Background: an optimization exercise with open tools, aiming at small area. Do not read the settings as production practice.
RTL that was checked went through simulation tests only; none was proved equivalent to the original.
The series may have gaps, and a smaller design here may also do less where the tests do not look.
Function not checked in runs 4 and 5: the RTL went through the layout flow alone.
Power figures rest on the tool's default switching activity, not on a simulated workload.

$ cat design/flow/run.sh
#!/bin/bash
# synth_recipe.tcl (not shown) runs the flow's synth.tcl, then flattens the netlist and writes it again
# the make line also repeats each setting of config.mk as NAME=value (left out here)
make -C /OpenROAD-flow-scripts/flow DESIGN_CONFIG=/design/flow/config.mk WORK_HOME=/design/flow/orfs CLKGATE_MAP_FILE= SYNTH_SCRIPT=/design/flow/synth_recipe.tcl finish
$ cat design/flow/constraint.sdc
create_clock -name core_clock -period 20.0 [get_ports {clock}]
set_input_delay 4.0000 -clock core_clock [delete_from_list [all_inputs] [get_ports {clock}]]
set_output_delay 4.0000 -clock core_clock [all_outputs]
set_load 0.01 [all_outputs]
$ cat design/flow/design.v
`timescale 1ns / 1ps
module ROM(
    input [4:0] address,
    output reg [5:0] data
    );
	always @ (address)
	begin
		case(address)
			0: data = 6'b100000;
			1: data = 6'b100011;
			2: data = 6'b101001;
			3: data = 6'b110000;
			4: data = 6'b111010;
			5: data = 6'b111010;
			6: data = 6'b111010;
			7: data = 6'b111111;
			8: data = 6'b111111;
			9: data = 6'b111111;
			10: data = 6'b111010;
			11: data = 6'b111010;
			12: data = 6'b110000;
			13: data = 6'b101001;
			14: data = 6'b100100;
			15: data = 6'b011110;
			16: data = 6'b010110;
			17: data = 6'b010010;
			18: data = 6'b001100;
			19: data = 6'b001000;
			20: data = 6'b000100;
			21: data = 6'b000100;
			22: data = 6'b000010;
			23: data = 6'b000010;
			24: data = 6'b000010;
			25: data = 6'b000100;
			26: data = 6'b001100;
			27: data = 6'b010010;
			28: data = 6'b010110;
			29: data = 6'b110000;
			30: data = 6'b111110;
			31: data = 6'b100010;
			default: data = 6'b000000;
		endcase
	end
endmodule
`timescale 1ns / 1ps
module Clk_Div(
    input clk_in,
    input reset,
    output clk_out
    );
	parameter divider = 1;
	reg [31:0] counter;
	reg clk_div_buff;
	assign clk_out = clk_div_buff;
	always @ (posedge clk_in)
	begin
		if (reset)
		begin
			clk_div_buff = 1'b0;
			counter = 32'h0;
		end
		else if (counter == (50000000 / divider) / 2)
		begin
			clk_div_buff = !clk_div_buff;
			counter = 32'h0;
		end
		else
			counter = counter + 1;
		begin
		end
	end
endmodule
`timescale 1ns / 1ps
module MainSound(
    input clk,
    input reset,
    input [31:0] note,
    output reg [5:0] sample
    );
	 parameter
		DO4_FEQ_Key = 32'h80000000,
		DO4sot_FEQ_Key = 32'h40000000,
		RE4_FEQ_Key = 32'h20000000,
		RE4sot_FEQ_Key	= 32'h10000000,
		MI4_FEQ_Key =32'h08000000,
		FA4_FEQ_Key = 32'h04000000,
		FA4sot_FEQ_Key = 32'h02000000,
		SOL4_FEQ_Key =32'h01000000,
		SOL4sot_FEQ_Key = 32'h00800000,
		LA4_FEQ_Key = 32'h00400000,
		LA4sot_FEQ_Key = 32'h00200000,
		SI4_FEQ_Key = 32'h00100000,
		DO5_FEQ_Key = 32'h00080000,
		DO5sot_FEQ_Key = 32'h00040000,
		RE5_FEQ_Key =32'h00020000,
		RE5sot_FEQ_Key	= 32'h00010000,
		MI5_FEQ_Key = 32'h00008000,
		FA5_FEQ_Key =32'h00004000,
		FA5sot_FEQ_Key = 32'h00002000,
		SOL5_FEQ_Key = 32'h00001000,
		SOL5sot_FEQ_Key = 32'h00000800,
		LA5_FEQ_Key = 32'h00000400,
		LA5sot_FEQ_Key = 32'h00000200,
		SI5_FEQ_Key = 32'h00000100,
		DO6_FEQ_Key = 32'h00000080,
		DO6sot_FEQ_Key = 32'h00000040,
		RE6_FEQ_Key = 32'h00000020,
		RE6sot_FEQ_Key	=32'h00000010,
		MI6_FEQ_Key = 32'h00000008,
		FA6_FEQ_Key = 32'h00000004,
		FA6sot_FEQ_Key =32'h00000002,
		SOL6_FEQ_Key = 32'h00000001;
	reg current_clk;
	wire DO4_clk, DO4sot_clk,RE4_clk, RE4sot_clk,MI4_clk,FA4_clk, FA4sot_clk,SOL4_clk, SOL4sot_clk,LA4_clk, LA4sot_clk,SI4_clk;
	wire DO5_clk, DO5sot_clk,RE5_clk, RE5sot_clk,MI5_clk,FA5_clk, FA5sot_clk,SOL5_clk, SOL5sot_clk,LA5_clk, LA5sot_clk,SI5_clk;
	wire DO6_clk, DO6sot_clk,RE6_clk, RE6sot_clk,MI6_clk,FA6_clk, FA6sot_clk,SOL6_clk, SOL6sot_clk,LA6_clk, LA6sot_clk,SI6_clk;
	Clk_Div #(.divider(261 * 32)) DO4(.clk_in(clk), .reset(reset), .clk_out(DO4_clk));
	Clk_Div #(.divider(277 * 32)) DO4sot(.clk_in(clk), .reset(reset), .clk_out(DO4sot_clk));
	Clk_Div #(.divider(293 * 32)) RE4(.clk_in(clk), .reset(reset), .clk_out(RE4_clk));
	Clk_Div #(.divider(311 * 32)) RE4sot(.clk_in(clk), .reset(reset), .clk_out(RE4sot_clk));
	Clk_Div #(.divider(329 * 32)) MI4(.clk_in(clk), .reset(reset), .clk_out(MI4_clk));
	Clk_Div #(.divider(349 * 32)) FA4(.clk_in(clk), .reset(reset), .clk_out(FA4_clk));
	Clk_Div #(.divider(340 * 32)) FA4sot(.clk_in(clk), .reset(reset), .clk_out(FA4sot_clk));
	Clk_Div #(.divider(391 * 32)) SOL4(.clk_in(clk), .reset(reset), .clk_out(SOL4_clk));
	Clk_Div #(.divider(415 * 32)) SOL4sot(.clk_in(clk), .reset(reset), .clk_out(SOL4sot_clk));
	Clk_Div #(.divider(440 * 32)) LA4(.clk_in(clk), .reset(reset), .clk_out(LA4_clk));
	Clk_Div #(.divider(466 * 32)) LA4sot(.clk_in(clk), .reset(reset), .clk_out(LA4sot_clk));
	Clk_Div #(.divider(494 * 32)) SI4(.clk_in(clk), .reset(reset), .clk_out(SI4_clk));
	Clk_Div #(.divider(523 * 32)) DO5(.clk_in(clk), .reset(reset), .clk_out(DO5_clk));
	Clk_Div #(.divider(554 * 32)) DO5sot(.clk_in(clk), .reset(reset), .clk_out(DO5sot_clk));
	Clk_Div #(.divider(587 * 32)) RE5(.clk_in(clk), .reset(reset), .clk_out(RE5_clk));
	Clk_Div #(.divider(622 * 32)) RE5sot(.clk_in(clk), .reset(reset), .clk_out(RE5sot_clk));
	Clk_Div #(.divider(659 * 32)) MI5(.clk_in(clk), .reset(reset), .clk_out(MI5_clk));
	Clk_Div #(.divider(698 * 32)) FA5(.clk_in(clk), .reset(reset), .clk_out(FA5_clk));
	Clk_Div #(.divider(739 * 32)) FA5sot(.clk_in(clk), .reset(reset), .clk_out(FA5sot_clk));
	Clk_Div #(.divider(783 * 32)) SOL5(.clk_in(clk), .reset(reset), .clk_out(SOL5_clk));
	Clk_Div #(.divider(830 * 32)) SOL5sot(.clk_in(clk), .reset(reset), .clk_out(SOL5sot_clk));
	Clk_Div #(.divider(880 * 32)) LA5(.clk_in(clk), .reset(reset), .clk_out(LA5_clk));
	Clk_Div #(.divider(932 * 32)) LA5sot(.clk_in(clk), .reset(reset), .clk_out(LA5sot_clk));
	Clk_Div #(.divider(987 * 32)) SI5(.clk_in(clk), .reset(reset), .clk_out(SI5_clk));
	Clk_Div #(.divider(1046 * 32)) DO6(.clk_in(clk), .reset(reset), .clk_out(DO6_clk));
	Clk_Div #(.divider(1108 * 32)) DO6sot(.clk_in(clk), .reset(reset), .clk_out(DO6sot_clk));
	Clk_Div #(.divider(1174 * 32)) RE6(.clk_in(clk), .reset(reset), .clk_out(RE6_clk));
	Clk_Div #(.divider(1244 * 32)) RE6sot(.clk_in(clk), .reset(reset), .clk_out(RE6sot_clk));
	Clk_Div #(.divider(1318 * 32)) MI6(.clk_in(clk), .reset(reset), .clk_out(MI6_clk));
	Clk_Div #(.divider(1396 * 32)) FA6(.clk_in(clk), .reset(reset), .clk_out(FA6_clk));
	Clk_Div #(.divider(1479 * 32)) FA6sot(.clk_in(clk), .reset(reset), .clk_out(FA6sot_clk));
	Clk_Div #(.divider(1567 * 32)) SOL6(.clk_in(clk), .reset(reset), .clk_out(SOL6_clk));
	wire [5:0] current_sample;
	reg [4:0] current_address;
	ROM samples_rom(current_address, current_sample);
	reg next_clk;
	always @ (*)
	begin
		case(note)
		DO4_FEQ_Key:next_clk = DO4_clk;
		DO4sot_FEQ_Key:next_clk = DO4sot_clk;
		RE4_FEQ_Key :next_clk = RE4_clk;
		RE4sot_FEQ_Key	:next_clk = RE4sot_clk;
		MI4_FEQ_Key:next_clk = MI4_clk;
		FA4_FEQ_Key:next_clk = FA4_clk;
		FA4sot_FEQ_Key:next_clk = FA4sot_clk;
		SOL4_FEQ_Key :next_clk = SOL4_clk;
		SOL4sot_FEQ_Key:next_clk = SOL4sot_clk;
		LA4_FEQ_Key:next_clk = LA4_clk;
		LA4sot_FEQ_Key :next_clk = LA4sot_clk;
		SI4_FEQ_Key :next_clk = SI4_clk;
		DO5_FEQ_Key :next_clk = DO5_clk;
		DO5sot_FEQ_Key :next_clk = DO5sot_clk;
		RE5_FEQ_Key :next_clk = RE5_clk;
		RE5sot_FEQ_Key	:next_clk = RE5sot_clk;
		MI5_FEQ_Key :next_clk = MI5_clk;
		FA5_FEQ_Key :next_clk = FA5_clk;
		FA5sot_FEQ_Key :next_clk = FA5sot_clk;
		SOL5_FEQ_Key :next_clk = SOL5_clk;
		SOL5sot_FEQ_Key :next_clk = SOL5sot_clk;
		LA5_FEQ_Key :next_clk = LA5_clk;
		LA5sot_FEQ_Key :next_clk = LA5sot_clk;
		SI5_FEQ_Key :next_clk = SI5_clk;
		DO6_FEQ_Key:next_clk = DO6_clk;
		DO6sot_FEQ_Key :next_clk = DO6sot_clk;
		RE6_FEQ_Key :next_clk = RE6_clk;
		RE6sot_FEQ_Key	:next_clk = RE6sot_clk;
		MI6_FEQ_Key :next_clk = MI6_clk;
		FA6_FEQ_Key :next_clk = FA6_clk;
		FA6sot_FEQ_Key :next_clk = FA6sot_clk;
		SOL6_FEQ_Key :next_clk = SOL6_clk;
			default: next_clk = current_clk;
		endcase
	end
	always @ (posedge clk)
	begin
		if (reset)
		begin
			sample <= 6'b0;
			current_clk <= 1'b0;
			current_address <= 5'b0;
		end
		else
		begin
			current_clk <= next_clk;
			if (next_clk && !current_clk)
			begin
				sample <= current_sample;
				if(current_address < 32)
					current_address <= current_address + 1;
				else
					current_address <= 0;
			end
		end
	end
endmodule
`timescale 1ns / 1ps
module Logica_VGA(
    input clock,
	 input en,
	 input reset,
	 input [5:0]tecla,
    output reg [2:0] RGB,
	 output reg H_sync,
    output reg V_sync
    );
	reg[9:0] H_count;
	reg[9:0] V_count;
	always @ (posedge clock)
	if (en)
	begin
		if(reset)
			{H_count, V_count, RGB} = {10'd0, 10'd0, 3'b0};
		else
		begin
			if(H_count == 799)
			begin
				H_count = 0;
				if(V_count == 524)
					V_count = 0;
				else
					V_count = V_count + 1;
			end
			else
				H_count = H_count + 1;
		end
		if(V_count >= 490 && V_count < 492)
			V_sync = 0;
		else
			V_sync = 1;
		if(H_count >= 656 && H_count < 752)
			H_sync = 0;
		else
			H_sync = 1;
		if(H_count < 640 && V_count < 480)
		begin
		 	if(V_count > 12 && V_count <= 228||V_count > 252 && V_count <= 468)
			begin
				if(H_count >=12 && H_count <= 43) 
					begin
						if (tecla == 6'b000001 && V_count > 12 && V_count <= 228)
							RGB = 3'b101;
						else
						begin
							if (tecla == 6'b010001 && V_count > 252 && V_count <= 468)
								RGB = 3'b101;
							else
								RGB = 3'b111;
						end
					end
				else
				begin
					if(H_count >=51 && H_count <= 82) 
						begin
							if (tecla == 6'b000010 && V_count > 12 && V_count <= 228)
							RGB = 3'b101;
							else
							begin
								if (tecla == 6'b010010 && V_count > 252 && V_count <= 468)
									RGB = 3'b101;
								else
									RGB = 3'b111;
							end
						end
					else
					begin
						if(H_count >=90 && H_count <= 121) 
						begin	
							if (tecla == 6'b000011 && V_count > 12 && V_count <= 228)
								RGB = 3'b101;
							else
							begin
								if (tecla == 6'b010011 && V_count > 252 && V_count <= 468)
									RGB = 3'b101;
								else
									RGB = 3'b111;
							end
						end	
						else
						begin
							if(H_count >=129 && H_count <= 160) 
							begin
								if (tecla == 6'b000100 && V_count > 12 && V_count <= 228)
									RGB = 3'b101;
								else
								begin
									if (tecla == 6'b010100 && V_count > 252 && V_count <= 468)
										RGB = 3'b101;
									else
										RGB = 3'b111;
								end
							end	
							else
							begin
								if(H_count >=168 && H_count <= 199) 
								begin
									if (tecla == 6'b000101 && V_count > 12 && V_count <= 228)
										RGB = 3'b101;
									else
									begin
										if (tecla == 6'b010101 && V_count > 252 && V_count <= 468)
											RGB = 3'b101;
										else
											RGB = 3'b111;
									end
								end	
								else
								begin
									if(H_count >=207 && H_count <= 238) 
									begin
										if (tecla == 6'b000110 && V_count > 12 && V_count <= 228)
											RGB = 3'b101;
										else
										begin
											if (tecla == 6'b010110 && V_count > 252 && V_count <= 468)
												RGB = 3'b101;
											else
												RGB = 3'b111;
										end
									end
									else
									begin
										if(H_count >=246 && H_count <= 277) 
										begin
											if (tecla == 6'b000111 && V_count > 12 && V_count <= 228)
												RGB = 3'b101;
											else
											begin
												if (tecla == 6'b010111 && V_count > 252 && V_count <= 468)
													RGB = 3'b101;
												else
													RGB = 3'b111;
											end
										end	
										else
										begin
											if(H_count >=285 && H_count <= 316) 
											begin
												if (tecla == 6'b001000 && V_count > 12 && V_count <= 228)
													RGB = 3'b101;
												else
												begin
													if (tecla == 6'b011000 && V_count > 252 && V_count <= 468)
														RGB = 3'b101;
													else
														RGB = 3'b111;
												end
											end
											else 
											begin
												if(H_count >=324 && H_count <= 355) 
												begin
													if (tecla == 6'b001001 && V_count > 12 && V_count <= 228)
														RGB = 3'b101;
													else
													begin
														if (tecla == 6'b011001 && V_count > 252 && V_count <= 468)
															RGB = 3'b101;
														else
															RGB = 3'b111;
													end
												end
												else
												begin
													if(H_count >=363 && H_count <= 394) 
													begin
															if (tecla == 6'b001010 && V_count > 12 && V_count <= 228)
																RGB = 3'b101;
															else
															begin
																if (tecla == 6'b011010 && V_count > 252 && V_count <= 468)
																	RGB = 3'b101;
																else
																	RGB = 3'b111;
															end
													end	
													else
													begin
														if(H_count >=402 && H_count <= 433) 
														begin
															if (tecla == 6'b001011 && V_count > 12 && V_count <= 228)
																RGB = 3'b101;
															else
															begin
																if (tecla == 6'b011011 && V_count > 252 && V_count <= 468)
																	RGB = 3'b101;
																else
																	RGB = 3'b111;
															end
														end	
														else
														begin
															if(H_count >=441 && H_count <= 472) 
															begin
																if (tecla == 6'b001100 && V_count > 12 && V_count <= 228)
																	RGB = 3'b101;
																else
																begin
																	if (tecla == 6'b011100 && V_count > 252 && V_count <= 468)
																		RGB = 3'b101;
																	else
																		RGB = 3'b111;
																end
															end
															else
															begin
																if(H_count >=480 && H_count <= 511) 
																begin
																	if (tecla == 6'b001101 && V_count > 12 && V_count <= 228)
																		RGB = 3'b101;
																	else
																	begin
																		if (tecla == 6'b011101 && V_count > 252 && V_count <= 468)
																			RGB = 3'b101;
																		else
																			RGB = 3'b111;
																	end
																end
																else
																begin
																	if(H_count >=519 && H_count <= 550) 
																	begin
																		if (tecla == 6'b001110 && V_count > 12 && V_count <= 228)
																			RGB = 3'b101;
																		else
																		begin
																			if (tecla == 6'b011110 && V_count > 252 && V_count <= 468)
																				RGB = 3'b101;
																			else
																				RGB = 3'b111;
																		end
																	end
																	else 
																	begin
																		if(H_count >=558 && H_count <= 589) 
																		begin
																			if (tecla == 6'b001111 && V_count > 12 && V_count <= 228)
																				RGB = 3'b101;
																			else
																			begin
																				if (tecla == 6'b011111 && V_count > 252 && V_count <= 468)
																					RGB = 3'b101;
																				else
																					RGB = 3'b111;
																			end
																		end	
																		else
																		begin
																			if(H_count >= 597 && H_count <= 628) 
																			begin
																				if (tecla == 6'b010000 && V_count > 12 && V_count <= 228)
																					RGB = 3'b101;
																				else
																				begin
																					if (tecla == 6'b100000 && V_count > 252 && V_count <= 468)
																						RGB = 3'b101;
																					else
																						RGB = 3'b111;
																				end
																			end
																			else
																				RGB = 3'b000;	
																		end	
																	end	
																end		
															end		
														end				 
													end		
												end
											end
										end 		
									end
								end
							end
						end	
					end	
				end	
			end
			else 
			  RGB = 3'b000;	
		end
		else
			RGB = 3'b000;
	end
endmodule
`timescale 1ns / 1ps
module Piano_VGA(
    input clk50mhz,
    input reset,
	 input [5:0] tecla,
    output [2:0] RGB,
    output H_sync,
    output V_sync
    );
	reg vga_clk;
	always @ (posedge clk50mhz)
		begin
			if (reset)
				vga_clk <= 1'b0;
			else
				vga_clk <= !vga_clk;
		end
	wire vga_en = reset | !vga_clk;
	Logica_VGA vga_logic (clk50mhz, vga_en, reset, tecla, RGB, H_sync, V_sync);
endmodule
`timescale 1ns / 1ps
module Main_Piano_VGA(
	input clock,
	input reset,
	input [5:0] teclas,
	output H_sync,
	output V_sync,
	output [2:0]RGB,
	output [5:0]sound4
	 );
reg [31:0] teclasSound;
reg [31:0] teclasSound_q;	 
Piano_VGA vga(clock,reset, teclas, RGB, H_sync, V_sync);
always @(*)
begin
	case (teclas)
		6'b000000: teclasSound = 32'h00000000;
		6'b000001: teclasSound = 32'h00000001;
		6'b000010: teclasSound = 32'h00000002;
		6'b000011: teclasSound = 32'h00000004;
		6'b000100: teclasSound = 32'h00000008;
		6'b000101: teclasSound = 32'h00000010;
		6'b000110: teclasSound = 32'h00000020;
		6'b000111: teclasSound = 32'h00000040;
		6'b001000: teclasSound = 32'h00000080;
		6'b001001: teclasSound = 32'h00000100;
		6'b001010: teclasSound = 32'h00000200;
		6'b001011: teclasSound = 32'h00000400;
		6'b001100: teclasSound = 32'h00000800;
		6'b001101: teclasSound = 32'h00001000;
		6'b001110: teclasSound = 32'h00002000;
		6'b001111: teclasSound = 32'h00004000;
		6'b010000: teclasSound = 32'h00008000;
		6'b010001: teclasSound = 32'h00010000;
		6'b010010: teclasSound = 32'h00020000;
		6'b010011: teclasSound = 32'h00040000;
		6'b010100: teclasSound = 32'h00080000;
		6'b010101: teclasSound = 32'h00100000;
		6'b010110: teclasSound = 32'h00200000;
		6'b010111: teclasSound = 32'h00400000;
		6'b011000: teclasSound = 32'h00800000;
		6'b011001: teclasSound = 32'h01000000;
		6'b011010: teclasSound = 32'h02000000;
		6'b011011: teclasSound = 32'h04000000;
		6'b011100: teclasSound = 32'h08000000;
		6'b011101: teclasSound = 32'h10000000;
		6'b011110: teclasSound = 32'h20000000;
		6'b011111: teclasSound = 32'h40000000;
		6'b100000: teclasSound = 32'h80000000;
		default: teclasSound = teclasSound_q;
	endcase
end
always @(posedge clock)
begin
	if (reset)
		teclasSound_q <= 32'h00000000;
	else
		teclasSound_q <= teclasSound;
end
MainSound sound(clock,reset,teclasSound,sound4);
endmodule
$ cat design/flow/config.mk
export PLATFORM = sky130hd
export DESIGN_NAME = Main_Piano_VGA
export DESIGN_NICKNAME = Main_Piano_VGA
export VERILOG_FILES = /design/flow/design.v
export SDC_FILE = /design/flow/constraint.sdc
export NUM_CORES = 4
export LEC_CHECK = 0
export CAP_MARGIN = 20
export CORE_MARGIN = 2
export CORE_UTILIZATION = 40
export SLEW_MARGIN = 20
==> impl_metrics.toml, run 1 <==
[clock_tree]
clockBufferDepth = 3
cts_hold_buf = 0
cts_resized = 0
cts_tree = "built"
cts_root_buffer = "clkbuf_16"
htreeDepth = 3
cts_buffers = 118
cts.clk_slew.worst_paths_ns = 0.06
insertion_delay_ns = 0.75
cts_setup_buffers = 0
clkSinkCount = 1125

[grt]
grt_pass1_vias = 38672
antenna_found_initial = 0
grt_start_max_net_pins = 57
grt_util_all_layers_pct = 16.1
overflow = 0
grt_pass1_wl_um = 188000

[yosys]
synth_edf_count = 24
synth_common_cells = "nor2_1, dfxtp_1, xor2_1"
synth_cell_types = 98
synth_nets = 6314
synthDominantCellAreaShare_pct = 42.0
ys_top_cells_by_area = "dfxtp_1, xor2_1, nor2_1, xnor2_1, nand3_1"
synth.avg_cell_area_um2 = 8.41
ys_ff_latch = 1125
synth_area_leader_cell = "dfxtp_1"
synth_flop_cell = "dfxtp_1"
synth_most_common_cell = "nor2_1"
yosysSeqAreaShare_pct = 43.4
async_flop_share_pct = 0
ys_warn_count = 37
synth_area_mm2 = 0.0524
syn_inst = 6232

[layout]
layout_commonest_cell = "nor2_1"
drive_gt1_share_pct = 5.10
register_area_mm2 = 0.0228
final_cell_mix = "nor2_1, dfxtp_1, xor2_1, nand2_1, nand3_1"
diodes = 0
final_nets = 6276
area_delta_synth_final_pct = 11.5
multiInputGateArea_mm2 = 0.0284
fill_cells = 12601

[setup_path]
cp-end-kind = "flip-flop"
crit_type = "in -> reg"
critPathLaunchType = "primary input"
slowest_delay_ns = 0.87
required_ns = 20.63
crit_fanout = 22
cp.arrival_ns = 8.95
r2r-start = "vga.vga_logic.H_count[0]"
worst-r2r-setup-slack_ns = 15.12
timing.rr.end = "vga.vga_logic.RGB[1]"
path_cells = "clkdlybuf4s50_1, or3_1, o21ai_2, o22ai_1, a311oi_2, nand3_1, o221ai_1, a2111oi_4, a21oi_4, and3_1, mux2_1"
cp_slowest_cell = "clkdlybuf4s50_1"
r2r_cells = 11

[job]
drv_cap = 0

[worst_hold_path]
worstHoldEndpoint = "vga.vga_clk"
hold_depth = 1
hold_start = "vga.vga_clk"
hold_class = "reg -> reg"

[placement]
dp_slack_ns = 11.01
place.gp.congestion = 0.869
hpwl_um = 75200
numPortBuffers = 18

[timing]
setup-violations-final = 0
worst_slack_ns = 11.69
drv_slew = 0
fmaxAchievable_mhz = 120
fin_crit_ns = 8.31
maxSlewHeadroom_pct = 28.3
skew_ns = 0.0674
hold_viol = 0
fin_tns_setup_ns = 0
tightestPinTransition_ns = 1.07
rsz0062_at_grt = "no"
fin_crit_sh_pct = 41.6

[floorplanning]
die_w_um = 366
ios = 19
chipHeight_um = 366
die_area_mm2 = 0.134

[route]
vias_per_cell = 5.20
firstDrtPassIters = 5
post_drt_wl_per_cell_um = 13.8
met3_length_um = 4410
top_layer = "met4"
wl_met1_um = 55000
route.met2.wl_um = 49500
drt-total-wl_um = 111000
num_vias = 41782
drc = 0
drt_iter0_drc = 2280
ant_nets = 0

[power_and_ir_drop]
power_density_mw_per_mm2 = 82.2
ir_drop_v = 0.0000708
comb_power_share_pct = 3.9
p_total_mw = 4.81
netSwitchingFraction_pct = 22.8
p_leak_nw = 20.5
p_int_mw = 3.71
p_clk_share_pct = 48.2
p_sw_mw = 1.10
pwr-share-seq_pct = 47.9

[status]
status = "no timing/DRC/antenna violations"
[run 1: worst max-delay path by stage]
stage / from / endpoint / slack (ns)
after floorplan: teclas[1] / sound.current_address[4] / 13.22
after global placement: teclas[1] / sound.current_address[4] / 11.01
after detailed placement: teclas[1] / sound.current_address[4] / 11.01
after CTS: teclas[4] / sound.current_address[4] / 11.84
after global routing: teclas[1] / sound.current_address[4] / 11.45
final: teclas[4] / sound.current_address[4] / 11.69
[run 1: metal layers]
layer	track usage, %	up-vias
met5	0	-
met4	4.57	0
met3	2.58	150
met2	25.9	588
met1	22.3	19558
li1	-	21486
[run 1: kinds of logic after synthesis]
logic type | after synthesis | synth area share (%)
AOI/OAI and AO/OA | 549 | 6.71
muxes | 17 | 0.341
adders and majority gates | 74 | 1.77
and+or+nand+nor | 3232 | 30.1
xor gates and xnor gates | 907 | 15.2
DFF | 1125 | 43.4
buffers and inverters | 328 | 2.46
[run 1: power groups by stage]
| stage | combinational (mW) | clock (mW) | sequential (mW) |
|---|---|---|---|
| 3_5_place_dp | 0.186 | 0 | 2.35 |
| 2_1_floorplan | 0.146 | 0 | 2.34 |
| 3_3_place_gp | 0.186 | 0 | 2.35 |
| 6_report | 0.187 | 2.32 | 2.30 |
| 5_1_grt | 0.208 | 2.49 | 2.31 |
| 4_1_cts | 0.187 | 2.40 | 2.30 |
[run 1: worst max-delay path, delay by kind of cell]
family	cells	cell delay, ns
compound gates	6	2.54
simple gates	3	1.21
buf+inv	1	0.87
mux	1	0.31
[run 1: metrics by stage]
stage	instance area (um2)	instances	hold WS, ns	utilization [%]
after floorplan	52400	6232	0.386	-
after global placement	54200	7816	0.400	41.8
after CTS	58400	8037	0.413	45.0
after detailed placement	54200	7816	0.403	41.8
final	58400	8037	0.411	45.0
after global routing	58400	8037	0.430	45.0
[run 1: area by class of cell]
class,instances,share of cell area [%]
Multi-Input combinational cell,4779,48.7
Clock inverter,56,1.21
Tap cell,1742,3.73
Timing Repair Buffer,49,0.694
Inverter,121,0.777
Sequential cell,1125,38.9
Clock buffer,165,5.98
==> run_1/closeup.png <==
Region (77, 77) to (107, 107) um. Cells in grey, sequential cells in the stronger grey; small squares are vias.
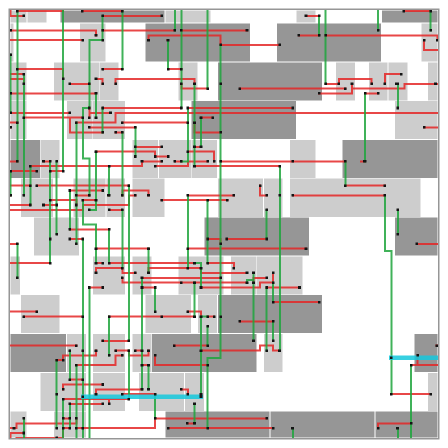
- M3: cyan
- M1: red
- M2: green
- sequential cells in the window: 12
- cells with their middle in the window: 57
- most frequent: nor2_1 (12), dfxtp_1 (12), nand4_1 (6)
- netlist names of flops here include: sound.FA5sot.counter (7), sound.MI6.counter (3), sound.SOL5.counter (2)

==> run_1/util_map.png <==
37 x 37 tiles, from dark purple (low) to yellow (high), 0 to 100% covered.
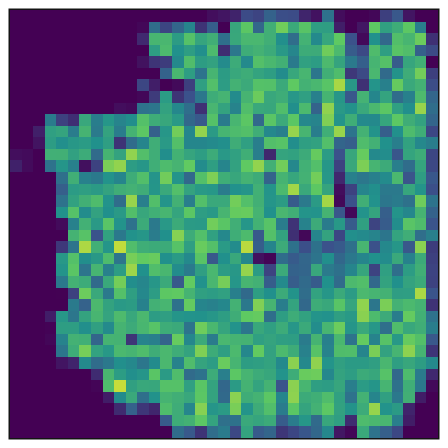
- fullest tile: 92%
- tiles over 75% full: 5.9%
- nearly empty tiles: 19%
- emptiest ninth of the die: upper left
Starting Density: 40.4%
fin util: 45.0%
Core Region: 0.130 mm2

==> run_1/placed.png <==
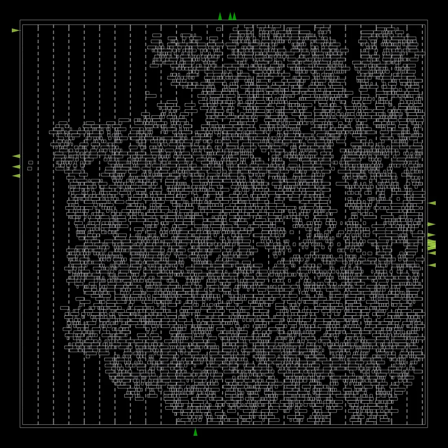
FFs & Latches: 1125
std cell rows: 132
Tap Cells: 1742
register share of the cell area: 38.9%

==> run_1/sizing.png <==
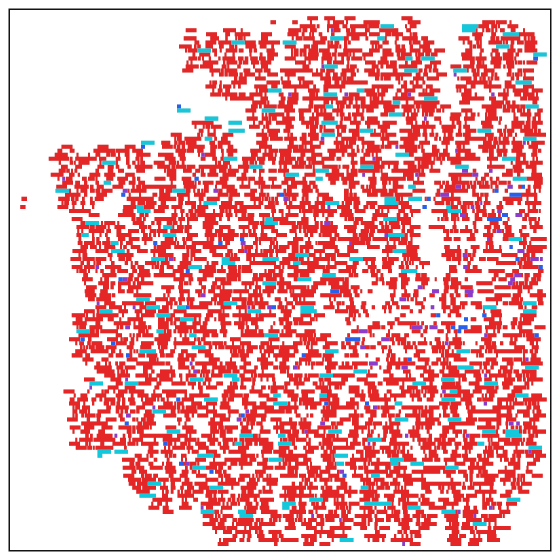
- x3 and x4: blue (cells 46)
- x2: purple (cells 104)
- x1 and smaller: red (cells 5974)
- x6 and larger: cyan (cells 171)

==> run_1/m1.png <==
Bar = 100 um.
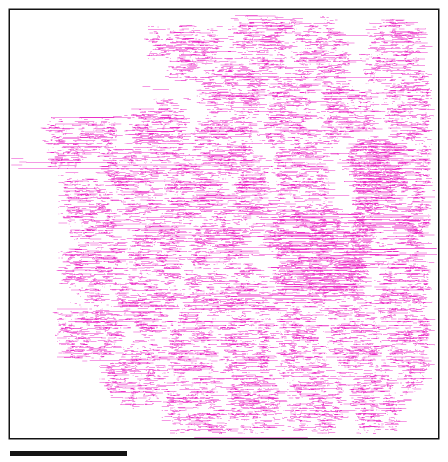

## Run 2: files that changed since run 1, shown whole
==> design/flow/design.v <==
`timescale 1ns / 1ps
module ROM(
    input [4:0] address,
    output reg [5:0] data
    );
	always @(*)
	begin
		case(address)
			0: data = 6'b100000;
			1: data = 6'b100011;
			2: data = 6'b101001;
			3: data = 6'b110000;
			4: data = 6'b111010;
			5: data = 6'b111010;
			6: data = 6'b111010;
			7: data = 6'b111111;
			8: data = 6'b111111;
			9: data = 6'b111111;
			10: data = 6'b111010;
			11: data = 6'b111010;
			12: data = 6'b110000;
			13: data = 6'b101001;
			14: data = 6'b100100;
			15: data = 6'b011110;
			16: data = 6'b010110;
			17: data = 6'b010010;
			18: data = 6'b001100;
			19: data = 6'b001000;
			20: data = 6'b000100;
			21: data = 6'b000100;
			22: data = 6'b000010;
			23: data = 6'b000010;
			24: data = 6'b000010;
			25: data = 6'b000100;
			26: data = 6'b001100;
			27: data = 6'b010010;
			28: data = 6'b010110;
			29: data = 6'b110000;
			30: data = 6'b111110;
			31: data = 6'b100010;
			default: data = 6'b000000;
		endcase
	end
endmodule
`timescale 1ns / 1ps
module Clk_Div #(
	parameter W = 4,
	parameter [W-1:0] TAPS = 0,
	parameter [W-1:0] S0 = 1,
	parameter [W-1:0] TERM = 0,
	parameter [W-1:0] MASK = 0,
	parameter FULL = 0
	)(
	input clk,
	input reset,
	output tick
	);
	reg [W-1:0] s;
	assign tick = ((s ^ TERM) & MASK) == {W{1'b0}};
	wire fb = ^(s & TAPS);
	always @(posedge clk)
		if (reset || (FULL == 0 && tick))
			s <= S0;
		else
			s <= {s[W-2:0], fb};
endmodule
`timescale 1ns / 1ps
module MainSound(
    input clk,
    input reset,
    input [5:0] teclas,
    input t2,
    output [5:0] sample
    );
	reg [3:0] p16;
	always @(posedge clk)
		if (reset) p16 <= 4'd0;
		else p16 <= p16 + {3'd0, t2};
	wire t8 = t2 & p16[0] & p16[1];
	wire t16 = t8 & p16[2];
	wire t32 = t16 & p16[3];
	wire t3;
	Clk_Div #(.W(2), .TAPS(2'd3), .S0(2'd1), .TERM(2'd2), .MASK(2'd1), .FULL(1)) c3(.clk(clk), .reset(reset), .tick(t3));
	wire t5;
	Clk_Div #(.W(3), .TAPS(3'd5), .S0(3'd1), .TERM(3'd5), .MASK(3'd6), .FULL(0)) c5(.clk(clk), .reset(reset), .tick(t5));
	wire t7;
	Clk_Div #(.W(3), .TAPS(3'd5), .S0(3'd1), .TERM(3'd4), .MASK(3'd3), .FULL(1)) c7(.clk(clk), .reset(reset), .tick(t7));
	wire t11;
	Clk_Div #(.W(4), .TAPS(4'd9), .S0(4'd1), .TERM(4'd12), .MASK(4'd3), .FULL(0)) c11(.clk(clk), .reset(reset), .tick(t11));
	wire t13;
	Clk_Div #(.W(4), .TAPS(4'd9), .S0(4'd1), .TERM(4'd2), .MASK(4'd13), .FULL(0)) c13(.clk(clk), .reset(reset), .tick(t13));
	wire t17;
	Clk_Div #(.W(5), .TAPS(5'd18), .S0(5'd23), .TERM(5'd6), .MASK(5'd25), .FULL(0)) c17(.clk(clk), .reset(reset), .tick(t17));
	wire t31;
	Clk_Div #(.W(5), .TAPS(5'd18), .S0(5'd1), .TERM(5'd16), .MASK(5'd15), .FULL(1)) c31(.clk(clk), .reset(reset), .tick(t31));
	wire t37;
	Clk_Div #(.W(6), .TAPS(6'd33), .S0(6'd1), .TERM(6'd56), .MASK(6'd7), .FULL(0)) c37(.clk(clk), .reset(reset), .tick(t37));
	wire t43;
	Clk_Div #(.W(6), .TAPS(6'd33), .S0(6'd62), .TERM(6'd10), .MASK(6'd53), .FULL(0)) c43(.clk(clk), .reset(reset), .tick(t43));
	wire t83;
	Clk_Div #(.W(7), .TAPS(7'd65), .S0(7'd41), .TERM(7'd34), .MASK(7'd85), .FULL(0)) c83(.clk(clk), .reset(reset), .tick(t83));
	wire t113;
	Clk_Div #(.W(7), .TAPS(7'd65), .S0(7'd1), .TERM(7'd80), .MASK(7'd47), .FULL(0)) c113(.clk(clk), .reset(reset), .tick(t113));
	wire t127;
	Clk_Div #(.W(7), .TAPS(7'd65), .S0(7'd1), .TERM(7'd64), .MASK(7'd63), .FULL(1)) c127(.clk(clk), .reset(reset), .tick(t127));
	wire t157;
	Clk_Div #(.W(8), .TAPS(8'd195), .S0(8'd215), .TERM(8'd188), .MASK(8'd79), .FULL(0)) c157(.clk(clk), .reset(reset), .tick(t157));
	wire t269;
	Clk_Div #(.W(9), .TAPS(9'd264), .S0(9'd2), .TERM(9'd470), .MASK(9'd175), .FULL(0)) c269(.clk(clk), .reset(reset), .tick(t269));
	wire t353;
	Clk_Div #(.W(9), .TAPS(9'd264), .S0(9'd285), .TERM(9'd305), .MASK(9'd207), .FULL(0)) c353(.clk(clk), .reset(reset), .tick(t353));
	wire t359;
	Clk_Div #(.W(9), .TAPS(9'd264), .S0(9'd100), .TERM(9'd305), .MASK(9'd207), .FULL(0)) c359(.clk(clk), .reset(reset), .tick(t359));
	wire t383;
	Clk_Div #(.W(9), .TAPS(9'd264), .S0(9'd34), .TERM(9'd102), .MASK(9'd491), .FULL(0)) c383(.clk(clk), .reset(reset), .tick(t383));
	wire t419;
	Clk_Div #(.W(9), .TAPS(9'd264), .S0(9'd347), .TERM(9'd20), .MASK(9'd491), .FULL(0)) c419(.clk(clk), .reset(reset), .tick(t419));
	wire t499;
	Clk_Div #(.W(9), .TAPS(9'd264), .S0(9'd8), .TERM(9'd272), .MASK(9'd239), .FULL(0)) c499(.clk(clk), .reset(reset), .tick(t499));
	wire t529;
	Clk_Div #(.W(10), .TAPS(10'd516), .S0(10'd233), .TERM(10'd641), .MASK(10'd311), .FULL(0)) c529(.clk(clk), .reset(reset), .tick(t529));
	wire t593;
	Clk_Div #(.W(10), .TAPS(10'd516), .S0(10'd699), .TERM(10'd641), .MASK(10'd311), .FULL(0)) c593(.clk(clk), .reset(reset), .tick(t593));
	wire t839;
	Clk_Div #(.W(10), .TAPS(10'd516), .S0(10'd380), .TERM(10'd40), .MASK(10'd983), .FULL(0)) c839(.clk(clk), .reset(reset), .tick(t839));
	wire t1999;
	Clk_Div #(.W(11), .TAPS(11'd1026), .S0(11'd21), .TERM(11'd1028), .MASK(11'd1019), .FULL(0)) c1999(.clk(clk), .reset(reset), .tick(t1999));
	wire t2239;
	Clk_Div #(.W(12), .TAPS(12'd2179), .S0(12'd3062), .TERM(12'd154), .MASK(12'd2549), .FULL(0)) c2239(.clk(clk), .reset(reset), .tick(t2239));
	reg [1:0] q9;
	wire l9 = q9[1];
	wire t9 = t3 & l9;
	always @(posedge clk)
		if (reset | t9) q9 <= 2'd0;
		else q9 <= q9 + {1'd0, t3};
	reg [8:0] q2375;
	wire l2375 = q2375[1] & q2375[3] & q2375[4] & q2375[6] & q2375[7] & q2375[8];
	wire t2375 = t5 & l2375;
	always @(posedge clk)
		if (reset | t2375) q2375 <= 9'd0;
		else q2375 <= q2375 + {8'd0, t5};
	reg [6:0] q1331;
	wire l1331 = q1331[3] & q1331[4] & q1331[5] & q1331[6];
	wire t1331 = t11 & l1331;
	always @(posedge clk)
		if (reset | t1331) q1331 <= 7'd0;
		else q1331 <= q1331 + {6'd0, t11};
	reg [31:0] o;
	wire d0 = t2 & t3 & t499;   
	wire d1 = t499;   
	wire d2 = t529;   
	wire d3 = t16 & t5 & t7;   
	wire d4 = t593;   
	wire d5 = t17 & t37;   
	wire d6 = t2 & t9 & t37;   
	wire d7 = t2 & t353;   
	wire d8 = t9 & t83;   
	wire d9 = t8 & t9 & t11;   
	wire d10 = t839;   
	wire d11 = t8 & t3 & t37;   
	wire d12 = t2 & t3 & t157;   
	wire d13 = t2 & t499;   
	wire d14 = t2 & t529;   
	wire d15 = t32 & t5 & t7;   
	wire d16 = t2 & t593;   
	wire d17 = t3 & t419;   
	wire d18 = t1331;   
	wire d19 = t17 & t83;   
	wire d20 = t2 & t9 & t83;   
	wire d21 = t2 & t7 & t113;   
	wire d22 = t3 & t13 & t43;   
	wire d23 = t16 & t3 & t37;   
	wire d24 = t7 & t269;   
	wire d25 = t1999;   
	wire d26 = t2 & t3 & t383;   
	wire d27 = t2239;   
	wire d28 = t2375;   
	wire d29 = t7 & t359;   
	wire d30 = t3 & t7 & t127;   
	wire d31 = t7 & t13 & t31;   
	always @(posedge clk)
		if (reset) o <= 32'd0;
		else o <= o ^ {d31, d30, d29, d28, d27, d26, d25, d24, d23, d22, d21, d20, d19, d18, d17, d16, d15, d14, d13, d12, d11, d10, d9, d8, d7, d6, d5, d4, d3, d2, d1, d0};
	reg [5:0] sel_q;
	wire take = ~teclas[5] | (teclas[4:0] == 5'd0);
	wire [5:0] s = take ? teclas : sel_q;
	reg lvl;
	wire lvl_n = (s == 6'd0) ? lvl : o[s[4:0]];
	wire step = lvl_n & ~lvl;
	reg [4:0] addr;
	reg played;
	wire [5:0] rom_q;
	ROM samples_rom(addr, rom_q);
	assign sample = played ? rom_q : 6'd0;
	always @(posedge clk)
		if (reset)
		begin
			sel_q <= 6'd0;
			lvl <= 1'b0;
			addr <= 5'd31;
			played <= 1'b0;
		end
		else
		begin
			sel_q <= s;
			lvl <= lvl_n;
			if (step)
			begin
				addr <= addr + 5'd1;
				played <= 1'b1;
			end
		end
endmodule
`timescale 1ns / 1ps
module Logica_VGA(
	input clock,
	input reset,
	input [5:0] tecla,
	output [2:0] RGB,
	output H_sync,
	output V_sync,
	output t2
	);
	reg [6:0] r2;
	reg [4:0] q;
	reg [9:0] V_count;
	reg pressed;
	wire qlast = q[4] & q[2];                                    
	wire rwrap = qlast ? (r2[5] & r2[2] & r2[1] & r2[0])         
	                   : (r2[6] & r2[3] & r2[2] & r2[0]);        
	wire [6:0] r2_n = rwrap ? 7'd0 : r2 + 7'd1;
	wire [4:0] q_n = rwrap ? (qlast ? 5'd0 : q + 5'd1) : q;
	wire vinc = qlast & (r2[3:0] == 4'hF) & ~r2[4];              
	wire vlast = V_count[9] & V_count[3] & V_count[2];           
	wire valid = tecla[5] ? (tecla[4:0] == 5'd0) : (tecla[4:0] != 5'd0);
	wire [4:0] ti = tecla[4:0] - 5'd1;
	wire lower = V_count[9] | V_count[8] | (V_count[7:4] == 4'hF);  
	wire match = valid & (q_n[3:0] == ti[3:0]) & (ti[4] == lower);
	always @(posedge clock)
		if (reset)
		begin
			r2 <= 7'd17;
			q <= 5'd20;
			V_count <= 10'd0;
			pressed <= 1'b0;
		end
		else
		begin
			r2 <= r2_n;
			q <= q_n;
			if (vinc)
				V_count <= vlast ? 10'd0 : V_count + 10'd1;
			if (r2[0])
				pressed <= match;
		end
	wire rows = (V_count > 12 && V_count <= 228) || (V_count > 252 && V_count <= 468);
	wire lit = ~q[4] & ~r2[6] & rows;
	assign RGB = {lit, lit & ~pressed, lit};
	assign H_sync = ~((q == 5'd16 && r2 >= 7'd40) || q == 5'd17 || (q == 5'd18 && r2 < 7'd76));
	assign V_sync = ~(V_count[9:1] == 9'd245);
	assign t2 = ~r2[0];
endmodule
`timescale 1ns / 1ps
module Piano_VGA(
	input clk50mhz,
	input reset,
	input [5:0] tecla,
	output [2:0] RGB,
	output H_sync,
	output V_sync,
	output t2
	);
	Logica_VGA vga_logic (clk50mhz, reset, tecla, RGB, H_sync, V_sync, t2);
endmodule
`timescale 1ns / 1ps
module Main_Piano_VGA(
	input clock,
	input reset,
	input [5:0] teclas,
	output H_sync,
	output V_sync,
	output [2:0]RGB,
	output [5:0]sound4
	);
	wire t2;
	Piano_VGA vga(clock, reset, teclas, RGB, H_sync, V_sync, t2);
	MainSound sound(clock, reset, teclas, t2, sound4);
endmodule
==> design/flow/config.mk <==
export PLATFORM = sky130hd
export DESIGN_NAME = Main_Piano_VGA
export DESIGN_NICKNAME = Main_Piano_VGA
export VERILOG_FILES = /design/flow/design.v
export SDC_FILE = /design/flow/constraint.sdc
export NUM_CORES = 4
export LEC_CHECK = 0
export CAP_MARGIN = 20
export CORE_MARGIN = 2
export CORE_UTILIZATION = 60
export CTS_BUF_LIST = sky130_fd_sc_hd__clkbuf_4
export CTS_CLUSTER_SIZE = 20
export SLEW_MARGIN = 20
==> run_2/m1.png <==
Bar = 50 um.
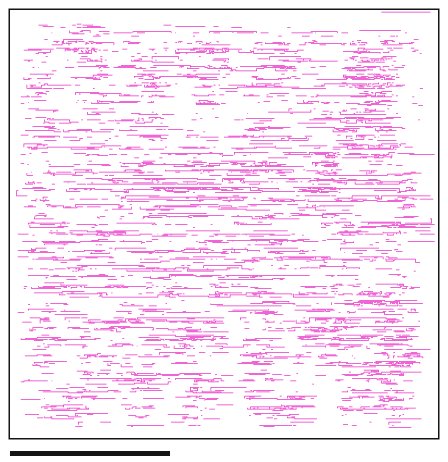
- wire length on this layer: 8330 um
- main direction: horizontal
- nets with wire on the layer: 1043
grt met1 use: 26.5%
routed wire length: 18100 um
via count: 6911

==> run_2/placed.png <==
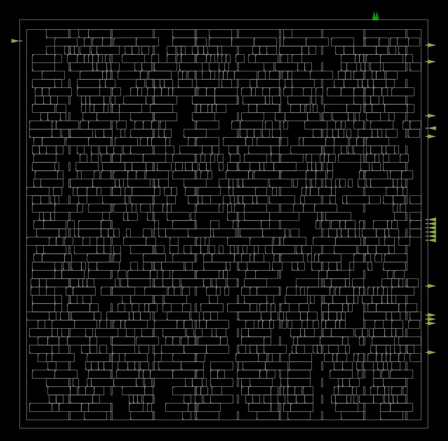
Non-Filler Instances: 1324
FFs & Latches: 270
Core Region: 0.0165 mm2
fin util: 67.7%
Tap Cells: 220

==> run_2/sizing.png <==
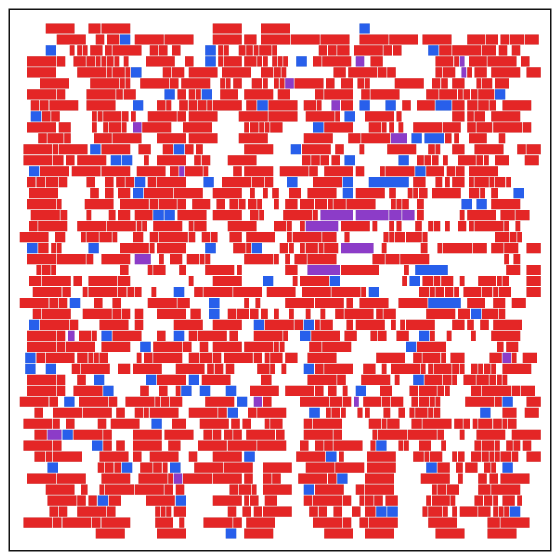
- x2: purple (cells 22)
- x3 and x4: blue (cells 104)
- x1 and smaller: red (cells 977)
post-route cell area: 0.0112 mm2
post-synthesis to final-layout area growth: 10.7%
Final WS setup: 11.32 ns
bufs w/o clock: 19

==> run 2 against run 1 <==
Clock power is 82% lower; area after synthesis is 81% lower; hold slack worse by 0.016 ns; register-to-register slack better by 1.0 ns; worst setup slack worse by 0.37 ns.
==> impl_metrics.toml, run 2 <==
[status]
status = "no timing/DRC/antenna violations"

[setup_path]
r2r_cells = 11
crit_type = "in -> reg"
critPathTopFamily = "compound AO/OA/AOI/OAI gates"
cp_slowest_cell = "mux2i_4"
crit_cells = 16
cp.arrival_ns = 9.18
critPathLaunchType = "primary input"
path_common_cell = "ha_1"
cp-end-kind = "flip-flop"
crit_fanout = 14
required_ns = 20.50
slowest_delay_ns = 0.62
path_cells = "clkdlybuf4s50_1, inv_1, ha_1, nand3b_1, ha_1, mux2i_4, mux4_2, a21oi_2, a2111oi_4, o21ai_2, nor3_1, a21oi_1, inv_1, ha_1, o311ai_1, o211ai_1"
cp_num_buf_inv = 3

[yosys]
yosysSeqAreaShare_pct = 53.5
synth_nets = 1046
synth_area_leader_cell = "dfxtp_1"
ys_ff_latch = 270
syn_inst = 1010
synth_common_cells = "dfxtp_1, nor2_1, nor2b_1"
ys_warn_count = 27
synth_area_mm2 = 0.0101
synth_most_common_cell = "dfxtp_1"
synth_flop_cell = "dfxtp_1"
synth_cell_types = 70
ys_top_cells_by_area = "dfxtp_1, nor2_1, nor2b_1, xnor2_1, xor2_1"
synthDominantCellAreaShare_pct = 53.5
synth.avg_cell_area_um2 = 10.0
async_flop_share_pct = 0
synth_edf_count = 0

[layout]
multiInputGateArea_mm2 = 0.00444
drive_gt1_share_pct = 11.4
reg_top3 = "sound.o (32), sound.c2239.s (12), sound.c1999.s (11)"
top_register = "sound.o"
largest_reg_flops = 32
register_area_mm2 = 0.00541
final_cell_mix = "dfxtp_1, nor2_1, clkbuf_4, nor2b_1, nand2_1"
fill_cells = 1291
final_nets = 1103
layout_commonest_cell = "dfxtp_1"

[timing]
rsz0062_at_grt = "no"
fin_crit_sh_pct = 43.4
skew_ns = 0.0229
tightestPinTransition_ns = 0.958
setup-violations-final = 0
fin_tns_setup_ns = 0
fin_crit_ns = 8.68
hold_viol = 0
maxSlewHeadroom_pct = 35.5
fmaxAchievable_mhz = 115
drv_slew = 0

[clock_tree]
cts_tree = "built"
cts_resized = 0
htreeDepth = 3
cts_root_buffer = "clkbuf_4"
clockBufferDepth = 3
cts_hold_buf = 0
clkSinkCount = 270
cts_buffers = 71
insertion_delay_ns = 0.64
cts.clk_slew.worst_paths_ns = 0.06
cts_setup_buffers = 0

[placement]
hpwl_um = 12100
placed_area_mm2 = 0.0104
place.gp.congestion = 0.872
numPortBuffers = 18
dp_slack_ns = 10.69
numPlacedInstances = 1214

[floorplanning]
initial_utilization_pct = 61.2
placementRows = 47
ios = 19
die_area_mm2 = 0.0179
die_w_um = 134
chipHeight_um = 134

[grt]
grt_start_max_net_pins = 95
grt_util_all_layers_pct = 21.1
grt_pass1_wl_um = 31000
antenna_found_initial = 1
overflow = 0
grt_pass1_vias = 6881

[power_and_ir_drop]
p_total_mw = 1.13
power_density_mw_per_mm2 = 101
ir_drop_v = 0.0000695
p_leak_nw = 4.46

[worst_hold_path]
hold_class = "reg -> reg"
hold_depth = 1

[route]
drt_iter0_drc = 318
post_drt_wl_per_cell_um = 13.7
ant_nets = 0
drc = 0
vias_per_cell = 5.22
firstDrtPassIters = 4

[job]
drv_cap = 0
-- run 2: cell types whose count changed after synthesis, moves of 139 or more --
cell and change:
clkbuf_1 -139, nand4_1 -209, nand2_1 -399, xnor2_1 -241
and3_1 -199, nor4_1 -139, nand3_1 -386, dfxtp_1 -831
nor2_1 -1110, xor2_1 -575
-- run 2: final timing paths --
| check | from | endpoint | slack [ns] |
|---|---|---|---|
| min reg2reg | sound.c43.s[1] | sound.c43.s[2] | 0.39 |
| max reg2reg | sound.sel_q[0] | sound.rom_q[1] | 16.15 |
| min | sound.c43.s[1] | sound.c43.s[2] | 0.39 |
| max | teclas[0] | sound.rom_q[1] | 11.32 |
-- run 2: where the power goes --
part / total, mW / switching [mW] / internal [mW]
Sequential: 0.594 / 0.0201 / 0.574
Combinational: 0.116 / 0.0636 / 0.0528
Clock: 0.422 / 0.206 / 0.216
-- run 2: logic make-up (layout without fill, tap and decap cells) --
kind of cell / Yosys count / in the layout / synth area share (%)
other: 0 / 1 / 0
DFF: 270 / 270 / 53.5
muxes: 24 / 24 / 3.44
AOI/OAI and AO/OA: 73 / 73 / 5.01
and+or+nand+nor: 463 / 463 / 24.2
adders and majority gates: 28 / 28 / 3.47
xor gates and xnor gates: 90 / 90 / 7.80
buffers and inverters: 62 / 155 / 2.58
-- run 2: layout make-up --
| class | count | area share, % |
|---|---|---|
| Clock buffer | 94 | 6.31 |
| Tap cell | 220 | 2.46 |
| Multi-Input combinational cell | 678 | 39.7 |
| Sequential cell | 270 | 48.3 |
| Antenna cell | 1 | 0.0224 |
| Inverter | 27 | 0.906 |
| Clock inverter | 15 | 0.615 |
| Timing Repair Buffer | 19 | 1.66 |
-- run 2: per-stage QoR --
step | hold slack, ns | utilization (%)
6_report | 0.395 | 67.7
5_1_grt | 0.421 | 67.7
4_1_cts | 0.400 | 67.7
3_5_place_dp | 0.396 | 63.0
3_3_place_gp | 0.389 | 63.0
2_1_floorplan | 0.386 | -
-- run 2: metal layers --
layer / GRT usage [%] / wire, um
met1: 26.5 / 8330
met2: 34.3 / 8600
met3: 5.56 / 750
met4: 9.28 / 398
met5: 0 / 0
==> run_2/util_map.png <==
13 x 13 tiles, from dark purple (low) to yellow (high), 0 to 100% covered.
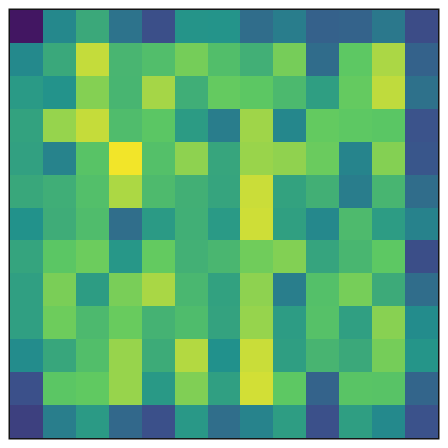

==> run 3, diff against run 2 <==
--- a/design/flow/config.mk
+++ b/design/flow/config.mk
@@ -7,7 +7,5 @@
 export LEC_CHECK = 0
 export CAP_MARGIN = 20
 export CORE_MARGIN = 2
-export CORE_UTILIZATION = 60
-export CTS_BUF_LIST = sky130_fd_sc_hd__clkbuf_4
-export CTS_CLUSTER_SIZE = 20
+export CORE_UTILIZATION = 40
 export SLEW_MARGIN = 20
==> run_3/util_map.png <==
16 x 16 tiles, from dark purple (low) to yellow (high), 0 to 100% covered.
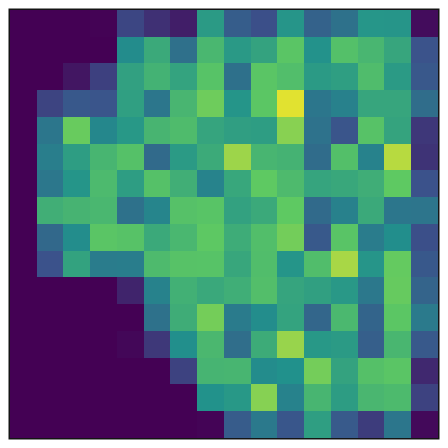
- fullest tile: 96%
- densest ninth of the die: centre
- mean over tiles: 42%
- nearly empty tiles: 20%

==> run_3/layers.png <==
Only two layers are drawn.
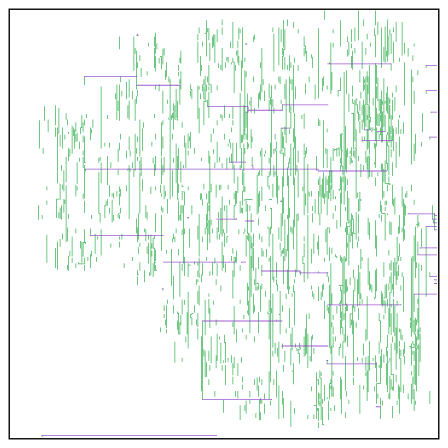
- M2: green (wire length 7170 um)
- M3: purple (wire length 591 um)

==> run_3/sizing.png <==
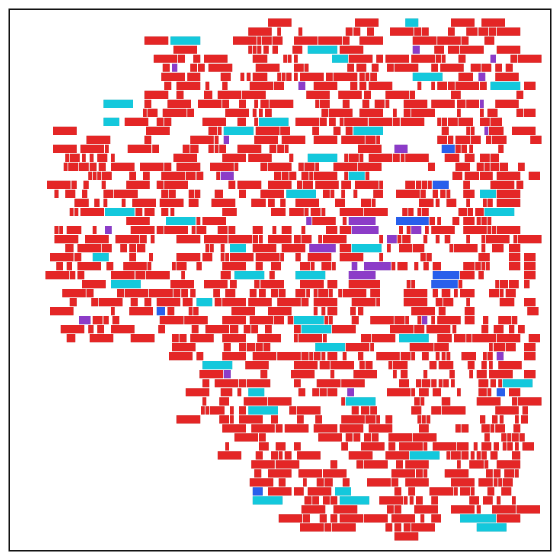
- x1 and smaller: red (cells 972)
- x2: purple (cells 25)
- x6 and larger: cyan (cells 40)
- x3 and x4: blue (cells 8)

==> run 3 against run 2 <==
Still clean on timing, DRC and antenna; hold slack improved by 0.011 ns; via count fell by 5.8%; clock power rose by 22%; area after synthesis did not move; core utilization fell by 22 points; maximum frequency fell by 0.70%; clock skew fell by 0.015 ns; routed wire length fell by 6.5%; non-clock buffer count did not move; sequential share of layout area fell by 1.3 points; critical path type unchanged.
==> impl_metrics.toml, run 3 <==
[yosys]
synth_cell_types = 70
synth_edf_count = 0
synth_area_leader_cell = "dfxtp_1"
syn_inst = 1010
synth_flop_cell = "dfxtp_1"
synthDominantCellAreaShare_pct = 53.5
ys_ff_latch = 270
synth_most_common_cell = "dfxtp_1"
ys_warn_count = 27
synth.avg_cell_area_um2 = 10.0
ys_top_cells_by_area = "dfxtp_1, nor2_1, nor2b_1, xnor2_1, xor2_1"
async_flop_share_pct = 0
synth_common_cells = "dfxtp_1, nor2_1, nor2b_1"
synth_area_mm2 = 0.0101
synth_nets = 1046

[timing]
skew_ns = 0.00754
maxSlewHeadroom_pct = 39.2
rsz0062_at_grt = "no"
fin_crit_sh_pct = 43.7
setup-violations-final = 0
fin_crit_ns = 8.74
fin_tns_setup_ns = 0
drv_slew = 0
hold_viol = 0
fmaxAchievable_mhz = 114
tightestPinTransition_ns = 0.904

[layout]
multiInputGateArea_mm2 = 0.00444
reg_top3 = "sound.o (32), sound.c2239.s (12), sound.c1999.s (11)"
top_register = "sound.o"
layout_commonest_cell = "dfxtp_1"
diodes = 0
fill_cells = 2357
final_nets = 1060
final_cell_mix = "dfxtp_1, nor2_1, nor2b_1, nand2_1"
instances_no_fill = 1375
design_area_mm2 = 0.0115
largest_reg_flops = 32
drive_gt1_share_pct = 6.99

[setup_path]
critPathLaunchType = "primary input"
crit_type = "in -> reg"
slowest_delay_ns = 0.61
cp-end-kind = "flip-flop"
critPathTopFamily = "multiplexers"
crit_fanout = 14
required_ns = 20.42
cp_slowest_cell = "clkdlybuf4s50_1"
path_cells = "clkdlybuf4s50_1, inv_1, ha_1, nand3b_1, ha_1, mux2i_4, mux4_2, a21oi_2, a2111oi_4, o21ai_2, mux2i_1, ha_1, a2111o_1, and3_1"
cp.arrival_ns = 9.17

[route]
drt-total-wl_um = 16900
ant_nets = 0
num_vias = 6510
drc = 0
vias_per_cell = 4.73
post_drt_wl_per_cell_um = 12.3
drt_iter0_drc = 425

[placement]
hpwl_um = 11000
place.gp.congestion = 0.786
numPortBuffers = 18
numPlacedInstances = 1324
placed_area_mm2 = 0.0105

[power_and_ir_drop]
p_int_mw = 0.937
comb_power_share_pct = 9.3
pwr-share-seq_pct = 48.5
ir_drop_v = 0.0000627
p_clk_share_pct = 42.2
power_density_mw_per_mm2 = 106
p_sw_mw = 0.285

[grt]
grtUsageMet3_pct = 2.50
antenna_found_initial = 0
overflow = 0
grt_pass1_vias = 6134
use_met2_pct = 20.3
grt_pass1_wl_um = 29300
use_met1_pct = 18.6

[clock_tree]
clockBufferDepth = 3
cts_buffers = 28
cts_tree = "built"
cts.clk_slew.worst_paths_ns = 0.06
cts_resized = 0
clkSinkCount = 270
cts_hold_buf = 0
cts_root_buffer = "clkbuf_16"
insertion_delay_ns = 0.53

[floorplanning]
placementRows = 58
ios = 19
die_area_mm2 = 0.0266
core-area_mm2 = 0.0250
initial_utilization_pct = 40.5
chipHeight_um = 163
die_w_um = 163

[status]
status = "no timing/DRC/antenna violations"

[worst_hold_path]
hold_class = "reg -> reg"

[job]
drv_cap = 0
==> run 3: routing by layer <==
layer	up-vias	part of all wire, %
li1	3399	-
met4	0	1.9
met1	3025	52
met5	-	0
met3	29	3.5
met2	57	42
==> run 3: kinds of logic after synthesis <==
group | count (synthesis) | synth area share [%]
simple gates | 463 | 24.2
xor+xnor | 90 | 7.80
compound gates | 73 | 5.01
mux | 24 | 3.44
flops | 270 | 53.5
buf+inv | 62 | 2.58
fa+ha+maj | 28 | 3.47
==> run 3: through the flow <==
step,hold slack [ns],worst slack [ns],power (mW),utilization [%]
2_1_floorplan,0.386,12.41,0.691,-
3_3_place_gp,0.388,10.82,0.716,42.3
3_5_place_dp,0.392,10.67,0.719,42.3
4_1_cts,0.407,11.24,1.24,46.0
5_1_grt,0.420,10.83,1.28,46.0
6_report,0.405,11.26,1.22,46.0
==> run 3: worst paths after layout <==
kind	start	to	slack, ns	depth (start not counted)
min	sound.c2239.s[3]	sound.c2239.s[4]	0.41	1
min reg2reg	sound.c2239.s[3]	sound.c2239.s[4]	0.41	1
max	teclas[0]	sound.rom_q[2]	11.26	14
max reg2reg	sound.sel_q[0]	sound.rom_q[2]	16.22	9
==> run 3: power groups by stage <==
stage | Clock, mW | Sequential [mW] | Combinational (mW)
final | 0.515 | 0.593 | 0.114
after global routing | 0.554 | 0.598 | 0.129
after CTS | 0.531 | 0.594 | 0.114
after detailed placement | 0 | 0.605 | 0.114
after global placement | 0 | 0.605 | 0.111
after floorplan | 0 | 0.598 | 0.0930
==> run 3: layout make-up <==
class                   count  share of cell area [%]
flip-flops and latches    270                    47.0
clock inverters             9                   0.664
clock buffers              42                    7.52
well taps                 330                    3.59
inverters                  27                   0.882
repair buffers             19                    1.64
multi-input cells         678                    38.6
==> run 3: worst register-to-register path, delay by kind of cell (launching register included) <==
kind | cells | cell delay (ns)
AO/OA/AOI/OAI | 4 | 1.18
adder cells (fa/ha/maj) | 1 | 0.38
flip-flops | 1 | 0.34
multiplexers | 3 | 1.60
AND/OR/NAND/NOR | 1 | 0.18
==> run_3/m1.png <==
Bar = 50 um.
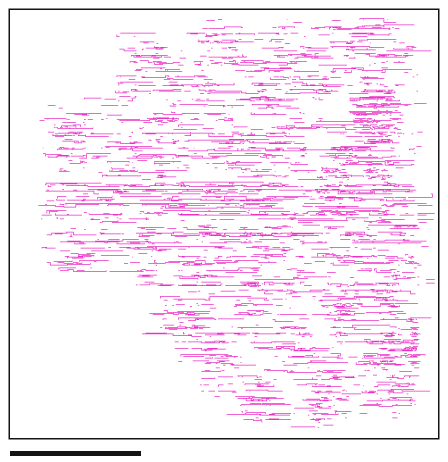

==> run 4, diff against run 3 <==
--- a/design/flow/design.v
+++ b/design/flow/design.v
@@ -223,7 +223,8 @@
 	);
 	reg [6:0] r2;
 	reg [4:0] q;
-	reg [9:0] V_count;
+	reg [1:0] m;
+	reg [7:0] l;
 	reg pressed;
 	wire qlast = q[4] & q[2];                                    
 	wire rwrap = qlast ? (r2[5] & r2[2] & r2[1] & r2[0])         
@@ -231,33 +232,38 @@
 	wire [6:0] r2_n = rwrap ? 7'd0 : r2 + 7'd1;
 	wire [4:0] q_n = rwrap ? (qlast ? 5'd0 : q + 5'd1) : q;
 	wire vinc = qlast & (r2[3:0] == 4'hF) & ~r2[4];              
-	wire vlast = V_count[9] & V_count[3] & V_count[2];           
+	wire lwrap = m[1] ? (l[5] & l[3] & l[2])                     
+	                  : (l[7] & l[6] & l[5] & l[3] & l[2] & l[1] & l[0]);  
 	wire valid = tecla[5] ? (tecla[4:0] == 5'd0) : (tecla[4:0] != 5'd0);
 	wire [4:0] ti = tecla[4:0] - 5'd1;
-	wire lower = V_count[9] | V_count[8] | (V_count[7:4] == 4'hF);  
-	wire match = valid & (q_n[3:0] == ti[3:0]) & (ti[4] == lower);
+	wire match = valid & (q_n[3:0] == ti[3:0]) & (ti[4] == m[0]);
+	always @(posedge clock)
+		if (r2[0])
+			pressed <= match;
 	always @(posedge clock)
 		if (reset)
 		begin
 			r2 <= 7'd17;
 			q <= 5'd20;
-			V_count <= 10'd0;
-			pressed <= 1'b0;
+			m <= 2'd2;
+			l <= 8'd32;
 		end
 		else
 		begin
 			r2 <= r2_n;
 			q <= q_n;
 			if (vinc)
-				V_count <= vlast ? 10'd0 : V_count + 10'd1;
-			if (r2[0])
-				pressed <= match;
-		end
-	wire rows = (V_count > 12 && V_count <= 228) || (V_count > 252 && V_count <= 468);
+			begin
+				l <= lwrap ? 8'd0 : l + 8'd1;
+				if (lwrap)
+					m <= m[1] ? 2'd0 : m + 2'd1;
+			end
+		end
+	wire rows = ~m[1] & ~(l[7] & l[6] & (l[5] | (l[4] & l[3])));   
 	wire lit = ~q[4] & ~r2[6] & rows;
 	assign RGB = {lit, lit & ~pressed, lit};
 	assign H_sync = ~((q == 5'd16 && r2 >= 7'd40) || q == 5'd17 || (q == 5'd18 && r2 < 7'd76));
-	assign V_sync = ~(V_count[9:1] == 9'd245);
+	assign V_sync = ~(m[0] & (l == 8'd237 || l == 8'd238));       
 	assign t2 = ~r2[0];
 endmodule
 `timescale 1ns / 1ps
--- a/design/flow/config.mk
+++ b/design/flow/config.mk
@@ -8,4 +8,7 @@
 export CAP_MARGIN = 20
 export CORE_MARGIN = 2
 export CORE_UTILIZATION = 40
+export CTS_BUF_LIST = sky130_fd_sc_hd__clkbuf_16
+export CTS_CLUSTER_DIAMETER = 60
+export CTS_CLUSTER_SIZE = 30
 export SLEW_MARGIN = 20
==> run_4/m1.png <==
Bar = 50 um.
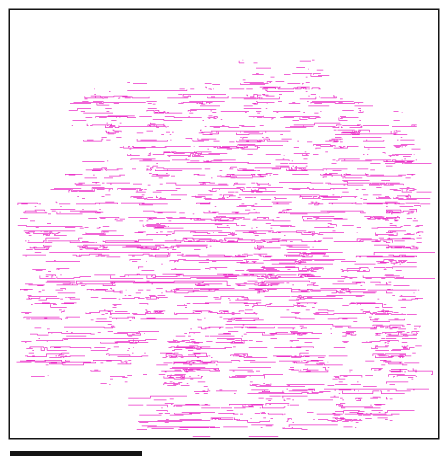
- share of all routed wire: 53%
- nets with wire on the layer: 990
- main direction: horizontal
- longest straight run: 45.1 um
via count: 6312
grt met1 use: 18.7%
routed wire length: 16700 um

==> run_4/sizing.png <==
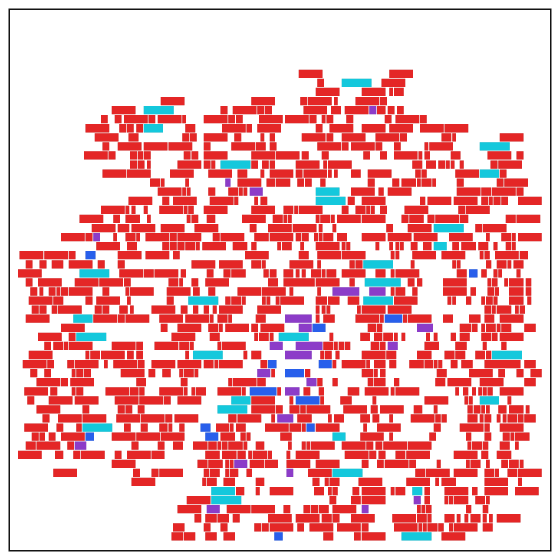
- x3 and x4: blue (cells 14)
- x1 and smaller: red (cells 944)
- x6 and larger: cyan (cells 30)
- x2: purple (cells 23)
bufs w/o clock: 21
Final WS setup: 11.22 ns

==> run 4 against run 3 <==
Worst setup slack worse by 0.031 ns; area after synthesis down 1.3%; final cell count down 2.9%; combinational power up 4%; non-clock buffer count up 2; power down 7.9%; global-route usage down 0.18 points; hold slack worse by 0.014 ns; die area down 1.2%; largest cell class unchanged.
==> impl_metrics.toml, run 4 <==
[job]
drv_cap = 0

[timing]
fin_tns_setup_ns = 0
hold_viol = 0
setup-violations-final = 0
maxSlewHeadroom_pct = 30.6
rsz0062_at_grt = "no"
skew_ns = 0.0219
drv_slew = 0
tightestPinTransition_ns = 1.03
fmaxAchievable_mhz = 114
whs_ns = 0.391
fin_crit_sh_pct = 43.9

[setup_path]
crit_type = "in -> reg"
r2r_cells = 10
cp-end-kind = "flip-flop"
cp.arrival_ns = 9.16
cp_slowest_cell = "mux2i_2"
crit_fanout = 17
critPathTopFamily = "multiplexers"
path_cells = "clkdlybuf4s50_1, inv_1, ha_1, nand3b_1, ha_1, mux2i_2, mux4_1, nor2_1, or4_4, a211oi_4, mux2i_1, inv_1, ha_1, a22o_1, mux2_2"
worst-r2r-setup-slack_ns = 16.07
r2r-start = "sound.sel_q[0]"
slowest_delay_ns = 0.77
required_ns = 20.39
timing.rr.end = "sound.rom_q[4]"
critPathLaunchType = "primary input"

[yosys]
ys_warn_count = 27
synth_flop_cell = "dfxtp_1"
synth_most_common_cell = "dfxtp_1"
syn_inst = 987
synth_common_cells = "dfxtp_1, nor2_1, nand2_1"
synth_nets = 1024
synth_area_leader_cell = "dfxtp_1"
synth.avg_cell_area_um2 = 10.1
ys_top_cells_by_area = "dfxtp_1, nor2_1, xnor2_1, nor2b_1, xor2_1"
synth_cell_types = 67
synthDominantCellAreaShare_pct = 54.0
async_flop_share_pct = 0
synth_area_mm2 = 0.00998
ys_ff_latch = 270
synth_edf_count = 1

[grt]
overflow = 0
grt_start_max_net_pins = 71
grt_pass1_wl_um = 28800
antenna_found_initial = 0
grt_pass1_vias = 5958

[power_and_ir_drop]
power_density_mw_per_mm2 = 101
ir_drop_v = 0.0000558

[worst_hold_path]
worstHoldEndpoint = "sound.c2239.s[11]"
hold_depth = 1
hold_class = "reg -> reg"
hold_start = "sound.c2239.s[10]"

[status]
status = "no timing/DRC/antenna violations"

[clock_tree]
clkSinkCount = 270
clockBufferDepth = 3
cts_root_buffer = "clkbuf_16"
cts.clk_slew.worst_paths_ns = 0.09
cts_resized = 0
cts_buffers = 19
cts_tree = "built"
htreeDepth = 1
cts_hold_buf = 0
insertion_delay_ns = 0.51

[floorplanning]
initial_utilization_pct = 40.9
placementRows = 57
chipHeight_um = 162
ios = 19
die_area_mm2 = 0.0262
core-area_mm2 = 0.0244

[layout]
final_nets = 1036
reg_top3 = "sound.o (32), sound.c2239.s (12), sound.c1999.s (11)"
drive_gt1_share_pct = 6.63
largest_reg_flops = 32
top_register = "sound.o"
layout_commonest_cell = "dfxtp_1"
final_cell_mix = "dfxtp_1, nor2_1, nand2_1, nor2b_1, xnor2_1"
diodes = 0

[route]
drt_iter0_drc = 420
drc = 0
vias_per_cell = 4.73
ant_nets = 0

[placement]
hpwl_um = 11100
numPortBuffers = 18
==> run_4/util_map.png <==
16 x 16 tiles, from dark purple (low) to yellow (high), 0 to 100% covered.
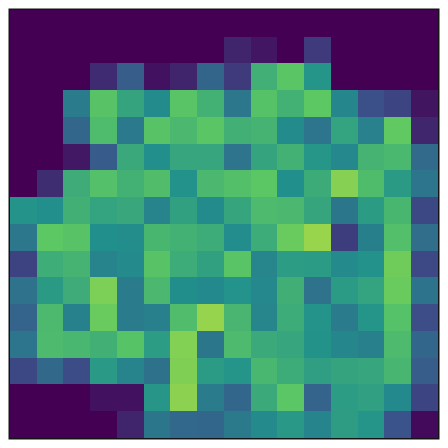
- fullest tile: 84%
- tiles over 75% full: 4.7%
- nearly empty tiles: 20%
- mean over tiles: 41%

## run 4: cell types whose count changed in the layout (fill, tap and decap cells not counted), moves of 5 or more
cell | previous run | this run
nor2_1 | 120 | 115
nand4_1 | 11 | 5
nand2_1 | 62 | 76
nand2b_1 | 36 | 30
clkinv_2 | 6 | 1
clkbuf_16 | 29 | 19
and3_1 | 3 | 14
clkbuf_8 | 9 | 0
## run 4: how the worst max path moves through the flow
stage | start | endpoint | slack (ns) | depth (start not counted)
final | teclas[0] | sound.rom_q[4] | 11.22 | 15
after global routing | teclas[1] | sound.rom_q[4] | 10.88 | 18
after CTS | teclas[0] | sound.rom_q[4] | 11.25 | 18
after detailed placement | teclas[0] | sound.rom_q[4] | 10.74 | 18
after global placement | teclas[0] | sound.rom_q[4] | 10.83 | 15
after floorplan | teclas[0] | sound.rom_q[4] | 12.37 | 18
## run 4: kinds of logic after synthesis
logic type / share of synthesized area [%]
xor gates and xnor gates: 7.81
AOI/OAI and AO/OA: 4.10
muxes: 3.61
buffers and inverters: 2.28
DFF: 54.3
adders and majority gates: 3.64
and+or+nand+nor: 24.3
## run 4: stage by stage
stage	utilization [%]	instance area, um2	total power, mW	instances	setup slack (ns)
floorplan	-	9980	0.696	987	12.37
global placement	42.8	10400	0.723	1302	10.83
detailed placement	42.8	10400	0.724	1302	10.74
CTS	45.6	11100	1.14	1335	11.25
global route	45.6	11100	1.18	1335	10.88
finish	45.6	11100	1.13	1335	11.22
## run 4: per-layer routing
layer  share of wire [%]  vias to the layer above  wire length, um  global-route usage [%]
met5                   0                        -                0                       0
met4                 2.0                        0              328                    3.10
met3                 2.5                       25              422                    2.17
met2                  43                       46             7150                    20.1
met1                  53                     2953             8810                    18.7
li1                    -                     3288                -                       -
## run 4: final cells by class
cell class                 instances  area (um2)
clock buffer                      19         475
clock inverter                    14         204
fill                            2327       13300
inverter                          22        87.6
multi-input combinational        665        4340
sequential                       270        5420
tap                              324         405
timing repair buffer              21         200
## run 4: power breakdown
part	leakage, nW	switching, mW	total, mW	internal, mW
combinational	1.78	0.0613	0.119	0.0574
clock	0.325	0.219	0.413	0.194
sequential	2.23	0.0192	0.593	0.574
==> run_4/placed.png <==
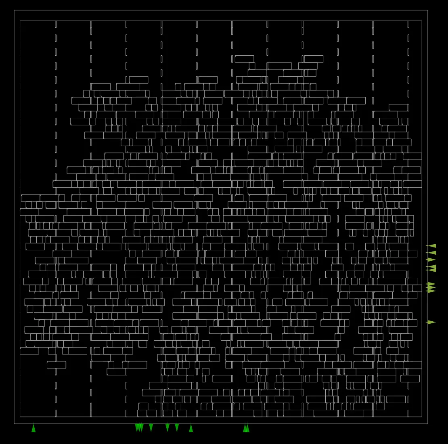

==> run 5, diff against run 4 <==
--- a/design/flow/config.mk
+++ b/design/flow/config.mk
@@ -8,7 +8,7 @@
 export CAP_MARGIN = 20
 export CORE_MARGIN = 2
 export CORE_UTILIZATION = 40
-export CTS_BUF_LIST = sky130_fd_sc_hd__clkbuf_16
-export CTS_CLUSTER_DIAMETER = 60
-export CTS_CLUSTER_SIZE = 30
+export CTS_BUF_LIST = sky130_fd_sc_hd__clkbuf_8
+export CTS_CLUSTER_DIAMETER = 50
+export CTS_CLUSTER_SIZE = 16
 export SLEW_MARGIN = 20
==> run_5/placed.png <==
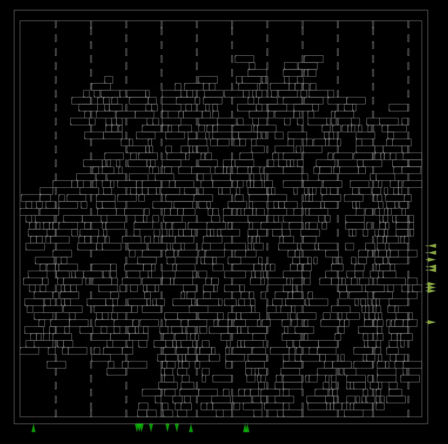
Non-Filler Instances: 1350
Tap Cells: 324
std cell rows: 57
Core Region: 0.0244 mm2

==> run_5/sizing.png <==
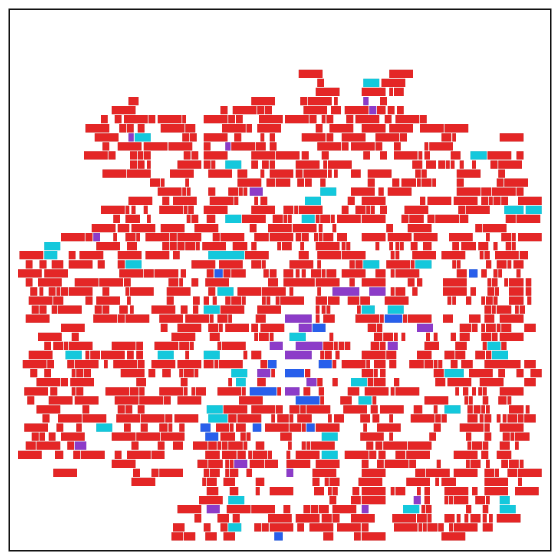
- x6 and larger: cyan (cells 42)
- x2: purple (cells 24)
- x1 and smaller: red (cells 946)
- x3 and x4: blue (cells 14)
post-route cell area: 0.0111 mm2
Final WS setup: 11.31 ns
post-synthesis to final-layout area growth: 10.8%
bufs w/o clock: 22

==> run 5 against run 4 <==
Clock power decreased by 9.9%; still clean; count of clock-buffer cells in the layout up 11; critical endpoint unchanged; via count up 0.76%.
==> impl_metrics.toml, run 5 <==
[setup_path]
timing.rr.end = "sound.rom_q[4]"
cp_slowest_cell = "mux2i_2"
critPathLaunchType = "primary input"
crit_fanout = 17
worst-r2r-setup-slack_ns = 16.10
cp-end-kind = "flip-flop"
r2r_cells = 13
cp.arrival_ns = 9.13
crit_type = "in -> reg"
path_cells = "clkdlybuf4s50_1, inv_1, ha_1, nand3b_1, ha_1, mux2i_2, mux4_1, nor2_1, or4_4, a211oi_4, xor2_1, nor2_1, inv_1, ha_1, inv_1, a21oi_1, a22o_1, mux2_2"
required_ns = 20.44
r2r-start = "sound.sel_q[0]"
slowest_delay_ns = 0.73

[yosys]
async_flop_share_pct = 0
ys_ff_latch = 270
synth_edf_count = 1
synth_cell_types = 67
ys_top_cells_by_area = "dfxtp_1, nor2_1, xnor2_1, nor2b_1, xor2_1"
synth_nets = 1024
synth.avg_cell_area_um2 = 10.1
synth_area_leader_cell = "dfxtp_1"
ys_warn_count = 27
yosysSeqAreaShare_pct = 54.3
synthDominantCellAreaShare_pct = 54.0
syn_inst = 987
synth_flop_cell = "dfxtp_1"
synth_common_cells = "dfxtp_1, nor2_1, nand2_1"
synth_area_mm2 = 0.00998
synth_most_common_cell = "dfxtp_1"

[clock_tree]
clkSinkCount = 270
insertion_delay_ns = 0.58
cts_resized = 0
cts_setup_buffers = 0
htreeDepth = 1
cts_buffers = 28
clockBufferDepth = 3
cts_hold_buf = 0
cts_root_buffer = "clkbuf_8"
cts.clk_slew.worst_paths_ns = 0.09
cts_tree = "built"

[timing]
fin_crit_ns = 8.69
drv_slew = 0
fin_crit_sh_pct = 43.4
fmaxAchievable_mhz = 115
rsz0062_at_grt = "no"
setup-violations-final = 0
tightestPinTransition_ns = 1.02
hold_viol = 0
maxSlewHeadroom_pct = 31.4
skew_ns = 0.0423
fin_tns_setup_ns = 0

[grt]
use_met2_pct = 19.7
grt_util_all_layers_pct = 12.9
grt_pass1_vias = 6021
grt_start_max_net_pins = 71
grt_pass1_wl_um = 28800
grtUsageMet3_pct = 2.30
antenna_found_initial = 0
overflow = 0
grt_busiest_layer = "met2"

[power_and_ir_drop]
p_total_mw = 1.08
p_leak_nw = 4.32
ir_drop_v = 0.0000583
power_density_mw_per_mm2 = 98.0

[floorplanning]
die_area_mm2 = 0.0262
die_w_um = 162
initial_utilization_pct = 40.9
ios = 19
chipHeight_um = 162

[route]
post_drt_wl_per_cell_um = 12.4
drc = 0
ant_nets = 0
vias_per_cell = 4.71
drt_iter0_drc = 382
firstDrtPassIters = 4

[status]
status = "no timing/DRC/antenna violations"

[layout]
final_cell_mix = "dfxtp_1, nor2_1, nand2_1, nor2b_1, xnor2_1"
final_nets = 1046
layout_commonest_cell = "dfxtp_1"
diodes = 0
drive_gt1_share_pct = 7.80
reg_top3 = "sound.o (32), sound.c2239.s (12), sound.c1999.s (11)"
largest_reg_flops = 32
top_register = "sound.o"

[placement]
place.gp.congestion = 0.788
hpwl_um = 11100
numPlacedInstances = 1302
dp_slack_ns = 10.74
numPortBuffers = 18

[worst_hold_path]
hold_start = "sound.c2239.s[10]"
worstHoldEndpoint = "sound.c2239.s[11]"
hold_depth = 1
hold_class = "reg -> reg"

[job]
drv_cap = 0
==> run_5/m1.png <==
Bar = 50 um.
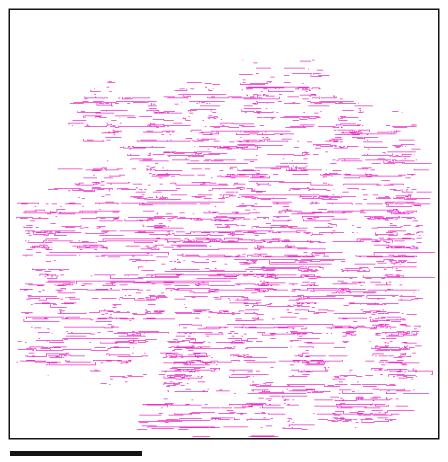
- wire length on this layer: 8800 um
- main direction: horizontal
routed wire length: 16700 um
via count: 6360
grt met1 use: 18.8%

## run 5: logic make-up (layout without fill, tap and decap cells)
logic type                 Yosys count  count (layout)  synth area share [%]
AOI/OAI and AO/OA                   59              59                  4.10
muxes                               26              26                  3.61
and+or+nand+nor                    462             462                  24.3
xor gates and xnor gates            89              89                  7.81
buffers and inverters               52              91                  2.28
adders and majority gates           29              29                  3.64
DFF                                270             270                  54.3
## run 5: per-stage QoR
stage | utilization (%) | hold WS [ns] | cell area (um2)
floorplan | - | 0.386 | 9980
global placement | 42.8 | 0.390 | 10400
detailed placement | 42.8 | 0.394 | 10400
CTS | 45.3 | 0.382 | 11000
global route | 45.3 | 0.402 | 11100
finish | 45.3 | 0.380 | 11100
## run 5: worst max path at each step
| stage | from | to |
|---|---|---|
| final | teclas[0] | sound.rom_q[4] |
| after global routing | teclas[1] | sound.rom_q[4] |
| after CTS | teclas[0] | sound.rom_q[4] |
| after detailed placement | teclas[0] | sound.rom_q[4] |
| after global placement | teclas[0] | sound.rom_q[4] |
| after floorplan | teclas[0] | sound.rom_q[4] |
## run 5: final cells by class
class                      count  area [um2]
fill                        2351       13300
sequential                   270        5420
multi-input combinational    665        4340
clock buffer                  30         413
tap                          324         405
timing repair buffer          22         208
clock inverter                17         190
inverter                      22        87.6
## run 5: where the power goes
group	switching, mW	internal, mW
registers	0.0191	0.574
clock network	0.208	0.165
logic	0.0604	0.0575
## run 5: per-layer routing
metal | part of all wire [%] | vias up
li1 | - | 3310
met2 | 42 | 56
met5 | 0 | -
met1 | 53 | 2967
met3 | 2.7 | 27
met4 | 2.1 | 0
## run 5: worst max-delay path, delay by kind of cell
| family | cells | cell delay [ns] |
|---|---|---|
| compound gates | 3 | 0.64 |
| xor+xnor | 1 | 0.12 |
| fa+ha+maj | 3 | 1.07 |
| buf+inv | 4 | 0.89 |
| mux | 3 | 1.38 |
| simple gates | 4 | 1.02 |
==> run_5/util_map.png <==
16 x 16 tiles, from dark purple (low) to yellow (high), 0 to 100% covered.
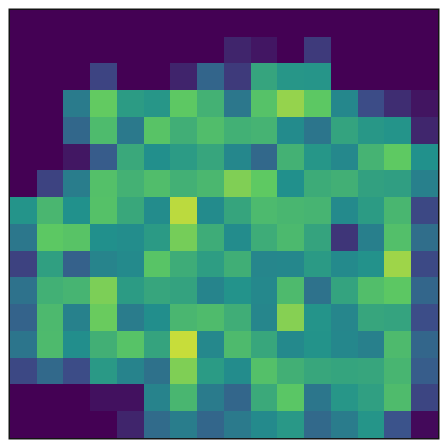

--- run 6 (changed files replaced; the others as in run 5) ---
==> design/flow/design.v <==
`timescale 1ns / 1ps
module ROM(
    input [4:0] address,
    output [5:0] data
    );
	localparam [31:0] ROW0 = 32'b00000000000000000010001110000110;
	localparam [31:0] ROW1 = 32'b11011001110000111000111111110010;
	localparam [31:0] ROW2 = 32'b01010110001101011100001110000000;
	localparam [31:0] ROW3 = 32'b01000100000011001010111111110100;
	localparam [31:0] ROW4 = 32'b01111000000000111001111111111000;
	localparam [31:0] ROW5 = 32'b11100000000000000111111111111111;
	assign data[0] = ROW0[address];
	assign data[1] = ROW1[address];
	assign data[2] = ROW2[address];
	assign data[3] = ROW3[address];
	assign data[4] = ROW4[address];
	assign data[5] = ROW5[address];
endmodule
`timescale 1ns / 1ps
module Clk_Div #(
	parameter W = 4,
	parameter [W-1:0] TAPS = 0,
	parameter [W-1:0] S0 = 1,
	parameter [W-1:0] TERM = 0,
	parameter [W-1:0] MASK = 0,
	parameter [W-1:0] DIFF = 0
	)(
	input clk,
	input reset,
	output tick
	);
	localparam [W-1:0] POL = {((W+1)/2){2'b10}};
	reg [W-1:0] r;
	wire [W-1:0] s = r ^ POL;
	assign tick = ((s ^ TERM) & MASK) == {W{1'b0}};
	wire fb = ^(s & TAPS);
	wire [W-1:0] nxt = {s[W-2:0], fb} ^ (DIFF & {W{tick}});
	always @(posedge clk)
		if (reset)
			r <= S0 ^ POL;
		else
			r <= nxt ^ POL;
endmodule
`timescale 1ns / 1ps
module MainSound(
    input clk,
    input reset,
    input [5:0] teclas,
    input t2,
    output [5:0] sample
    );
	reg [3:0] p16;
	always @(posedge clk)
		if (reset) p16 <= 4'd0;
		else p16 <= p16 + {3'd0, t2};
	wire t8 = t2 & p16[0] & p16[1];
	wire t16 = t8 & p16[2];
	wire t32 = t16 & p16[3];
	wire t3;
	Clk_Div #(.W(2), .TAPS(2'd3), .S0(2'd1), .TERM(2'd2), .MASK(2'd1), .DIFF(2'd0)) c3(.clk(clk), .reset(reset), .tick(t3));
	wire t5;
	Clk_Div #(.W(3), .TAPS(3'd5), .S0(3'd5), .TERM(3'd3), .MASK(3'd3), .DIFF(3'd2)) c5(.clk(clk), .reset(reset), .tick(t5));
	wire t7;
	Clk_Div #(.W(3), .TAPS(3'd5), .S0(3'd1), .TERM(3'd4), .MASK(3'd3), .DIFF(3'd0)) c7(.clk(clk), .reset(reset), .tick(t7));
	wire t11;
	Clk_Div #(.W(4), .TAPS(4'd9), .S0(4'd1), .TERM(4'd12), .MASK(4'd3), .DIFF(4'd8)) c11(.clk(clk), .reset(reset), .tick(t11));
	wire t13;
	Clk_Div #(.W(4), .TAPS(4'd9), .S0(4'd13), .TERM(4'd7), .MASK(4'd7), .DIFF(4'd2)) c13(.clk(clk), .reset(reset), .tick(t13));
	wire t17;
	Clk_Div #(.W(5), .TAPS(5'd18), .S0(5'd22), .TERM(5'd9), .MASK(5'd22), .DIFF(5'd4)) c17(.clk(clk), .reset(reset), .tick(t17));
	wire t31;
	Clk_Div #(.W(5), .TAPS(5'd18), .S0(5'd1), .TERM(5'd16), .MASK(5'd15), .DIFF(5'd0)) c31(.clk(clk), .reset(reset), .tick(t31));
	wire t37;
	Clk_Div #(.W(6), .TAPS(6'd33), .S0(6'd7), .TERM(6'd34), .MASK(6'd28), .DIFF(6'd2)) c37(.clk(clk), .reset(reset), .tick(t37));
	wire t43;
	Clk_Div #(.W(6), .TAPS(6'd33), .S0(6'd24), .TERM(6'd14), .MASK(6'd45), .DIFF(6'd4)) c43(.clk(clk), .reset(reset), .tick(t43));
	wire t83;
	Clk_Div #(.W(7), .TAPS(7'd68), .S0(7'd19), .TERM(7'd89), .MASK(7'd39), .DIFF(7'd32)) c83(.clk(clk), .reset(reset), .tick(t83));
	wire t113;
	Clk_Div #(.W(7), .TAPS(7'd65), .S0(7'd1), .TERM(7'd80), .MASK(7'd47), .DIFF(7'd32)) c113(.clk(clk), .reset(reset), .tick(t113));
	wire t127;
	Clk_Div #(.W(7), .TAPS(7'd65), .S0(7'd1), .TERM(7'd64), .MASK(7'd63), .DIFF(7'd0)) c127(.clk(clk), .reset(reset), .tick(t127));
	wire t157;
	Clk_Div #(.W(8), .TAPS(8'd149), .S0(8'd223), .TERM(8'd107), .MASK(8'd205), .DIFF(8'd8)) c157(.clk(clk), .reset(reset), .tick(t157));
	wire t269;
	Clk_Div #(.W(9), .TAPS(9'd264), .S0(9'd479), .TERM(9'd487), .MASK(9'd231), .DIFF(9'd16)) c269(.clk(clk), .reset(reset), .tick(t269));
	wire t353;
	Clk_Div #(.W(9), .TAPS(9'd264), .S0(9'd153), .TERM(9'd324), .MASK(9'd127), .DIFF(9'd16)) c353(.clk(clk), .reset(reset), .tick(t353));
	wire t359;
	Clk_Div #(.W(9), .TAPS(9'd272), .S0(9'd410), .TERM(9'd477), .MASK(9'd127), .DIFF(9'd32)) c359(.clk(clk), .reset(reset), .tick(t359));
	wire t383;
	Clk_Div #(.W(9), .TAPS(9'd264), .S0(9'd443), .TERM(9'd205), .MASK(9'd495), .DIFF(9'd32)) c383(.clk(clk), .reset(reset), .tick(t383));
	wire t419;
	Clk_Div #(.W(9), .TAPS(9'd264), .S0(9'd461), .TERM(9'd238), .MASK(9'd383), .DIFF(9'd16)) c419(.clk(clk), .reset(reset), .tick(t419));
	wire t499;
	Clk_Div #(.W(9), .TAPS(9'd264), .S0(9'd494), .TERM(9'd511), .MASK(9'd510), .DIFF(9'd16)) c499(.clk(clk), .reset(reset), .tick(t499));
	wire t529;
	Clk_Div #(.W(10), .TAPS(10'd516), .S0(10'd1008), .TERM(10'd248), .MASK(10'd471), .DIFF(10'd512)) c529(.clk(clk), .reset(reset), .tick(t529));
	wire t593;
	Clk_Div #(.W(10), .TAPS(10'd516), .S0(10'd536), .TERM(10'd524), .MASK(10'd755), .DIFF(10'd512)) c593(.clk(clk), .reset(reset), .tick(t593));
	wire t839;
	Clk_Div #(.W(10), .TAPS(10'd516), .S0(10'd220), .TERM(10'd106), .MASK(10'd1022), .DIFF(10'd8)) c839(.clk(clk), .reset(reset), .tick(t839));
	wire t1999;
	Clk_Div #(.W(11), .TAPS(11'd1026), .S0(11'd1457), .TERM(11'd730), .MASK(11'd1535), .DIFF(11'd4)) c1999(.clk(clk), .reset(reset), .tick(t1999));
	wire t2239;
	Clk_Div #(.W(12), .TAPS(12'd2179), .S0(12'd412), .TERM(12'd1230), .MASK(12'd3767), .DIFF(12'd2048)) c2239(.clk(clk), .reset(reset), .tick(t2239));
	reg [1:0] q9;
	wire l9 = q9[1];
	wire t9 = t3 & l9;
	always @(posedge clk)
		if (reset | t9) q9 <= 2'd0;
		else q9 <= q9 + {1'd0, t3};
	reg [8:0] q2375;
	wire l2375 = q2375[1] & q2375[3] & q2375[4] & q2375[6] & q2375[7] & q2375[8];
	wire t2375 = t5 & l2375;
	always @(posedge clk)
		if (reset | t2375) q2375 <= 9'd0;
		else q2375 <= q2375 + {8'd0, t5};
	reg [6:0] q1331;
	wire l1331 = q1331[3] & q1331[4] & q1331[5] & q1331[6];
	wire t1331 = t11 & l1331;
	always @(posedge clk)
		if (reset | t1331) q1331 <= 7'd0;
		else q1331 <= q1331 + {6'd0, t11};
	reg [31:0] o;
	wire d0 = t2 & t3 & t499;   
	wire d1 = t499;   
	wire d2 = t529;   
	wire d3 = t16 & t5 & t7;   
	wire d4 = t593;   
	wire d5 = t17 & t37;   
	wire d6 = t2 & t9 & t37;   
	wire d7 = t2 & t353;   
	wire d8 = t9 & t83;   
	wire d9 = t8 & t9 & t11;   
	wire d10 = t839;   
	wire d11 = t8 & t3 & t37;   
	wire d12 = t2 & t3 & t157;   
	wire d13 = t2 & t499;   
	wire d14 = t2 & t529;   
	wire d15 = t32 & t5 & t7;   
	wire d16 = t2 & t593;   
	wire d17 = t3 & t419;   
	wire d18 = t1331;   
	wire d19 = t17 & t83;   
	wire d20 = t2 & t9 & t83;   
	wire d21 = t2 & t7 & t113;   
	wire d22 = t3 & t13 & t43;   
	wire d23 = t16 & t3 & t37;   
	wire d24 = t7 & t269;   
	wire d25 = t1999;   
	wire d26 = t2 & t3 & t383;   
	wire d27 = t2239;   
	wire d28 = t2375;   
	wire d29 = t7 & t359;   
	wire d30 = t3 & t7 & t127;   
	wire d31 = t7 & t13 & t31;   
	always @(posedge clk)
		if (reset) o <= 32'd0;
		else o <= o ^ {d31, d30, d29, d28, d27, d26, d25, d24, d23, d22, d21, d20, d19, d18, d17, d16, d15, d14, d13, d12, d11, d10, d9, d8, d7, d6, d5, d4, d3, d2, d1, d0};
	reg [5:0] sel_q;
	wire take = ~teclas[5] | (teclas[4:0] == 5'd0);
	wire [5:0] s = take ? teclas : sel_q;
	reg lvl;
	wire lvl_n = (s == 6'd0) ? lvl : o[s[4:0]];
	wire step = lvl_n & ~lvl;
	reg [4:0] addr;
	reg played;
	wire [5:0] rom_q;
	ROM samples_rom(addr, rom_q);
	assign sample = played ? rom_q : 6'd0;
	always @(posedge clk)
		if (reset)
		begin
			sel_q <= 6'd0;
			lvl <= 1'b0;
			addr <= 5'd31;
			played <= 1'b0;
		end
		else
		begin
			sel_q <= s;
			lvl <= lvl_n;
			if (step)
			begin
				addr <= addr + 5'd1;
				played <= 1'b1;
			end
		end
endmodule
`timescale 1ns / 1ps
module Logica_VGA(
	input clock,
	input reset,
	input [5:0] tecla,
	output [2:0] RGB,
	output H_sync,
	output V_sync,
	output t2
	);
	reg [6:0] r2;
	reg [4:0] q;
	reg [1:0] m;
	reg [7:0] l;
	reg pressed;
	wire qlast = q[4] & q[2];                                    
	wire rwrap = qlast ? (r2[5] & r2[2] & r2[1] & r2[0])         
	                   : (r2[6] & r2[3] & r2[2] & r2[0]);        
	wire [6:0] r2_n = rwrap ? 7'd0 : r2 + 7'd1;
	wire [4:0] q_n = rwrap ? (qlast ? 5'd0 : q + 5'd1) : q;
	wire vinc = qlast & (r2[3:0] == 4'hF) & ~r2[4];              
	wire lwrap = m[1] ? (l[5] & l[3] & l[2])                     
	                  : (l[7] & l[6] & l[5] & l[3] & l[2] & l[1] & l[0]);  
	wire valid = tecla[5] ? (tecla[4:0] == 5'd0) : (tecla[4:0] != 5'd0);
	wire [4:0] ti = tecla[4:0] - 5'd1;
	wire match = valid & (q_n[3:0] == ti[3:0]) & (ti[4] == m[0]);
	always @(posedge clock)
		if (r2[0])
			pressed <= match;
	always @(posedge clock)
		if (reset)
		begin
			r2 <= 7'd17;
			q <= 5'd20;
			m <= 2'd2;
			l <= 8'd32;
		end
		else
		begin
			r2 <= r2_n;
			q <= q_n;
			if (vinc)
			begin
				l <= lwrap ? 8'd0 : l + 8'd1;
				if (lwrap)
					m <= m[1] ? 2'd0 : m + 2'd1;
			end
		end
	wire rows = ~m[1] & ~(l[7] & l[6] & (l[5] | (l[4] & l[3])));   
	wire lit = ~q[4] & ~r2[6] & rows;
	assign RGB = {lit, lit & ~pressed, lit};
	assign H_sync = ~((q == 5'd16 && r2 >= 7'd40) || q == 5'd17 || (q == 5'd18 && r2 < 7'd76));
	assign V_sync = ~(m[0] & (l == 8'd237 || l == 8'd238));       
	assign t2 = ~r2[0];
endmodule
`timescale 1ns / 1ps
module Piano_VGA(
	input clk50mhz,
	input reset,
	input [5:0] tecla,
	output [2:0] RGB,
	output H_sync,
	output V_sync,
	output t2
	);
	Logica_VGA vga_logic (clk50mhz, reset, tecla, RGB, H_sync, V_sync, t2);
endmodule
`timescale 1ns / 1ps
module Main_Piano_VGA(
	input clock,
	input reset,
	input [5:0] teclas,
	output H_sync,
	output V_sync,
	output [2:0]RGB,
	output [5:0]sound4
	);
	wire t2;
	Piano_VGA vga(clock, reset, teclas, RGB, H_sync, V_sync, t2);
	MainSound sound(clock, reset, teclas, t2, sound4);
endmodule
==> design/flow/config.mk <==
export PLATFORM = sky130hd
export DESIGN_NAME = Main_Piano_VGA
export DESIGN_NICKNAME = Main_Piano_VGA
export VERILOG_FILES = /design/flow/design.v
export SDC_FILE = /design/flow/constraint.sdc
export NUM_CORES = 4
export LEC_CHECK = 0
export CAP_MARGIN = 20
export CORE_MARGIN = 2
export CORE_UTILIZATION = 70
export CTS_BUF_LIST = sky130_fd_sc_hd__clkbuf_16
export CTS_CLUSTER_DIAMETER = 50
export CTS_CLUSTER_SIZE = 30
export SLEW_MARGIN = 20
==> run_6/util_map.png <==
12 x 12 tiles, from dark purple (low) to yellow (high), 0 to 100% covered.
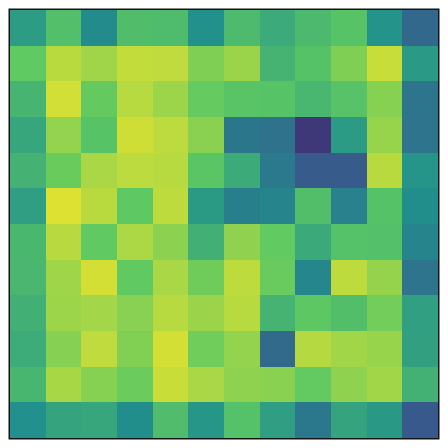
- fullest tile: 95%
- tiles over 75% full: 49%
- mean over tiles: 70%
Core Region: 0.0137 mm2
fin util: 77.6%
Starting Density: 70.9%

==> run_6/closeup.png <==
Region (15, 15) to (45, 45) um. Cells in grey, sequential cells in the stronger grey; small squares are vias.
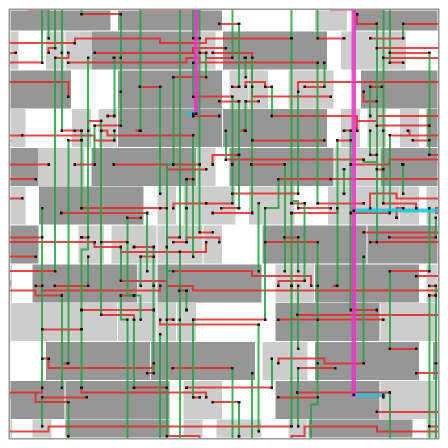
- M2: green
- M4: magenta
- M1: red
- M3: cyan
- cells with their middle in the window: 64
- netlist names of flops here include: sound.c83.r (6), sound.c13.r (4), sound.c37.r (4)
- most frequent: dfxtp_1 (26), nor2_1 (11), nand2_1 (8)
- sequential cells in the window: 26

==> run_6/sizing.png <==
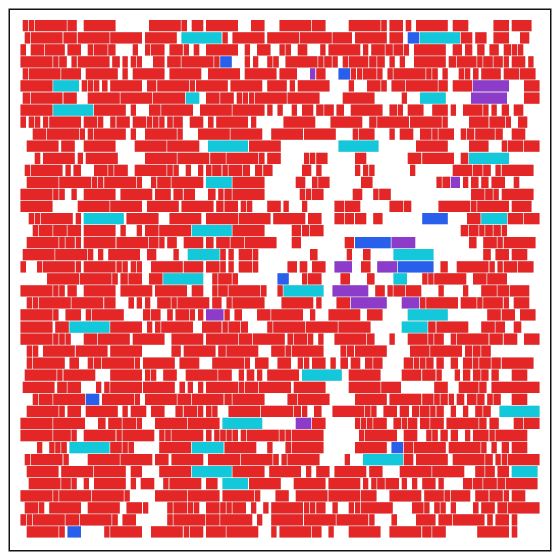
- x6 and larger: cyan (cells 30)
- x2: purple (cells 12)
- x1 and smaller: red (cells 981)
- x3 and x4: blue (cells 10)
bufs w/o clock: 21
Final WS setup: 12.15 ns

==> run 6 against run 5 <==
Core utilization increased by 32 points; first-iteration DRC count decreased by 11%; worst setup slack improved by 0.83 ns; sequential cell count decreased by 6; sequential power decreased by 2%; combinational power decreased by 13%; register-to-register slack improved by 1.3 ns; critical path type unchanged; largest power group unchanged.
==> impl_metrics.toml, run 6 <==
[status]
status = "no timing/DRC/antenna violations"

[yosys]
syn_inst = 1019
ys_top_cells_by_area = "dfxtp_1, nor2_1, nand2_1, xor2_1, ha_1"
synth.avg_cell_area_um2 = 9.54
synth_flop_cell = "dfxtp_1"
synth_most_common_cell = "dfxtp_1"
synthDominantCellAreaShare_pct = 54.1
async_flop_share_pct = 0
synth_area_mm2 = 0.00972
synth_edf_count = 1
synth_nets = 1058
synth_cell_types = 62
synth_common_cells = "dfxtp_1, nor2_1, nand2_1"
ys_warn_count = 26
ys_ff_latch = 264
synth_area_leader_cell = "dfxtp_1"
yosysSeqAreaShare_pct = 54.5

[route]
drt_iter0_drc = 341
num_vias = 6739
drc = 0
ant_nets = 0
firstDrtPassIters = 5
drt-total-wl_um = 18300
post_drt_wl_per_cell_um = 15.1
vias_per_cell = 5.56

[clock_tree]
cts_setup_buffers = 0
cts_tree = "built"
cts_buffers = 19
clkSinkCount = 264
cts_resized = 0
insertion_delay_ns = 0.52
cts_hold_buf = 0
cts_root_buffer = "clkbuf_16"
clockBufferDepth = 3
cts.clk_slew.worst_paths_ns = 0.09
htreeDepth = 1

[timing]
setup-violations-final = 0
tightestPinTransition_ns = 0.905
fin_crit_ns = 7.85
fin_crit_sh_pct = 39.3
skew_ns = 0.0423
rsz0062_at_grt = "no"
hold_viol = 0
maxSlewHeadroom_pct = 39.6
fmaxAchievable_mhz = 127
fin_tns_setup_ns = 0
drv_slew = 0

[layout]
reg_top3 = "sound.o (32), sound.c2239.r (12), sound.c1999.r (11)"
largest_reg_flops = 32
instances_no_fill = 1213
drive_gt1_share_pct = 5.03
diodes = 0
area_delta_synth_final_pct = 9.48
final_nets = 1059
layout_commonest_cell = "dfxtp_1"
top_register = "sound.o"
final_cell_mix = "dfxtp_1, nor2_1, nand2_1, xor2_1, xnor2_1"

[setup_path]
path_common_cell = "ha_1"
path_cells = "clkdlybuf4s50_1, inv_1, ha_1, nand3b_1, ha_1, mux2i_4, mux4_2, nor2_1, a221oi_2, a22oi_2, nor3_1, or3b_1"
crit_type = "in -> reg"
cp_slowest_cell = "clkdlybuf4s50_1"
critPathLaunchType = "primary input"
crit_fanout = 19
cp.arrival_ns = 8.22
cp-end-kind = "flip-flop"
slowest_delay_ns = 0.82
critPathTopFamily = "multiplexers"
required_ns = 20.36
cp_num_buf_inv = 2

[grt]
grt_pass1_wl_um = 30500
antenna_found_initial = 0
grt_pass1_vias = 6543
grt_util_all_layers_pct = 25.1
grt_start_max_net_pins = 90
overflow = 0

[power_and_ir_drop]
ir_drop_v = 0.0000965
p_leak_nw = 4.28
power_density_mw_per_mm2 = 102

[floorplanning]
ios = 19
die_w_um = 122
placementRows = 43
chipHeight_um = 122
die_area_mm2 = 0.0149

[placement]
place.gp.congestion = 0.833
hpwl_um = 12400
dp_slack_ns = 11.70
numPlacedInstances = 1179
numPortBuffers = 18

[worst_hold_path]
hold_class = "reg -> reg"

[job]
drv_cap = 0
[run 6: logic make-up (layout without fill, tap and decap cells)]
group / count (synthesis) / in the layout / share of synthesized area [%]
mux: 19 / 19 / 2.77
fa+ha+maj: 31 / 31 / 3.99
compound gates: 86 / 86 / 5.76
xor+xnor: 96 / 96 / 8.65
flops: 264 / 264 / 54.5
buf+inv: 70 / 84 / 2.96
simple gates: 453 / 453 / 21.4
[run 6: through the flow]
stage          power (mW)  util, %  hold WS, ns  area (um2)
6_report             1.09     77.6        0.373       10600
5_1_grt              1.13     77.6        0.381       10600
4_1_cts              1.10     77.6        0.368       10600
3_5_place_dp        0.699     72.7        0.353        9970
3_3_place_gp        0.690     72.7        0.345        9970
2_1_floorplan       0.669        -        0.343        9720
[run 6: routing by layer]
layer | share of wire, % | routed length [um] | GRT usage (%)
met1 | 47 | 8560 | 33.4
met2 | 49 | 9000 | 44.1
met3 | 2.7 | 487 | 3.28
met4 | 1.6 | 301 | 5.32
met5 | 0 | 0 | 0
[run 6: worst paths after layout]
path              startpoint               to  slack [ns]  cells past startpoint
max                teclas[0]    sound.addr[4]       12.15                     12
min          sound.c157.r[1]  sound.c157.r[2]        0.37                      1
max reg2reg   sound.sel_q[0]    sound.addr[4]       17.42                      7
min reg2reg  sound.c157.r[1]  sound.c157.r[2]        0.37                      1
[run 6: final cells by class]
class / instances / area (um2)
Clock buffer: 19 / 475
Clock inverter: 15 / 200
Fill cell: 925 / 3070
Inverter: 29 / 109
Multi-Input combinational cell: 685 / 4140
Sequential cell: 264 / 5300
Tap cell: 180 / 225
Timing Repair Buffer: 21 / 200
[run 6: power breakdown]
part / internal (mW) / switching (mW) / leakage (nW)
clock network: 0.194 / 0.209 / 0.326
logic: 0.0485 / 0.0549 / 1.77
registers: 0.556 / 0.0270 / 2.18
total: 0.799 / 0.291 / 4.28
==> run_6/placed.png <==
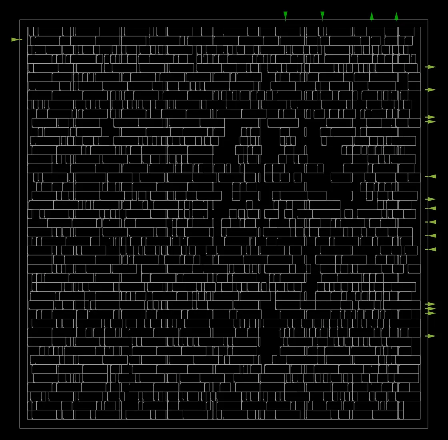

==> run 7, diff against run 6 <==
--- a/design/flow/config.mk
+++ b/design/flow/config.mk
@@ -8,7 +8,7 @@
 export CAP_MARGIN = 20
 export CORE_MARGIN = 2
 export CORE_UTILIZATION = 70
-export CTS_BUF_LIST = sky130_fd_sc_hd__clkbuf_16
-export CTS_CLUSTER_DIAMETER = 50
-export CTS_CLUSTER_SIZE = 30
+export CTS_BUF_LIST = sky130_fd_sc_hd__clkbuf_8
+export CTS_CLUSTER_DIAMETER = 40
+export CTS_CLUSTER_SIZE = 22
 export SLEW_MARGIN = 20
==> run_7/placed.png <==
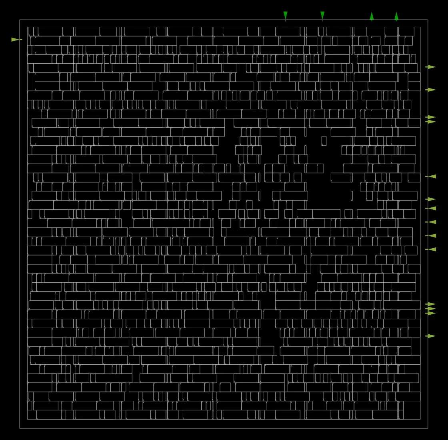
Non-Filler Instances: 1228
fill cell count: 947

==> run_7/util_map.png <==
12 x 12 tiles, from dark purple (low) to yellow (high), 0 to 100% covered.
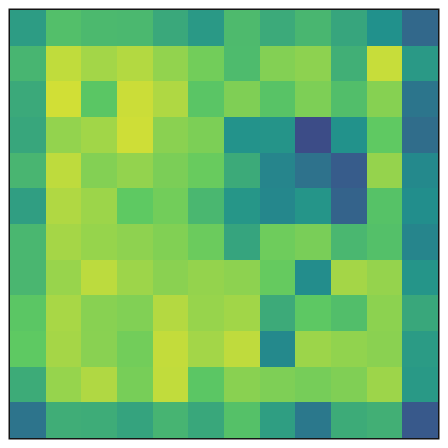
- mean over tiles: 70%
- tiles over 75% full: 49%
- fullest tile: 93%
fin util: 77.7%

==> run 7 against run 6 <==
Area after synthesis unchanged; via count up 0.33%; synthesized cell count unchanged; non-clock buffer count unchanged; core utilization up 0.064 points; worst setup slack better by 0.10 ns; routed wire length down 0.44%; combinational power about the same; first-iteration DRC count down 9.1%; critical endpoint unchanged; largest power group unchanged; sequential power about the same; critical path type unchanged; highest routed layer unchanged; still clean on timing, DRC and antenna; die area unchanged; largest cell class unchanged.
==> impl_metrics.toml, run 7 <==
[clock_tree]
clockBufferDepth = 3
cts_setup_buffers = 0
cts.clk_slew.worst_paths_ns = 0.09
htreeDepth = 1
cts_root_buffer = "clkbuf_8"
cts_tree = "built"
clkSinkCount = 264
cts_buffers = 28
insertion_delay_ns = 0.57
cts_resized = 0

[timing]
rsz0062_at_grt = "no"
hold_viol = 0
fin_crit_sh_pct = 38.8
setup-violations-final = 0
tightestPinTransition_ns = 0.899
fmaxAchievable_mhz = 129
skew_ns = 0.0449
drv_slew = 0
fin_crit_ns = 7.75
maxSlewHeadroom_pct = 40.0

[layout]
largest_reg_flops = 32
reg_top3 = "sound.o (32), sound.c2239.r (12), sound.c1999.r (11)"
area_delta_synth_final_pct = 9.57
diodes = 0
register_area_mm2 = 0.00530
layout_commonest_cell = "dfxtp_1"
top_register = "sound.o"
final_nets = 1068
drive_gt1_share_pct = 6.20

[yosys]
yosysSeqAreaShare_pct = 54.5
synthDominantCellAreaShare_pct = 54.1
syn_inst = 1019
synth_flop_cell = "dfxtp_1"
ys_ff_latch = 264
ys_top_cells_by_area = "dfxtp_1, nor2_1, nand2_1, xor2_1, ha_1"
synth_area_leader_cell = "dfxtp_1"
synth_cell_types = 62
synth_edf_count = 1
synth_most_common_cell = "dfxtp_1"

[floorplanning]
die_w_um = 122
initial_utilization_pct = 70.9
ios = 19
chipHeight_um = 122
die_area_mm2 = 0.0149
placementRows = 43

[setup_path]
required_ns = 20.42
crit_fanout = 19
cp_slowest_cell = "clkdlybuf4s50_1"
cp.arrival_ns = 8.17
cp-end-kind = "flip-flop"
path_cells = "clkdlybuf4s50_1, inv_1, ha_1, nand3b_1, ha_1, mux2i_4, mux4_2, nor2_1, a221oi_2, a22oi_2, nor3_1, or3b_1"
worst-r2r-setup-slack_ns = 17.45
startpoint = "teclas[0]"
slowest_delay_ns = 0.82
r2r-start = "sound.sel_q[0]"
critPathLaunchType = "primary input"

[route]
post_drt_wl_per_cell_um = 14.9
ant_nets = 0
vias_per_cell = 5.51
firstDrtPassIters = 5

[grt]
grt_start_max_net_pins = 90
grt_util_all_layers_pct = 24.8
overflow = 0

[worst_hold_path]
hold_depth = 1
hold_class = "reg -> reg"
hold_start = "sound.c529.r[5]"

[power_and_ir_drop]
power_density_mw_per_mm2 = 102
p_leak_nw = 4.31

[placement]
place.gp.congestion = 0.833
hpwl_um = 12400

[status]
status = "no timing/DRC/antenna violations"
==> run_7/sizing.png <==
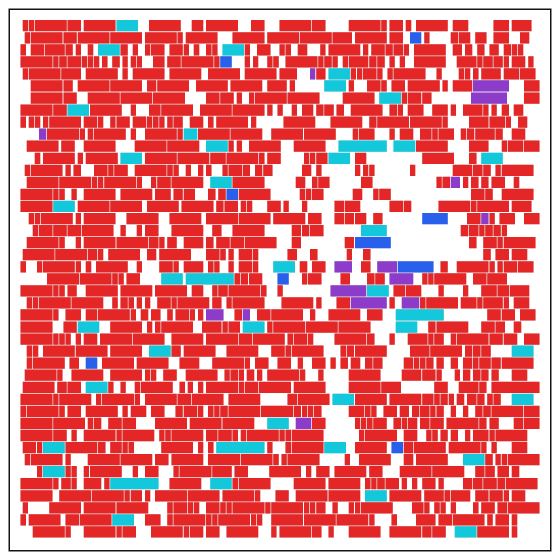
- x3 and x4: blue (cells 9)
- x2: purple (cells 15)
- x1 and smaller: red (cells 983)
- x6 and larger: cyan (cells 41)

[run 7: through the flow]
step | total power [mW] | setup WS (ns) | cell area [um2] | hold WS, ns | std cells
6_report | 1.09 | 12.25 | 10700 | 0.347 | 1228
4_1_cts | 1.10 | 12.24 | 10700 | 0.346 | 1228
5_1_grt | 1.13 | 12.01 | 10700 | 0.360 | 1228
3_5_place_dp | 0.699 | 11.70 | 9970 | 0.353 | 1179
2_1_floorplan | 0.669 | 13.33 | 9720 | 0.343 | 1019
3_3_place_gp | 0.690 | 11.78 | 9970 | 0.345 | 1179
[run 7: logic make-up (layout without fill, tap and decap cells)]
logic type | count (synthesis) | in the layout | share of synthesized area (%)
multiplexers | 19 | 19 | 2.77
adder cells (fa/ha/maj) | 31 | 31 | 3.99
flip-flops | 264 | 264 | 54.5
XOR/XNOR | 96 | 96 | 8.65
AO/OA/AOI/OAI | 86 | 86 | 5.76
AND/OR/NAND/NOR | 453 | 453 | 21.4
buffers and inverters | 70 | 99 | 2.96
[run 7: routing by layer]
| layer | wire length, um | share of wire (%) | vias up | global-route usage [%] |
|---|---|---|---|---|
| li1 | - | - | 3400 | - |
| met1 | 8600 | 47 | 3241 | 32.7 |
| met2 | 8870 | 49 | 91 | 43.3 |
| met3 | 528 | 2.9 | 29 | 3.79 |
| met4 | 255 | 1.4 | 0 | 5.17 |
| met5 | 0 | 0 | - | 0 |
[run 7: power by group]
part           internal, mW  total, mW  leakage, nW  switching [mW]
registers             0.557      0.583         2.18          0.0269
clock network         0.221      0.404        0.355           0.183
logic                0.0485      0.103         1.77          0.0549
total                 0.826       1.09         4.31           0.265
[run 7: layout make-up]
type	instances	area share, %
Inverter	29	1.02
Multi-Input combinational cell	685	38.9
Clock buffer	34	4.39
Sequential cell	264	49.7
Timing Repair Buffer	21	1.88
Clock inverter	15	2.03
Tap cell	180	2.11
[run 7: worst max path at each step]
stage / end / slack (ns) / cells after the start
6_report: sound.addr[4] / 12.25 / 12
5_1_grt: sound.addr[4] / 12.01 / 12
4_1_cts: sound.addr[4] / 12.24 / 12
3_5_place_dp: sound.addr[4] / 11.70 / 12
3_3_place_gp: sound.addr[3] / 11.78 / 12
2_1_floorplan: sound.addr[4] / 13.33 / 13
==> run_7/m1.png <==
Bar = 20 um.
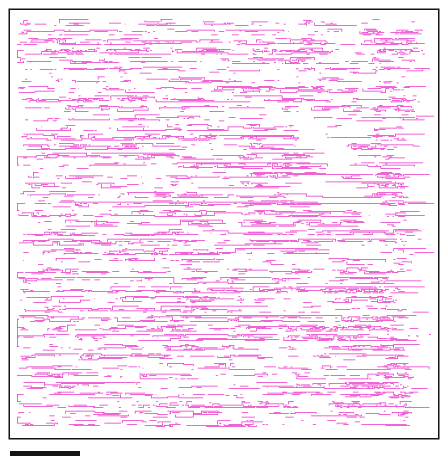

==> run 8, diff against run 7 <==
==> design/flow/flow/run.sh (new file) <==
#!/bin/bash
# Standard layout with two changes: clock tree synthesis without dummy loads
# and with larger sink clusters, and the smallest buffer on the ports.
export CTS_ARGS="-sink_clustering_enable -repair_clock_nets -dont_use_dummy_load -buf_list sky130_fd_sc_hd__clkbuf_8 -root_buf sky130_fd_sc_hd__clkbuf_16 -sink_clustering_buffer sky130_fd_sc_hd__clkbuf_16 -sink_clustering_size 40 -sink_clustering_max_diameter 60"
export BUFFER_PORTS_ARGS="-buffer_cell sky130_fd_sc_hd__buf_1"
bash standard.sh > standard.log 2>&1
==> design/flow/standard.sh (new file) <==
#!/bin/bash
# synth_recipe.tcl (not shown) runs the flow's synth.tcl, then flattens the netlist and writes it again
# the make line also repeats each setting of config.mk as NAME=value (left out here)
make -C /OpenROAD-flow-scripts/flow DESIGN_CONFIG=/design/flow/config.mk WORK_HOME=/design/flow/orfs CLKGATE_MAP_FILE= SYNTH_SCRIPT=/design/flow/synth_recipe.tcl "${@:-finish}"
--- a/design/flow/config.mk
+++ b/design/flow/config.mk
@@ -8,7 +8,4 @@
 export CAP_MARGIN = 20
 export CORE_MARGIN = 2
 export CORE_UTILIZATION = 70
-export CTS_BUF_LIST = sky130_fd_sc_hd__clkbuf_8
-export CTS_CLUSTER_DIAMETER = 40
-export CTS_CLUSTER_SIZE = 22
 export SLEW_MARGIN = 20
removed: design/flow/run.sh
==> run_8/m1.png <==
Bar = 20 um.
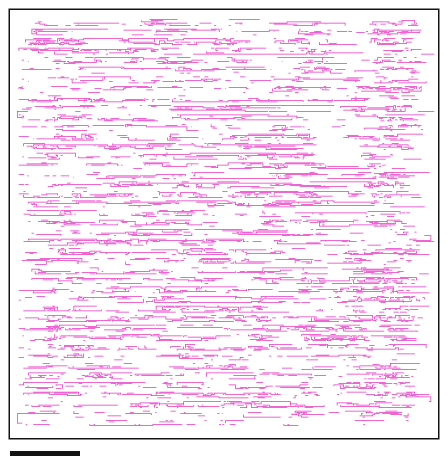
- share of all routed wire: 46%
- wire length on this layer: 8260 um

==> run_8/sizing.png <==
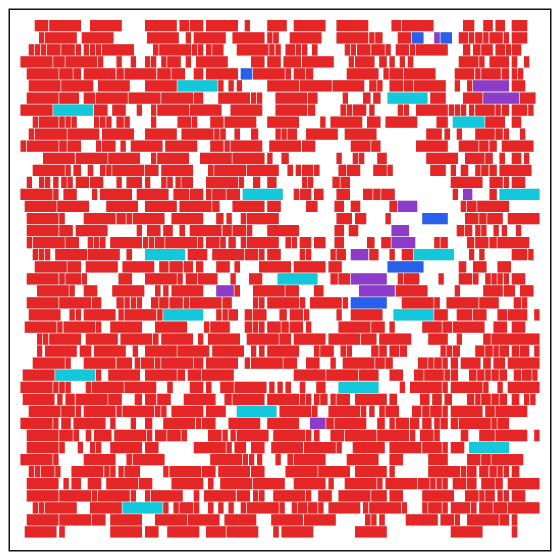
- x3 and x4: blue (cells 6)
- x2: purple (cells 12)
- x6 and larger: cyan (cells 16)
- x1 and smaller: red (cells 980)
post-route cell area: 0.0103 mm2
post-synthesis to final-layout area growth: 5.43%
Final WS setup: 12.45 ns

==> run 8 against run 7 <==
Final cell count fell by 2.8%; sequential power barely moved; still clean; maximum frequency rose by 2.6%; non-clock buffer count did not move; area after synthesis did not move; cell area fell by 3.8%; hold slack got worse by 0.019 ns; first-iteration DRC count rose by 28%; via count fell by 1.4%; sequential cell count did not move; largest cell class unchanged; synthesized cell count did not move; core utilization fell by 2.9 points.
==> impl_metrics.toml, run 8 <==
[timing]
tightestPinTransition_ns = 0.876
fin_crit_ns = 7.55
maxSlewHeadroom_pct = 41.6
fin_tns_setup_ns = 0
fin_crit_sh_pct = 37.8
rsz0062_at_grt = "no"
setup-violations-final = 0
skew_ns = 0.0947
fmaxAchievable_mhz = 132
hold_viol = 0
drv_slew = 0

[grt]
grt_util_all_layers_pct = 24.5
grt_pass1_wl_um = 29800
overflow = 0
grt_start_max_net_pins = 110
antenna_found_initial = 0
grt_pass1_vias = 6545

[layout]
drive_gt1_share_pct = 3.35
largest_reg_flops = 32
diodes = 0
fill_cells = 985
top_register = "sound.o"
final_nets = 1055
layout_commonest_cell = "dfxtp_1"
utilization_pct = 74.7
register_area_mm2 = 0.00530
reg_top3 = "sound.o (32), sound.c2239.r (12), sound.c1999.r (11)"
multiInputGateArea_mm2 = 0.00414
final_cell_mix = "dfxtp_1, nor2_1, nand2_1, xor2_1, xnor2_1"

[clock_tree]
cts_tree = "built"
clkSinkCount = 264
cts_buffers = 15
cts_root_buffer = "clkbuf_16"
clockBufferDepth = 3
cts_resized = 0
cts_setup_buffers = 0
htreeDepth = 1
cts.clk_slew.worst_paths_ns = 0.09
insertion_delay_ns = 0.51
cts_hold_buf = 0

[placement]
numPortBuffers = 18
place.gp.congestion = 0.814
hpwl_um = 12300

[yosys]
ys_ff_latch = 264
synth_flop_cell = "dfxtp_1"
yosysSeqAreaShare_pct = 54.5
synth_area_mm2 = 0.00972
synth.area.mux_share_pct = 2.77
synth_nets = 1058
synth_compound_area_share_pct = 5.76
async_flop_share_pct = 0
synth_edf_count = 1
synth_common_cells = "dfxtp_1, nor2_1, nand2_1"
synthDominantCellAreaShare_pct = 54.1
synth_top_family_by_area = "simple AND/OR/NAND/NOR gates"
synth_cell_types = 62
synth_area_leader_cell = "dfxtp_1"
synth.avg_cell_area_um2 = 9.54
ys_warn_count = 26
ys_top_cells_by_area = "dfxtp_1, nor2_1, nand2_1, xor2_1, ha_1"
synth-xor-area-share_pct = 8.65
syn_inst = 1019
synthSimpleGateAreaFrac_pct = 21.4
synth_most_common_cell = "dfxtp_1"
synth_fa_ha_area_share_pct = 3.99

[route]
met3_length_um = 672
drt-total-wl_um = 17800
num_vias = 6663
vias_per_cell = 5.58
route.met2.wl_um = 8570
drt_iter0_drc = 396
drc = 0
top_layer = "met4"
firstDrtPassIters = 7
ant_nets = 0
wl_met1_um = 8260
post_drt_wl_per_cell_um = 14.9

[power_and_ir_drop]
power_density_mw_per_mm2 = 94.6
ir_drop_v = 0.000106
p_leak_nw = 4.10

[floorplanning]
core-area_mm2 = 0.0137
die_area_mm2 = 0.0149
die_w_um = 122
chipHeight_um = 122
ios = 19
initial_utilization_pct = 70.9

[worst_hold_path]
hold_class = "reg -> reg"

[status]
status = "no timing/DRC/antenna violations"

[setup_path]
critPathLaunchType = "primary input"
cp.arrival_ns = 7.85
required_ns = 20.29
cp-end-kind = "flip-flop"
crit_type = "in -> reg"
crit_fanout = 19
worst-r2r-setup-slack_ns = 17.13

[job]
drv_cap = 0
==> run_8/placed.png <==
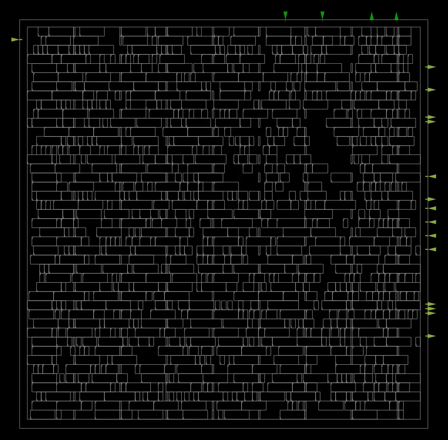
register share of the cell area: 51.6%
FFs & Latches: 264
Tap Cells: 180
std cell rows: 43

==> run 8: changes by cell type in the layout (fill, tap and decap cells not counted) <==
cell             previous run  this run
clkdlybuf4s50_1            17         0
clkbuf_4                    0         1
clkinv_2                    3         0
bufinv_16                   5         0
buf_4                       4         2
clkbuf_8                   34         0
buf_1                       0        17
clkinvlp_4                  2         0
clkinv_8                    1         0
clkbuf_16                   0        15
buf_12                      0         1
inv_1                      31        28
inv_6                       1         0
==> run 8: path summary, 6_finish.rpt <==
kind,start,endpoint,cells past startpoint
max,teclas[0],sound.addr[3],12
max reg2reg,vga.vga_logic.r2[0],vga.vga_logic.l[6],6
min,sound.c2239.r[4],sound.c2239.r[5],1
min reg2reg,sound.c2239.r[4],sound.c2239.r[5],1
==> run 8: cell families after synthesis <==
| kind of cell | after synthesis |
|---|---|
| fa+ha+maj | 31 |
| buf+inv | 70 |
| compound gates | 86 |
| flops | 264 |
| xor+xnor | 96 |
| simple gates | 453 |
| mux | 19 |
==> run 8: cell type report <==
class                   instances  share of cell area [%]
flip-flops and latches        264                    51.6
repair buffers                 21                    1.04
inverters                      29                    1.06
multi-input cells             685                    40.4
clock buffers                  15                    3.66
well taps                     180                    2.20
==> run 8: report_power, final <==
group,switching [mW],leakage (nW),internal (mW)
clock network,0.154,0.185,0.134
registers,0.0273,2.18,0.557
logic,0.0534,1.74,0.0449
total,0.234,4.10,0.736
==> run 8: metal layers <==
metal	vias up	GRT usage (%)
li1	3342	-
met4	0	5.89
met5	-	0
met2	109	42.8
met3	30	4.03
met1	3182	31.8
==> run 8: worst max-delay path, stage by stage <==
cell and delay [ns]:
buf_1 0.48, inv_1 0.20, ha_1 0.24, nand3b_1 0.08, ha_1 0.73, mux2i_4 0.52, mux4_2 0.55, nor2_1 0.13
a221oi_2 0.06, a22oi_2 0.38, nor3_1 0.10, or3b_1 0.37
==> run 8: stage by stage <==
step	instance area (um2)	cells	power, mW	worst slack [ns]	hold slack [ns]
final	10300	1194	0.970	12.45	0.328
after global routing	10300	1194	1.01	12.12	0.341
after CTS	10200	1193	0.977	12.45	0.324
after detailed placement	9860	1178	0.693	12.04	0.354
after global placement	9860	1178	0.685	12.10	0.346
after floorplan	9720	1019	0.669	13.33	0.343
==> run_8/util_map.png <==
12 x 12 tiles, from dark purple (low) to yellow (high), 0 to 100% covered.
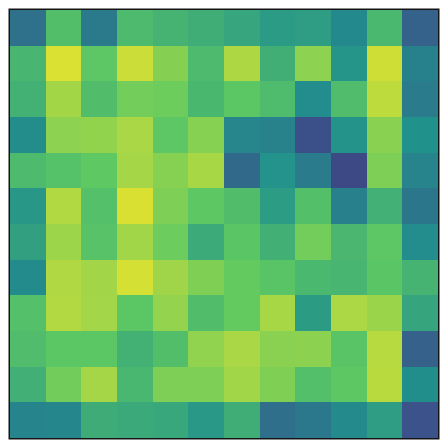

==> run 9, diff against run 8 <==
==> design/flow/flow/run.sh (replaced) <==
#!/bin/bash
# Standard layout with these changes: clock tree synthesis without dummy
# loads and with larger sink clusters, the smallest buffer on the ports, and
# power recovery (downsizing) after global routing.
export CTS_ARGS="-sink_clustering_enable -repair_clock_nets -dont_use_dummy_load -buf_list sky130_fd_sc_hd__clkbuf_8 -root_buf sky130_fd_sc_hd__clkbuf_16 -sink_clustering_buffer sky130_fd_sc_hd__clkbuf_16 -sink_clustering_size 45 -sink_clustering_max_diameter 45"
export BUFFER_PORTS_ARGS="-buffer_cell sky130_fd_sc_hd__buf_1"
export RECOVER_POWER=100
bash standard.sh > standard.log 2>&1
--- a/design/flow/config.mk
+++ b/design/flow/config.mk
@@ -7,5 +7,5 @@
 export LEC_CHECK = 0
 export CAP_MARGIN = 20
 export CORE_MARGIN = 2
-export CORE_UTILIZATION = 70
+export CORE_UTILIZATION = 80
 export SLEW_MARGIN = 20
==> run_9/util_map.png <==
11 x 11 tiles, from dark purple (low) to yellow (high), 0 to 100% covered.
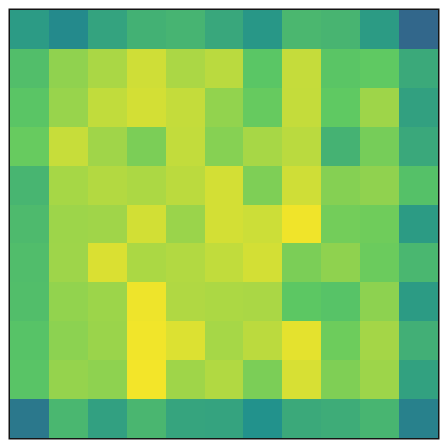
- tiles over 75% full: 64%
- fullest tile: 98%
- mean over tiles: 78%
Starting Density: 81.3%
fin util: 86.2%
Core Region: 0.0120 mm2

==> run_9/placed.png <==
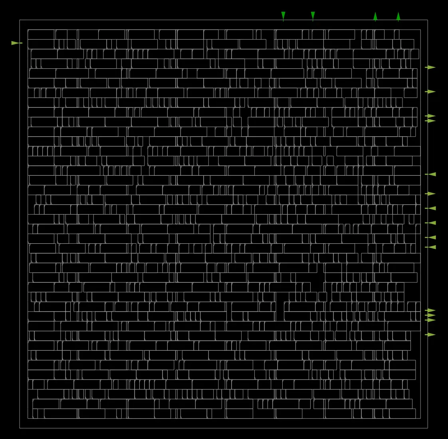
fill cell count: 632
register share of the cell area: 51.4%
std cell rows: 40

==> run_9/m1.png <==
Bar = 20 um.
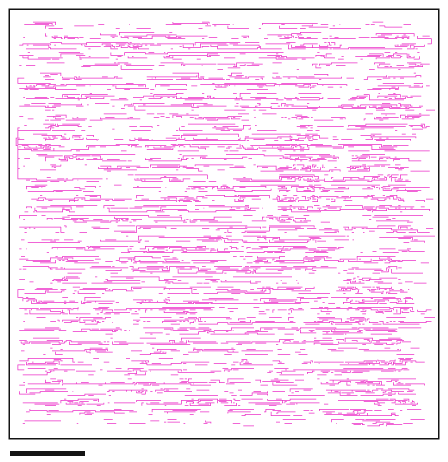
- longest straight run: 30.8 um
- main direction: horizontal
- nets with wire on the layer: 998

==> run 9 against run 8 <==
The layout now fails its checks (capacitance limit, slew limit); first-iteration DRC count increased by 49%; maximum frequency fell by 15%; register-to-register slack got worse by 0.35 ns; critical path type unchanged; via count increased by 2.4%; clock skew down 0.037 ns; power increased by 5.9%; count of clock-buffer cells in the layout is 5 higher; final cell count shrank 2.4%; combinational power about the same; core utilization increased by 11 points; sequential cell count stayed put; global-route usage grew 4.8 points; highest routed layer unchanged.
==> impl_metrics.toml, run 9 <==
[status]
status = "complete, but fails checks"
so_faults = "capacitance limit, slew limit"

[route]
wl_met1_um = 8170
met3_length_um = 789
num_vias = 6822
firstDrtPassIters = 5
drt_iter0_drc = 589
post_drt_wl_per_cell_um = 16.2
drc = 0
route.met2.wl_um = 9400
drt-total-wl_um = 18900
vias_per_cell = 5.86
ant_nets = 0

[clock_tree]
cts_setup_buffers = 0
cts_buffers = 20
clockBufferDepth = 3
clkSinkCount = 264
insertion_delay_ns = 0.51
cts_hold_buf = 0
cts_resized = 0
cts_root_buffer = "clkbuf_16"
cts.clk_slew.worst_paths_ns = 0.07
cts_tree = "built"
htreeDepth = 1

[yosys]
synth_most_common_cell = "dfxtp_1"
synth.avg_cell_area_um2 = 9.54
synth_area_leader_cell = "dfxtp_1"
syn_inst = 1019
synth_edf_count = 1
synth_area_mm2 = 0.00972
synth_flop_cell = "dfxtp_1"
synth_cell_types = 62
ys_ff_latch = 264
ys_warn_count = 26
async_flop_share_pct = 0
synthDominantCellAreaShare_pct = 54.1
synth_nets = 1058
synth_common_cells = "dfxtp_1, nor2_1, nand2_1"
ys_top_cells_by_area = "dfxtp_1, nor2_1, nand2_1, xor2_1, ha_1"
yosysSeqAreaShare_pct = 54.5

[setup_path]
required_ns = 20.37
crit_fanout = 63
path_common_cell = "clkbuf_1"
cp.arrival_ns = 9.22
path_cells = "clkbuf_1, inv_1, clkbuf_1, o21ai_0, nor2_1"
cp_slowest_cell = "clkbuf_1"
critPathLaunchType = "primary input"
cp-end-kind = "flip-flop"
slowest_delay_ns = 1.89
cp_num_buf_inv = 3
crit_type = "in -> reg"
critPathTopFamily = "buffers and inverters"

[floorplanning]
ios = 19
die_area_mm2 = 0.0131
chipHeight_um = 114
die_w_um = 114

[timing]
drv_slew = 201
fin_crit_sh_pct = 44.3
fin_tns_setup_ns = 0
setup-violations-final = 0
tightestPinTransition_ns = 4.20
whs_ns = 0.365
hold_viol = 0
worst_slack_ns = 11.15
maxSlewHeadroom_pct = -180
fin_crit_ns = 8.85
skew_ns = 0.0573
fmaxAchievable_mhz = 113
rsz0062_at_grt = "no"

[placement]
numPortBuffers = 18
hpwl_um = 12400
numPlacedInstances = 1145
place.gp.congestion = 1.00
dp_slack_ns = 12.12

[power_and_ir_drop]
p_leak_nw = 4.14
ir_drop_v = 0.0000999
power_density_mw_per_mm2 = 99.7

[layout]
reg_top3 = "sound.o (32), sound.c2239.r (12), sound.c1999.r (11)"
final_cell_mix = "dfxtp_1, nor2_1, nand2_1, xor2_1, xnor2_1"
diodes = 0
area_delta_synth_final_pct = 5.97
final_nets = 1059
instances_no_fill = 1165
drive_gt1_share_pct = 3.34
register_area_mm2 = 0.00530
layout_commonest_cell = "dfxtp_1"
top_register = "sound.o"
largest_reg_flops = 32
multiInputGateArea_mm2 = 0.00414

[grt]
antenna_found_initial = 0
grt_util_all_layers_pct = 29.3
grt_pass1_wl_um = 31400
grt_pass1_vias = 6817
grt_start_max_net_pins = 99
overflow = 0

[job]
drv_cap = 3

[worst_hold_path]
hold_class = "reg -> reg"
## run 9: metrics by stage
step	total power [mW]	instance area [um2]
2_1_floorplan	0.669	9720
3_3_place_gp	0.684	9820
3_5_place_dp	0.693	9820
4_1_cts	1.03	10300
5_1_grt	1.06	10300
6_report	1.03	10300
## run 9: where the power goes
group | switching, mW | leakage (nW) | internal, mW
logic | 0.0556 | 1.72 | 0.0456
clock network | 0.164 | 0.246 | 0.177
registers | 0.0287 | 2.18 | 0.557
## run 9: final timing paths
| check | startpoint | end | slack, ns | cells after the start |
|---|---|---|---|---|
| worst min-delay path | sound.c593.r[3] | sound.c593.r[4] | 0.36 | 1 |
| worst max register to register | vga.vga_logic.r2[0] | vga.vga_logic.l[3] | 16.78 | 6 |
| worst max-delay path | reset | sound.q2375[4] | 11.15 | 5 |
| worst min register to register | sound.c593.r[3] | sound.c593.r[4] | 0.36 | 1 |
## run 9: logic make-up after synthesis
family	count (synthesis)	share of synthesized area, %
flops	264	54.5
buf+inv	70	2.96
compound gates	86	5.76
fa+ha+maj	31	3.99
xor+xnor	96	8.65
simple gates	453	21.4
mux	19	2.77
## run 9: cell type report
type / count / share of cell area, %
inverter: 29 / 1.06
tap: 147 / 1.78
sequential: 264 / 51.4
clock buffer: 20 / 4.86
timing repair buffer: 20 / 0.729
multi-input combinational: 685 / 40.2
## run 9: routing by layer
metal,global-route usage [%],up-vias
li1,-,3358
met1,36.9,3228
met2,52.0,183
met3,3.86,53
met4,10.2,0
met5,0,-

## re-timing with driven ports
No port has a modelled driver above. Below, the same layouts with a new extraction and two added sets of constraints. Step 1 (the two cells are an assumption about what drives the block):
set clk [get_ports {clock}]
set_driving_cell -lib_cell sky130_fd_sc_hd__clkbuf_16 $clk
set_driving_cell -lib_cell sky130_fd_sc_hd__buf_2 [delete_from_list [all_inputs] $clk]
Step 2 adds t to the input delays and takes it off the output delays; t is the mean of the earliest and latest rising clock arrival at the registers after step 1. Input paths then give back, and output paths get back, about the clock's delay inside the block. a / b / c = no drivers / after step 1 / after step 2; a / b = the first two.
| run | t, ns | setup slack, ns | worst setup path after step 2 | clock arrival spread, ns |
|---|---|---|---|---|
| run 1 | 0.796 | 11.686 / 11.714 / 10.918 | input to register | 0.068 / 0.069 |
| run 2 | 0.664 | 11.316 / 11.322 / 10.658 | input to register | 0.026 / 0.026 |
| run 3 | 0.569 | 11.255 / 11.275 / 10.705 | input to register | 0.008 / 0.009 |
| run 4 | 0.542 | 11.224 / 11.218 / 10.676 | input to register | 0.025 / 0.024 |
| run 5 | 0.593 | 11.314 / 11.304 / 10.710 | input to register | 0.043 / 0.043 |
| run 6 | 0.541 | 12.147 / 12.154 / 11.613 | input to register | 0.043 / 0.044 |
| run 7 | 0.590 | 12.247 / 12.246 / 11.656 | input to register | 0.046 / 0.046 |
| run 8 | 0.508 | 12.445 / 12.443 / 11.935 | input to register | 0.095 / 0.095 |
| run 9 | 0.520 | 11.146 / 11.161 / 10.641 | input to register | 0.059 / 0.059 |
For run 1, which loses most, drivers alone change the setup slack by +0.028 ns; drivers and shift together by -0.768 ns.
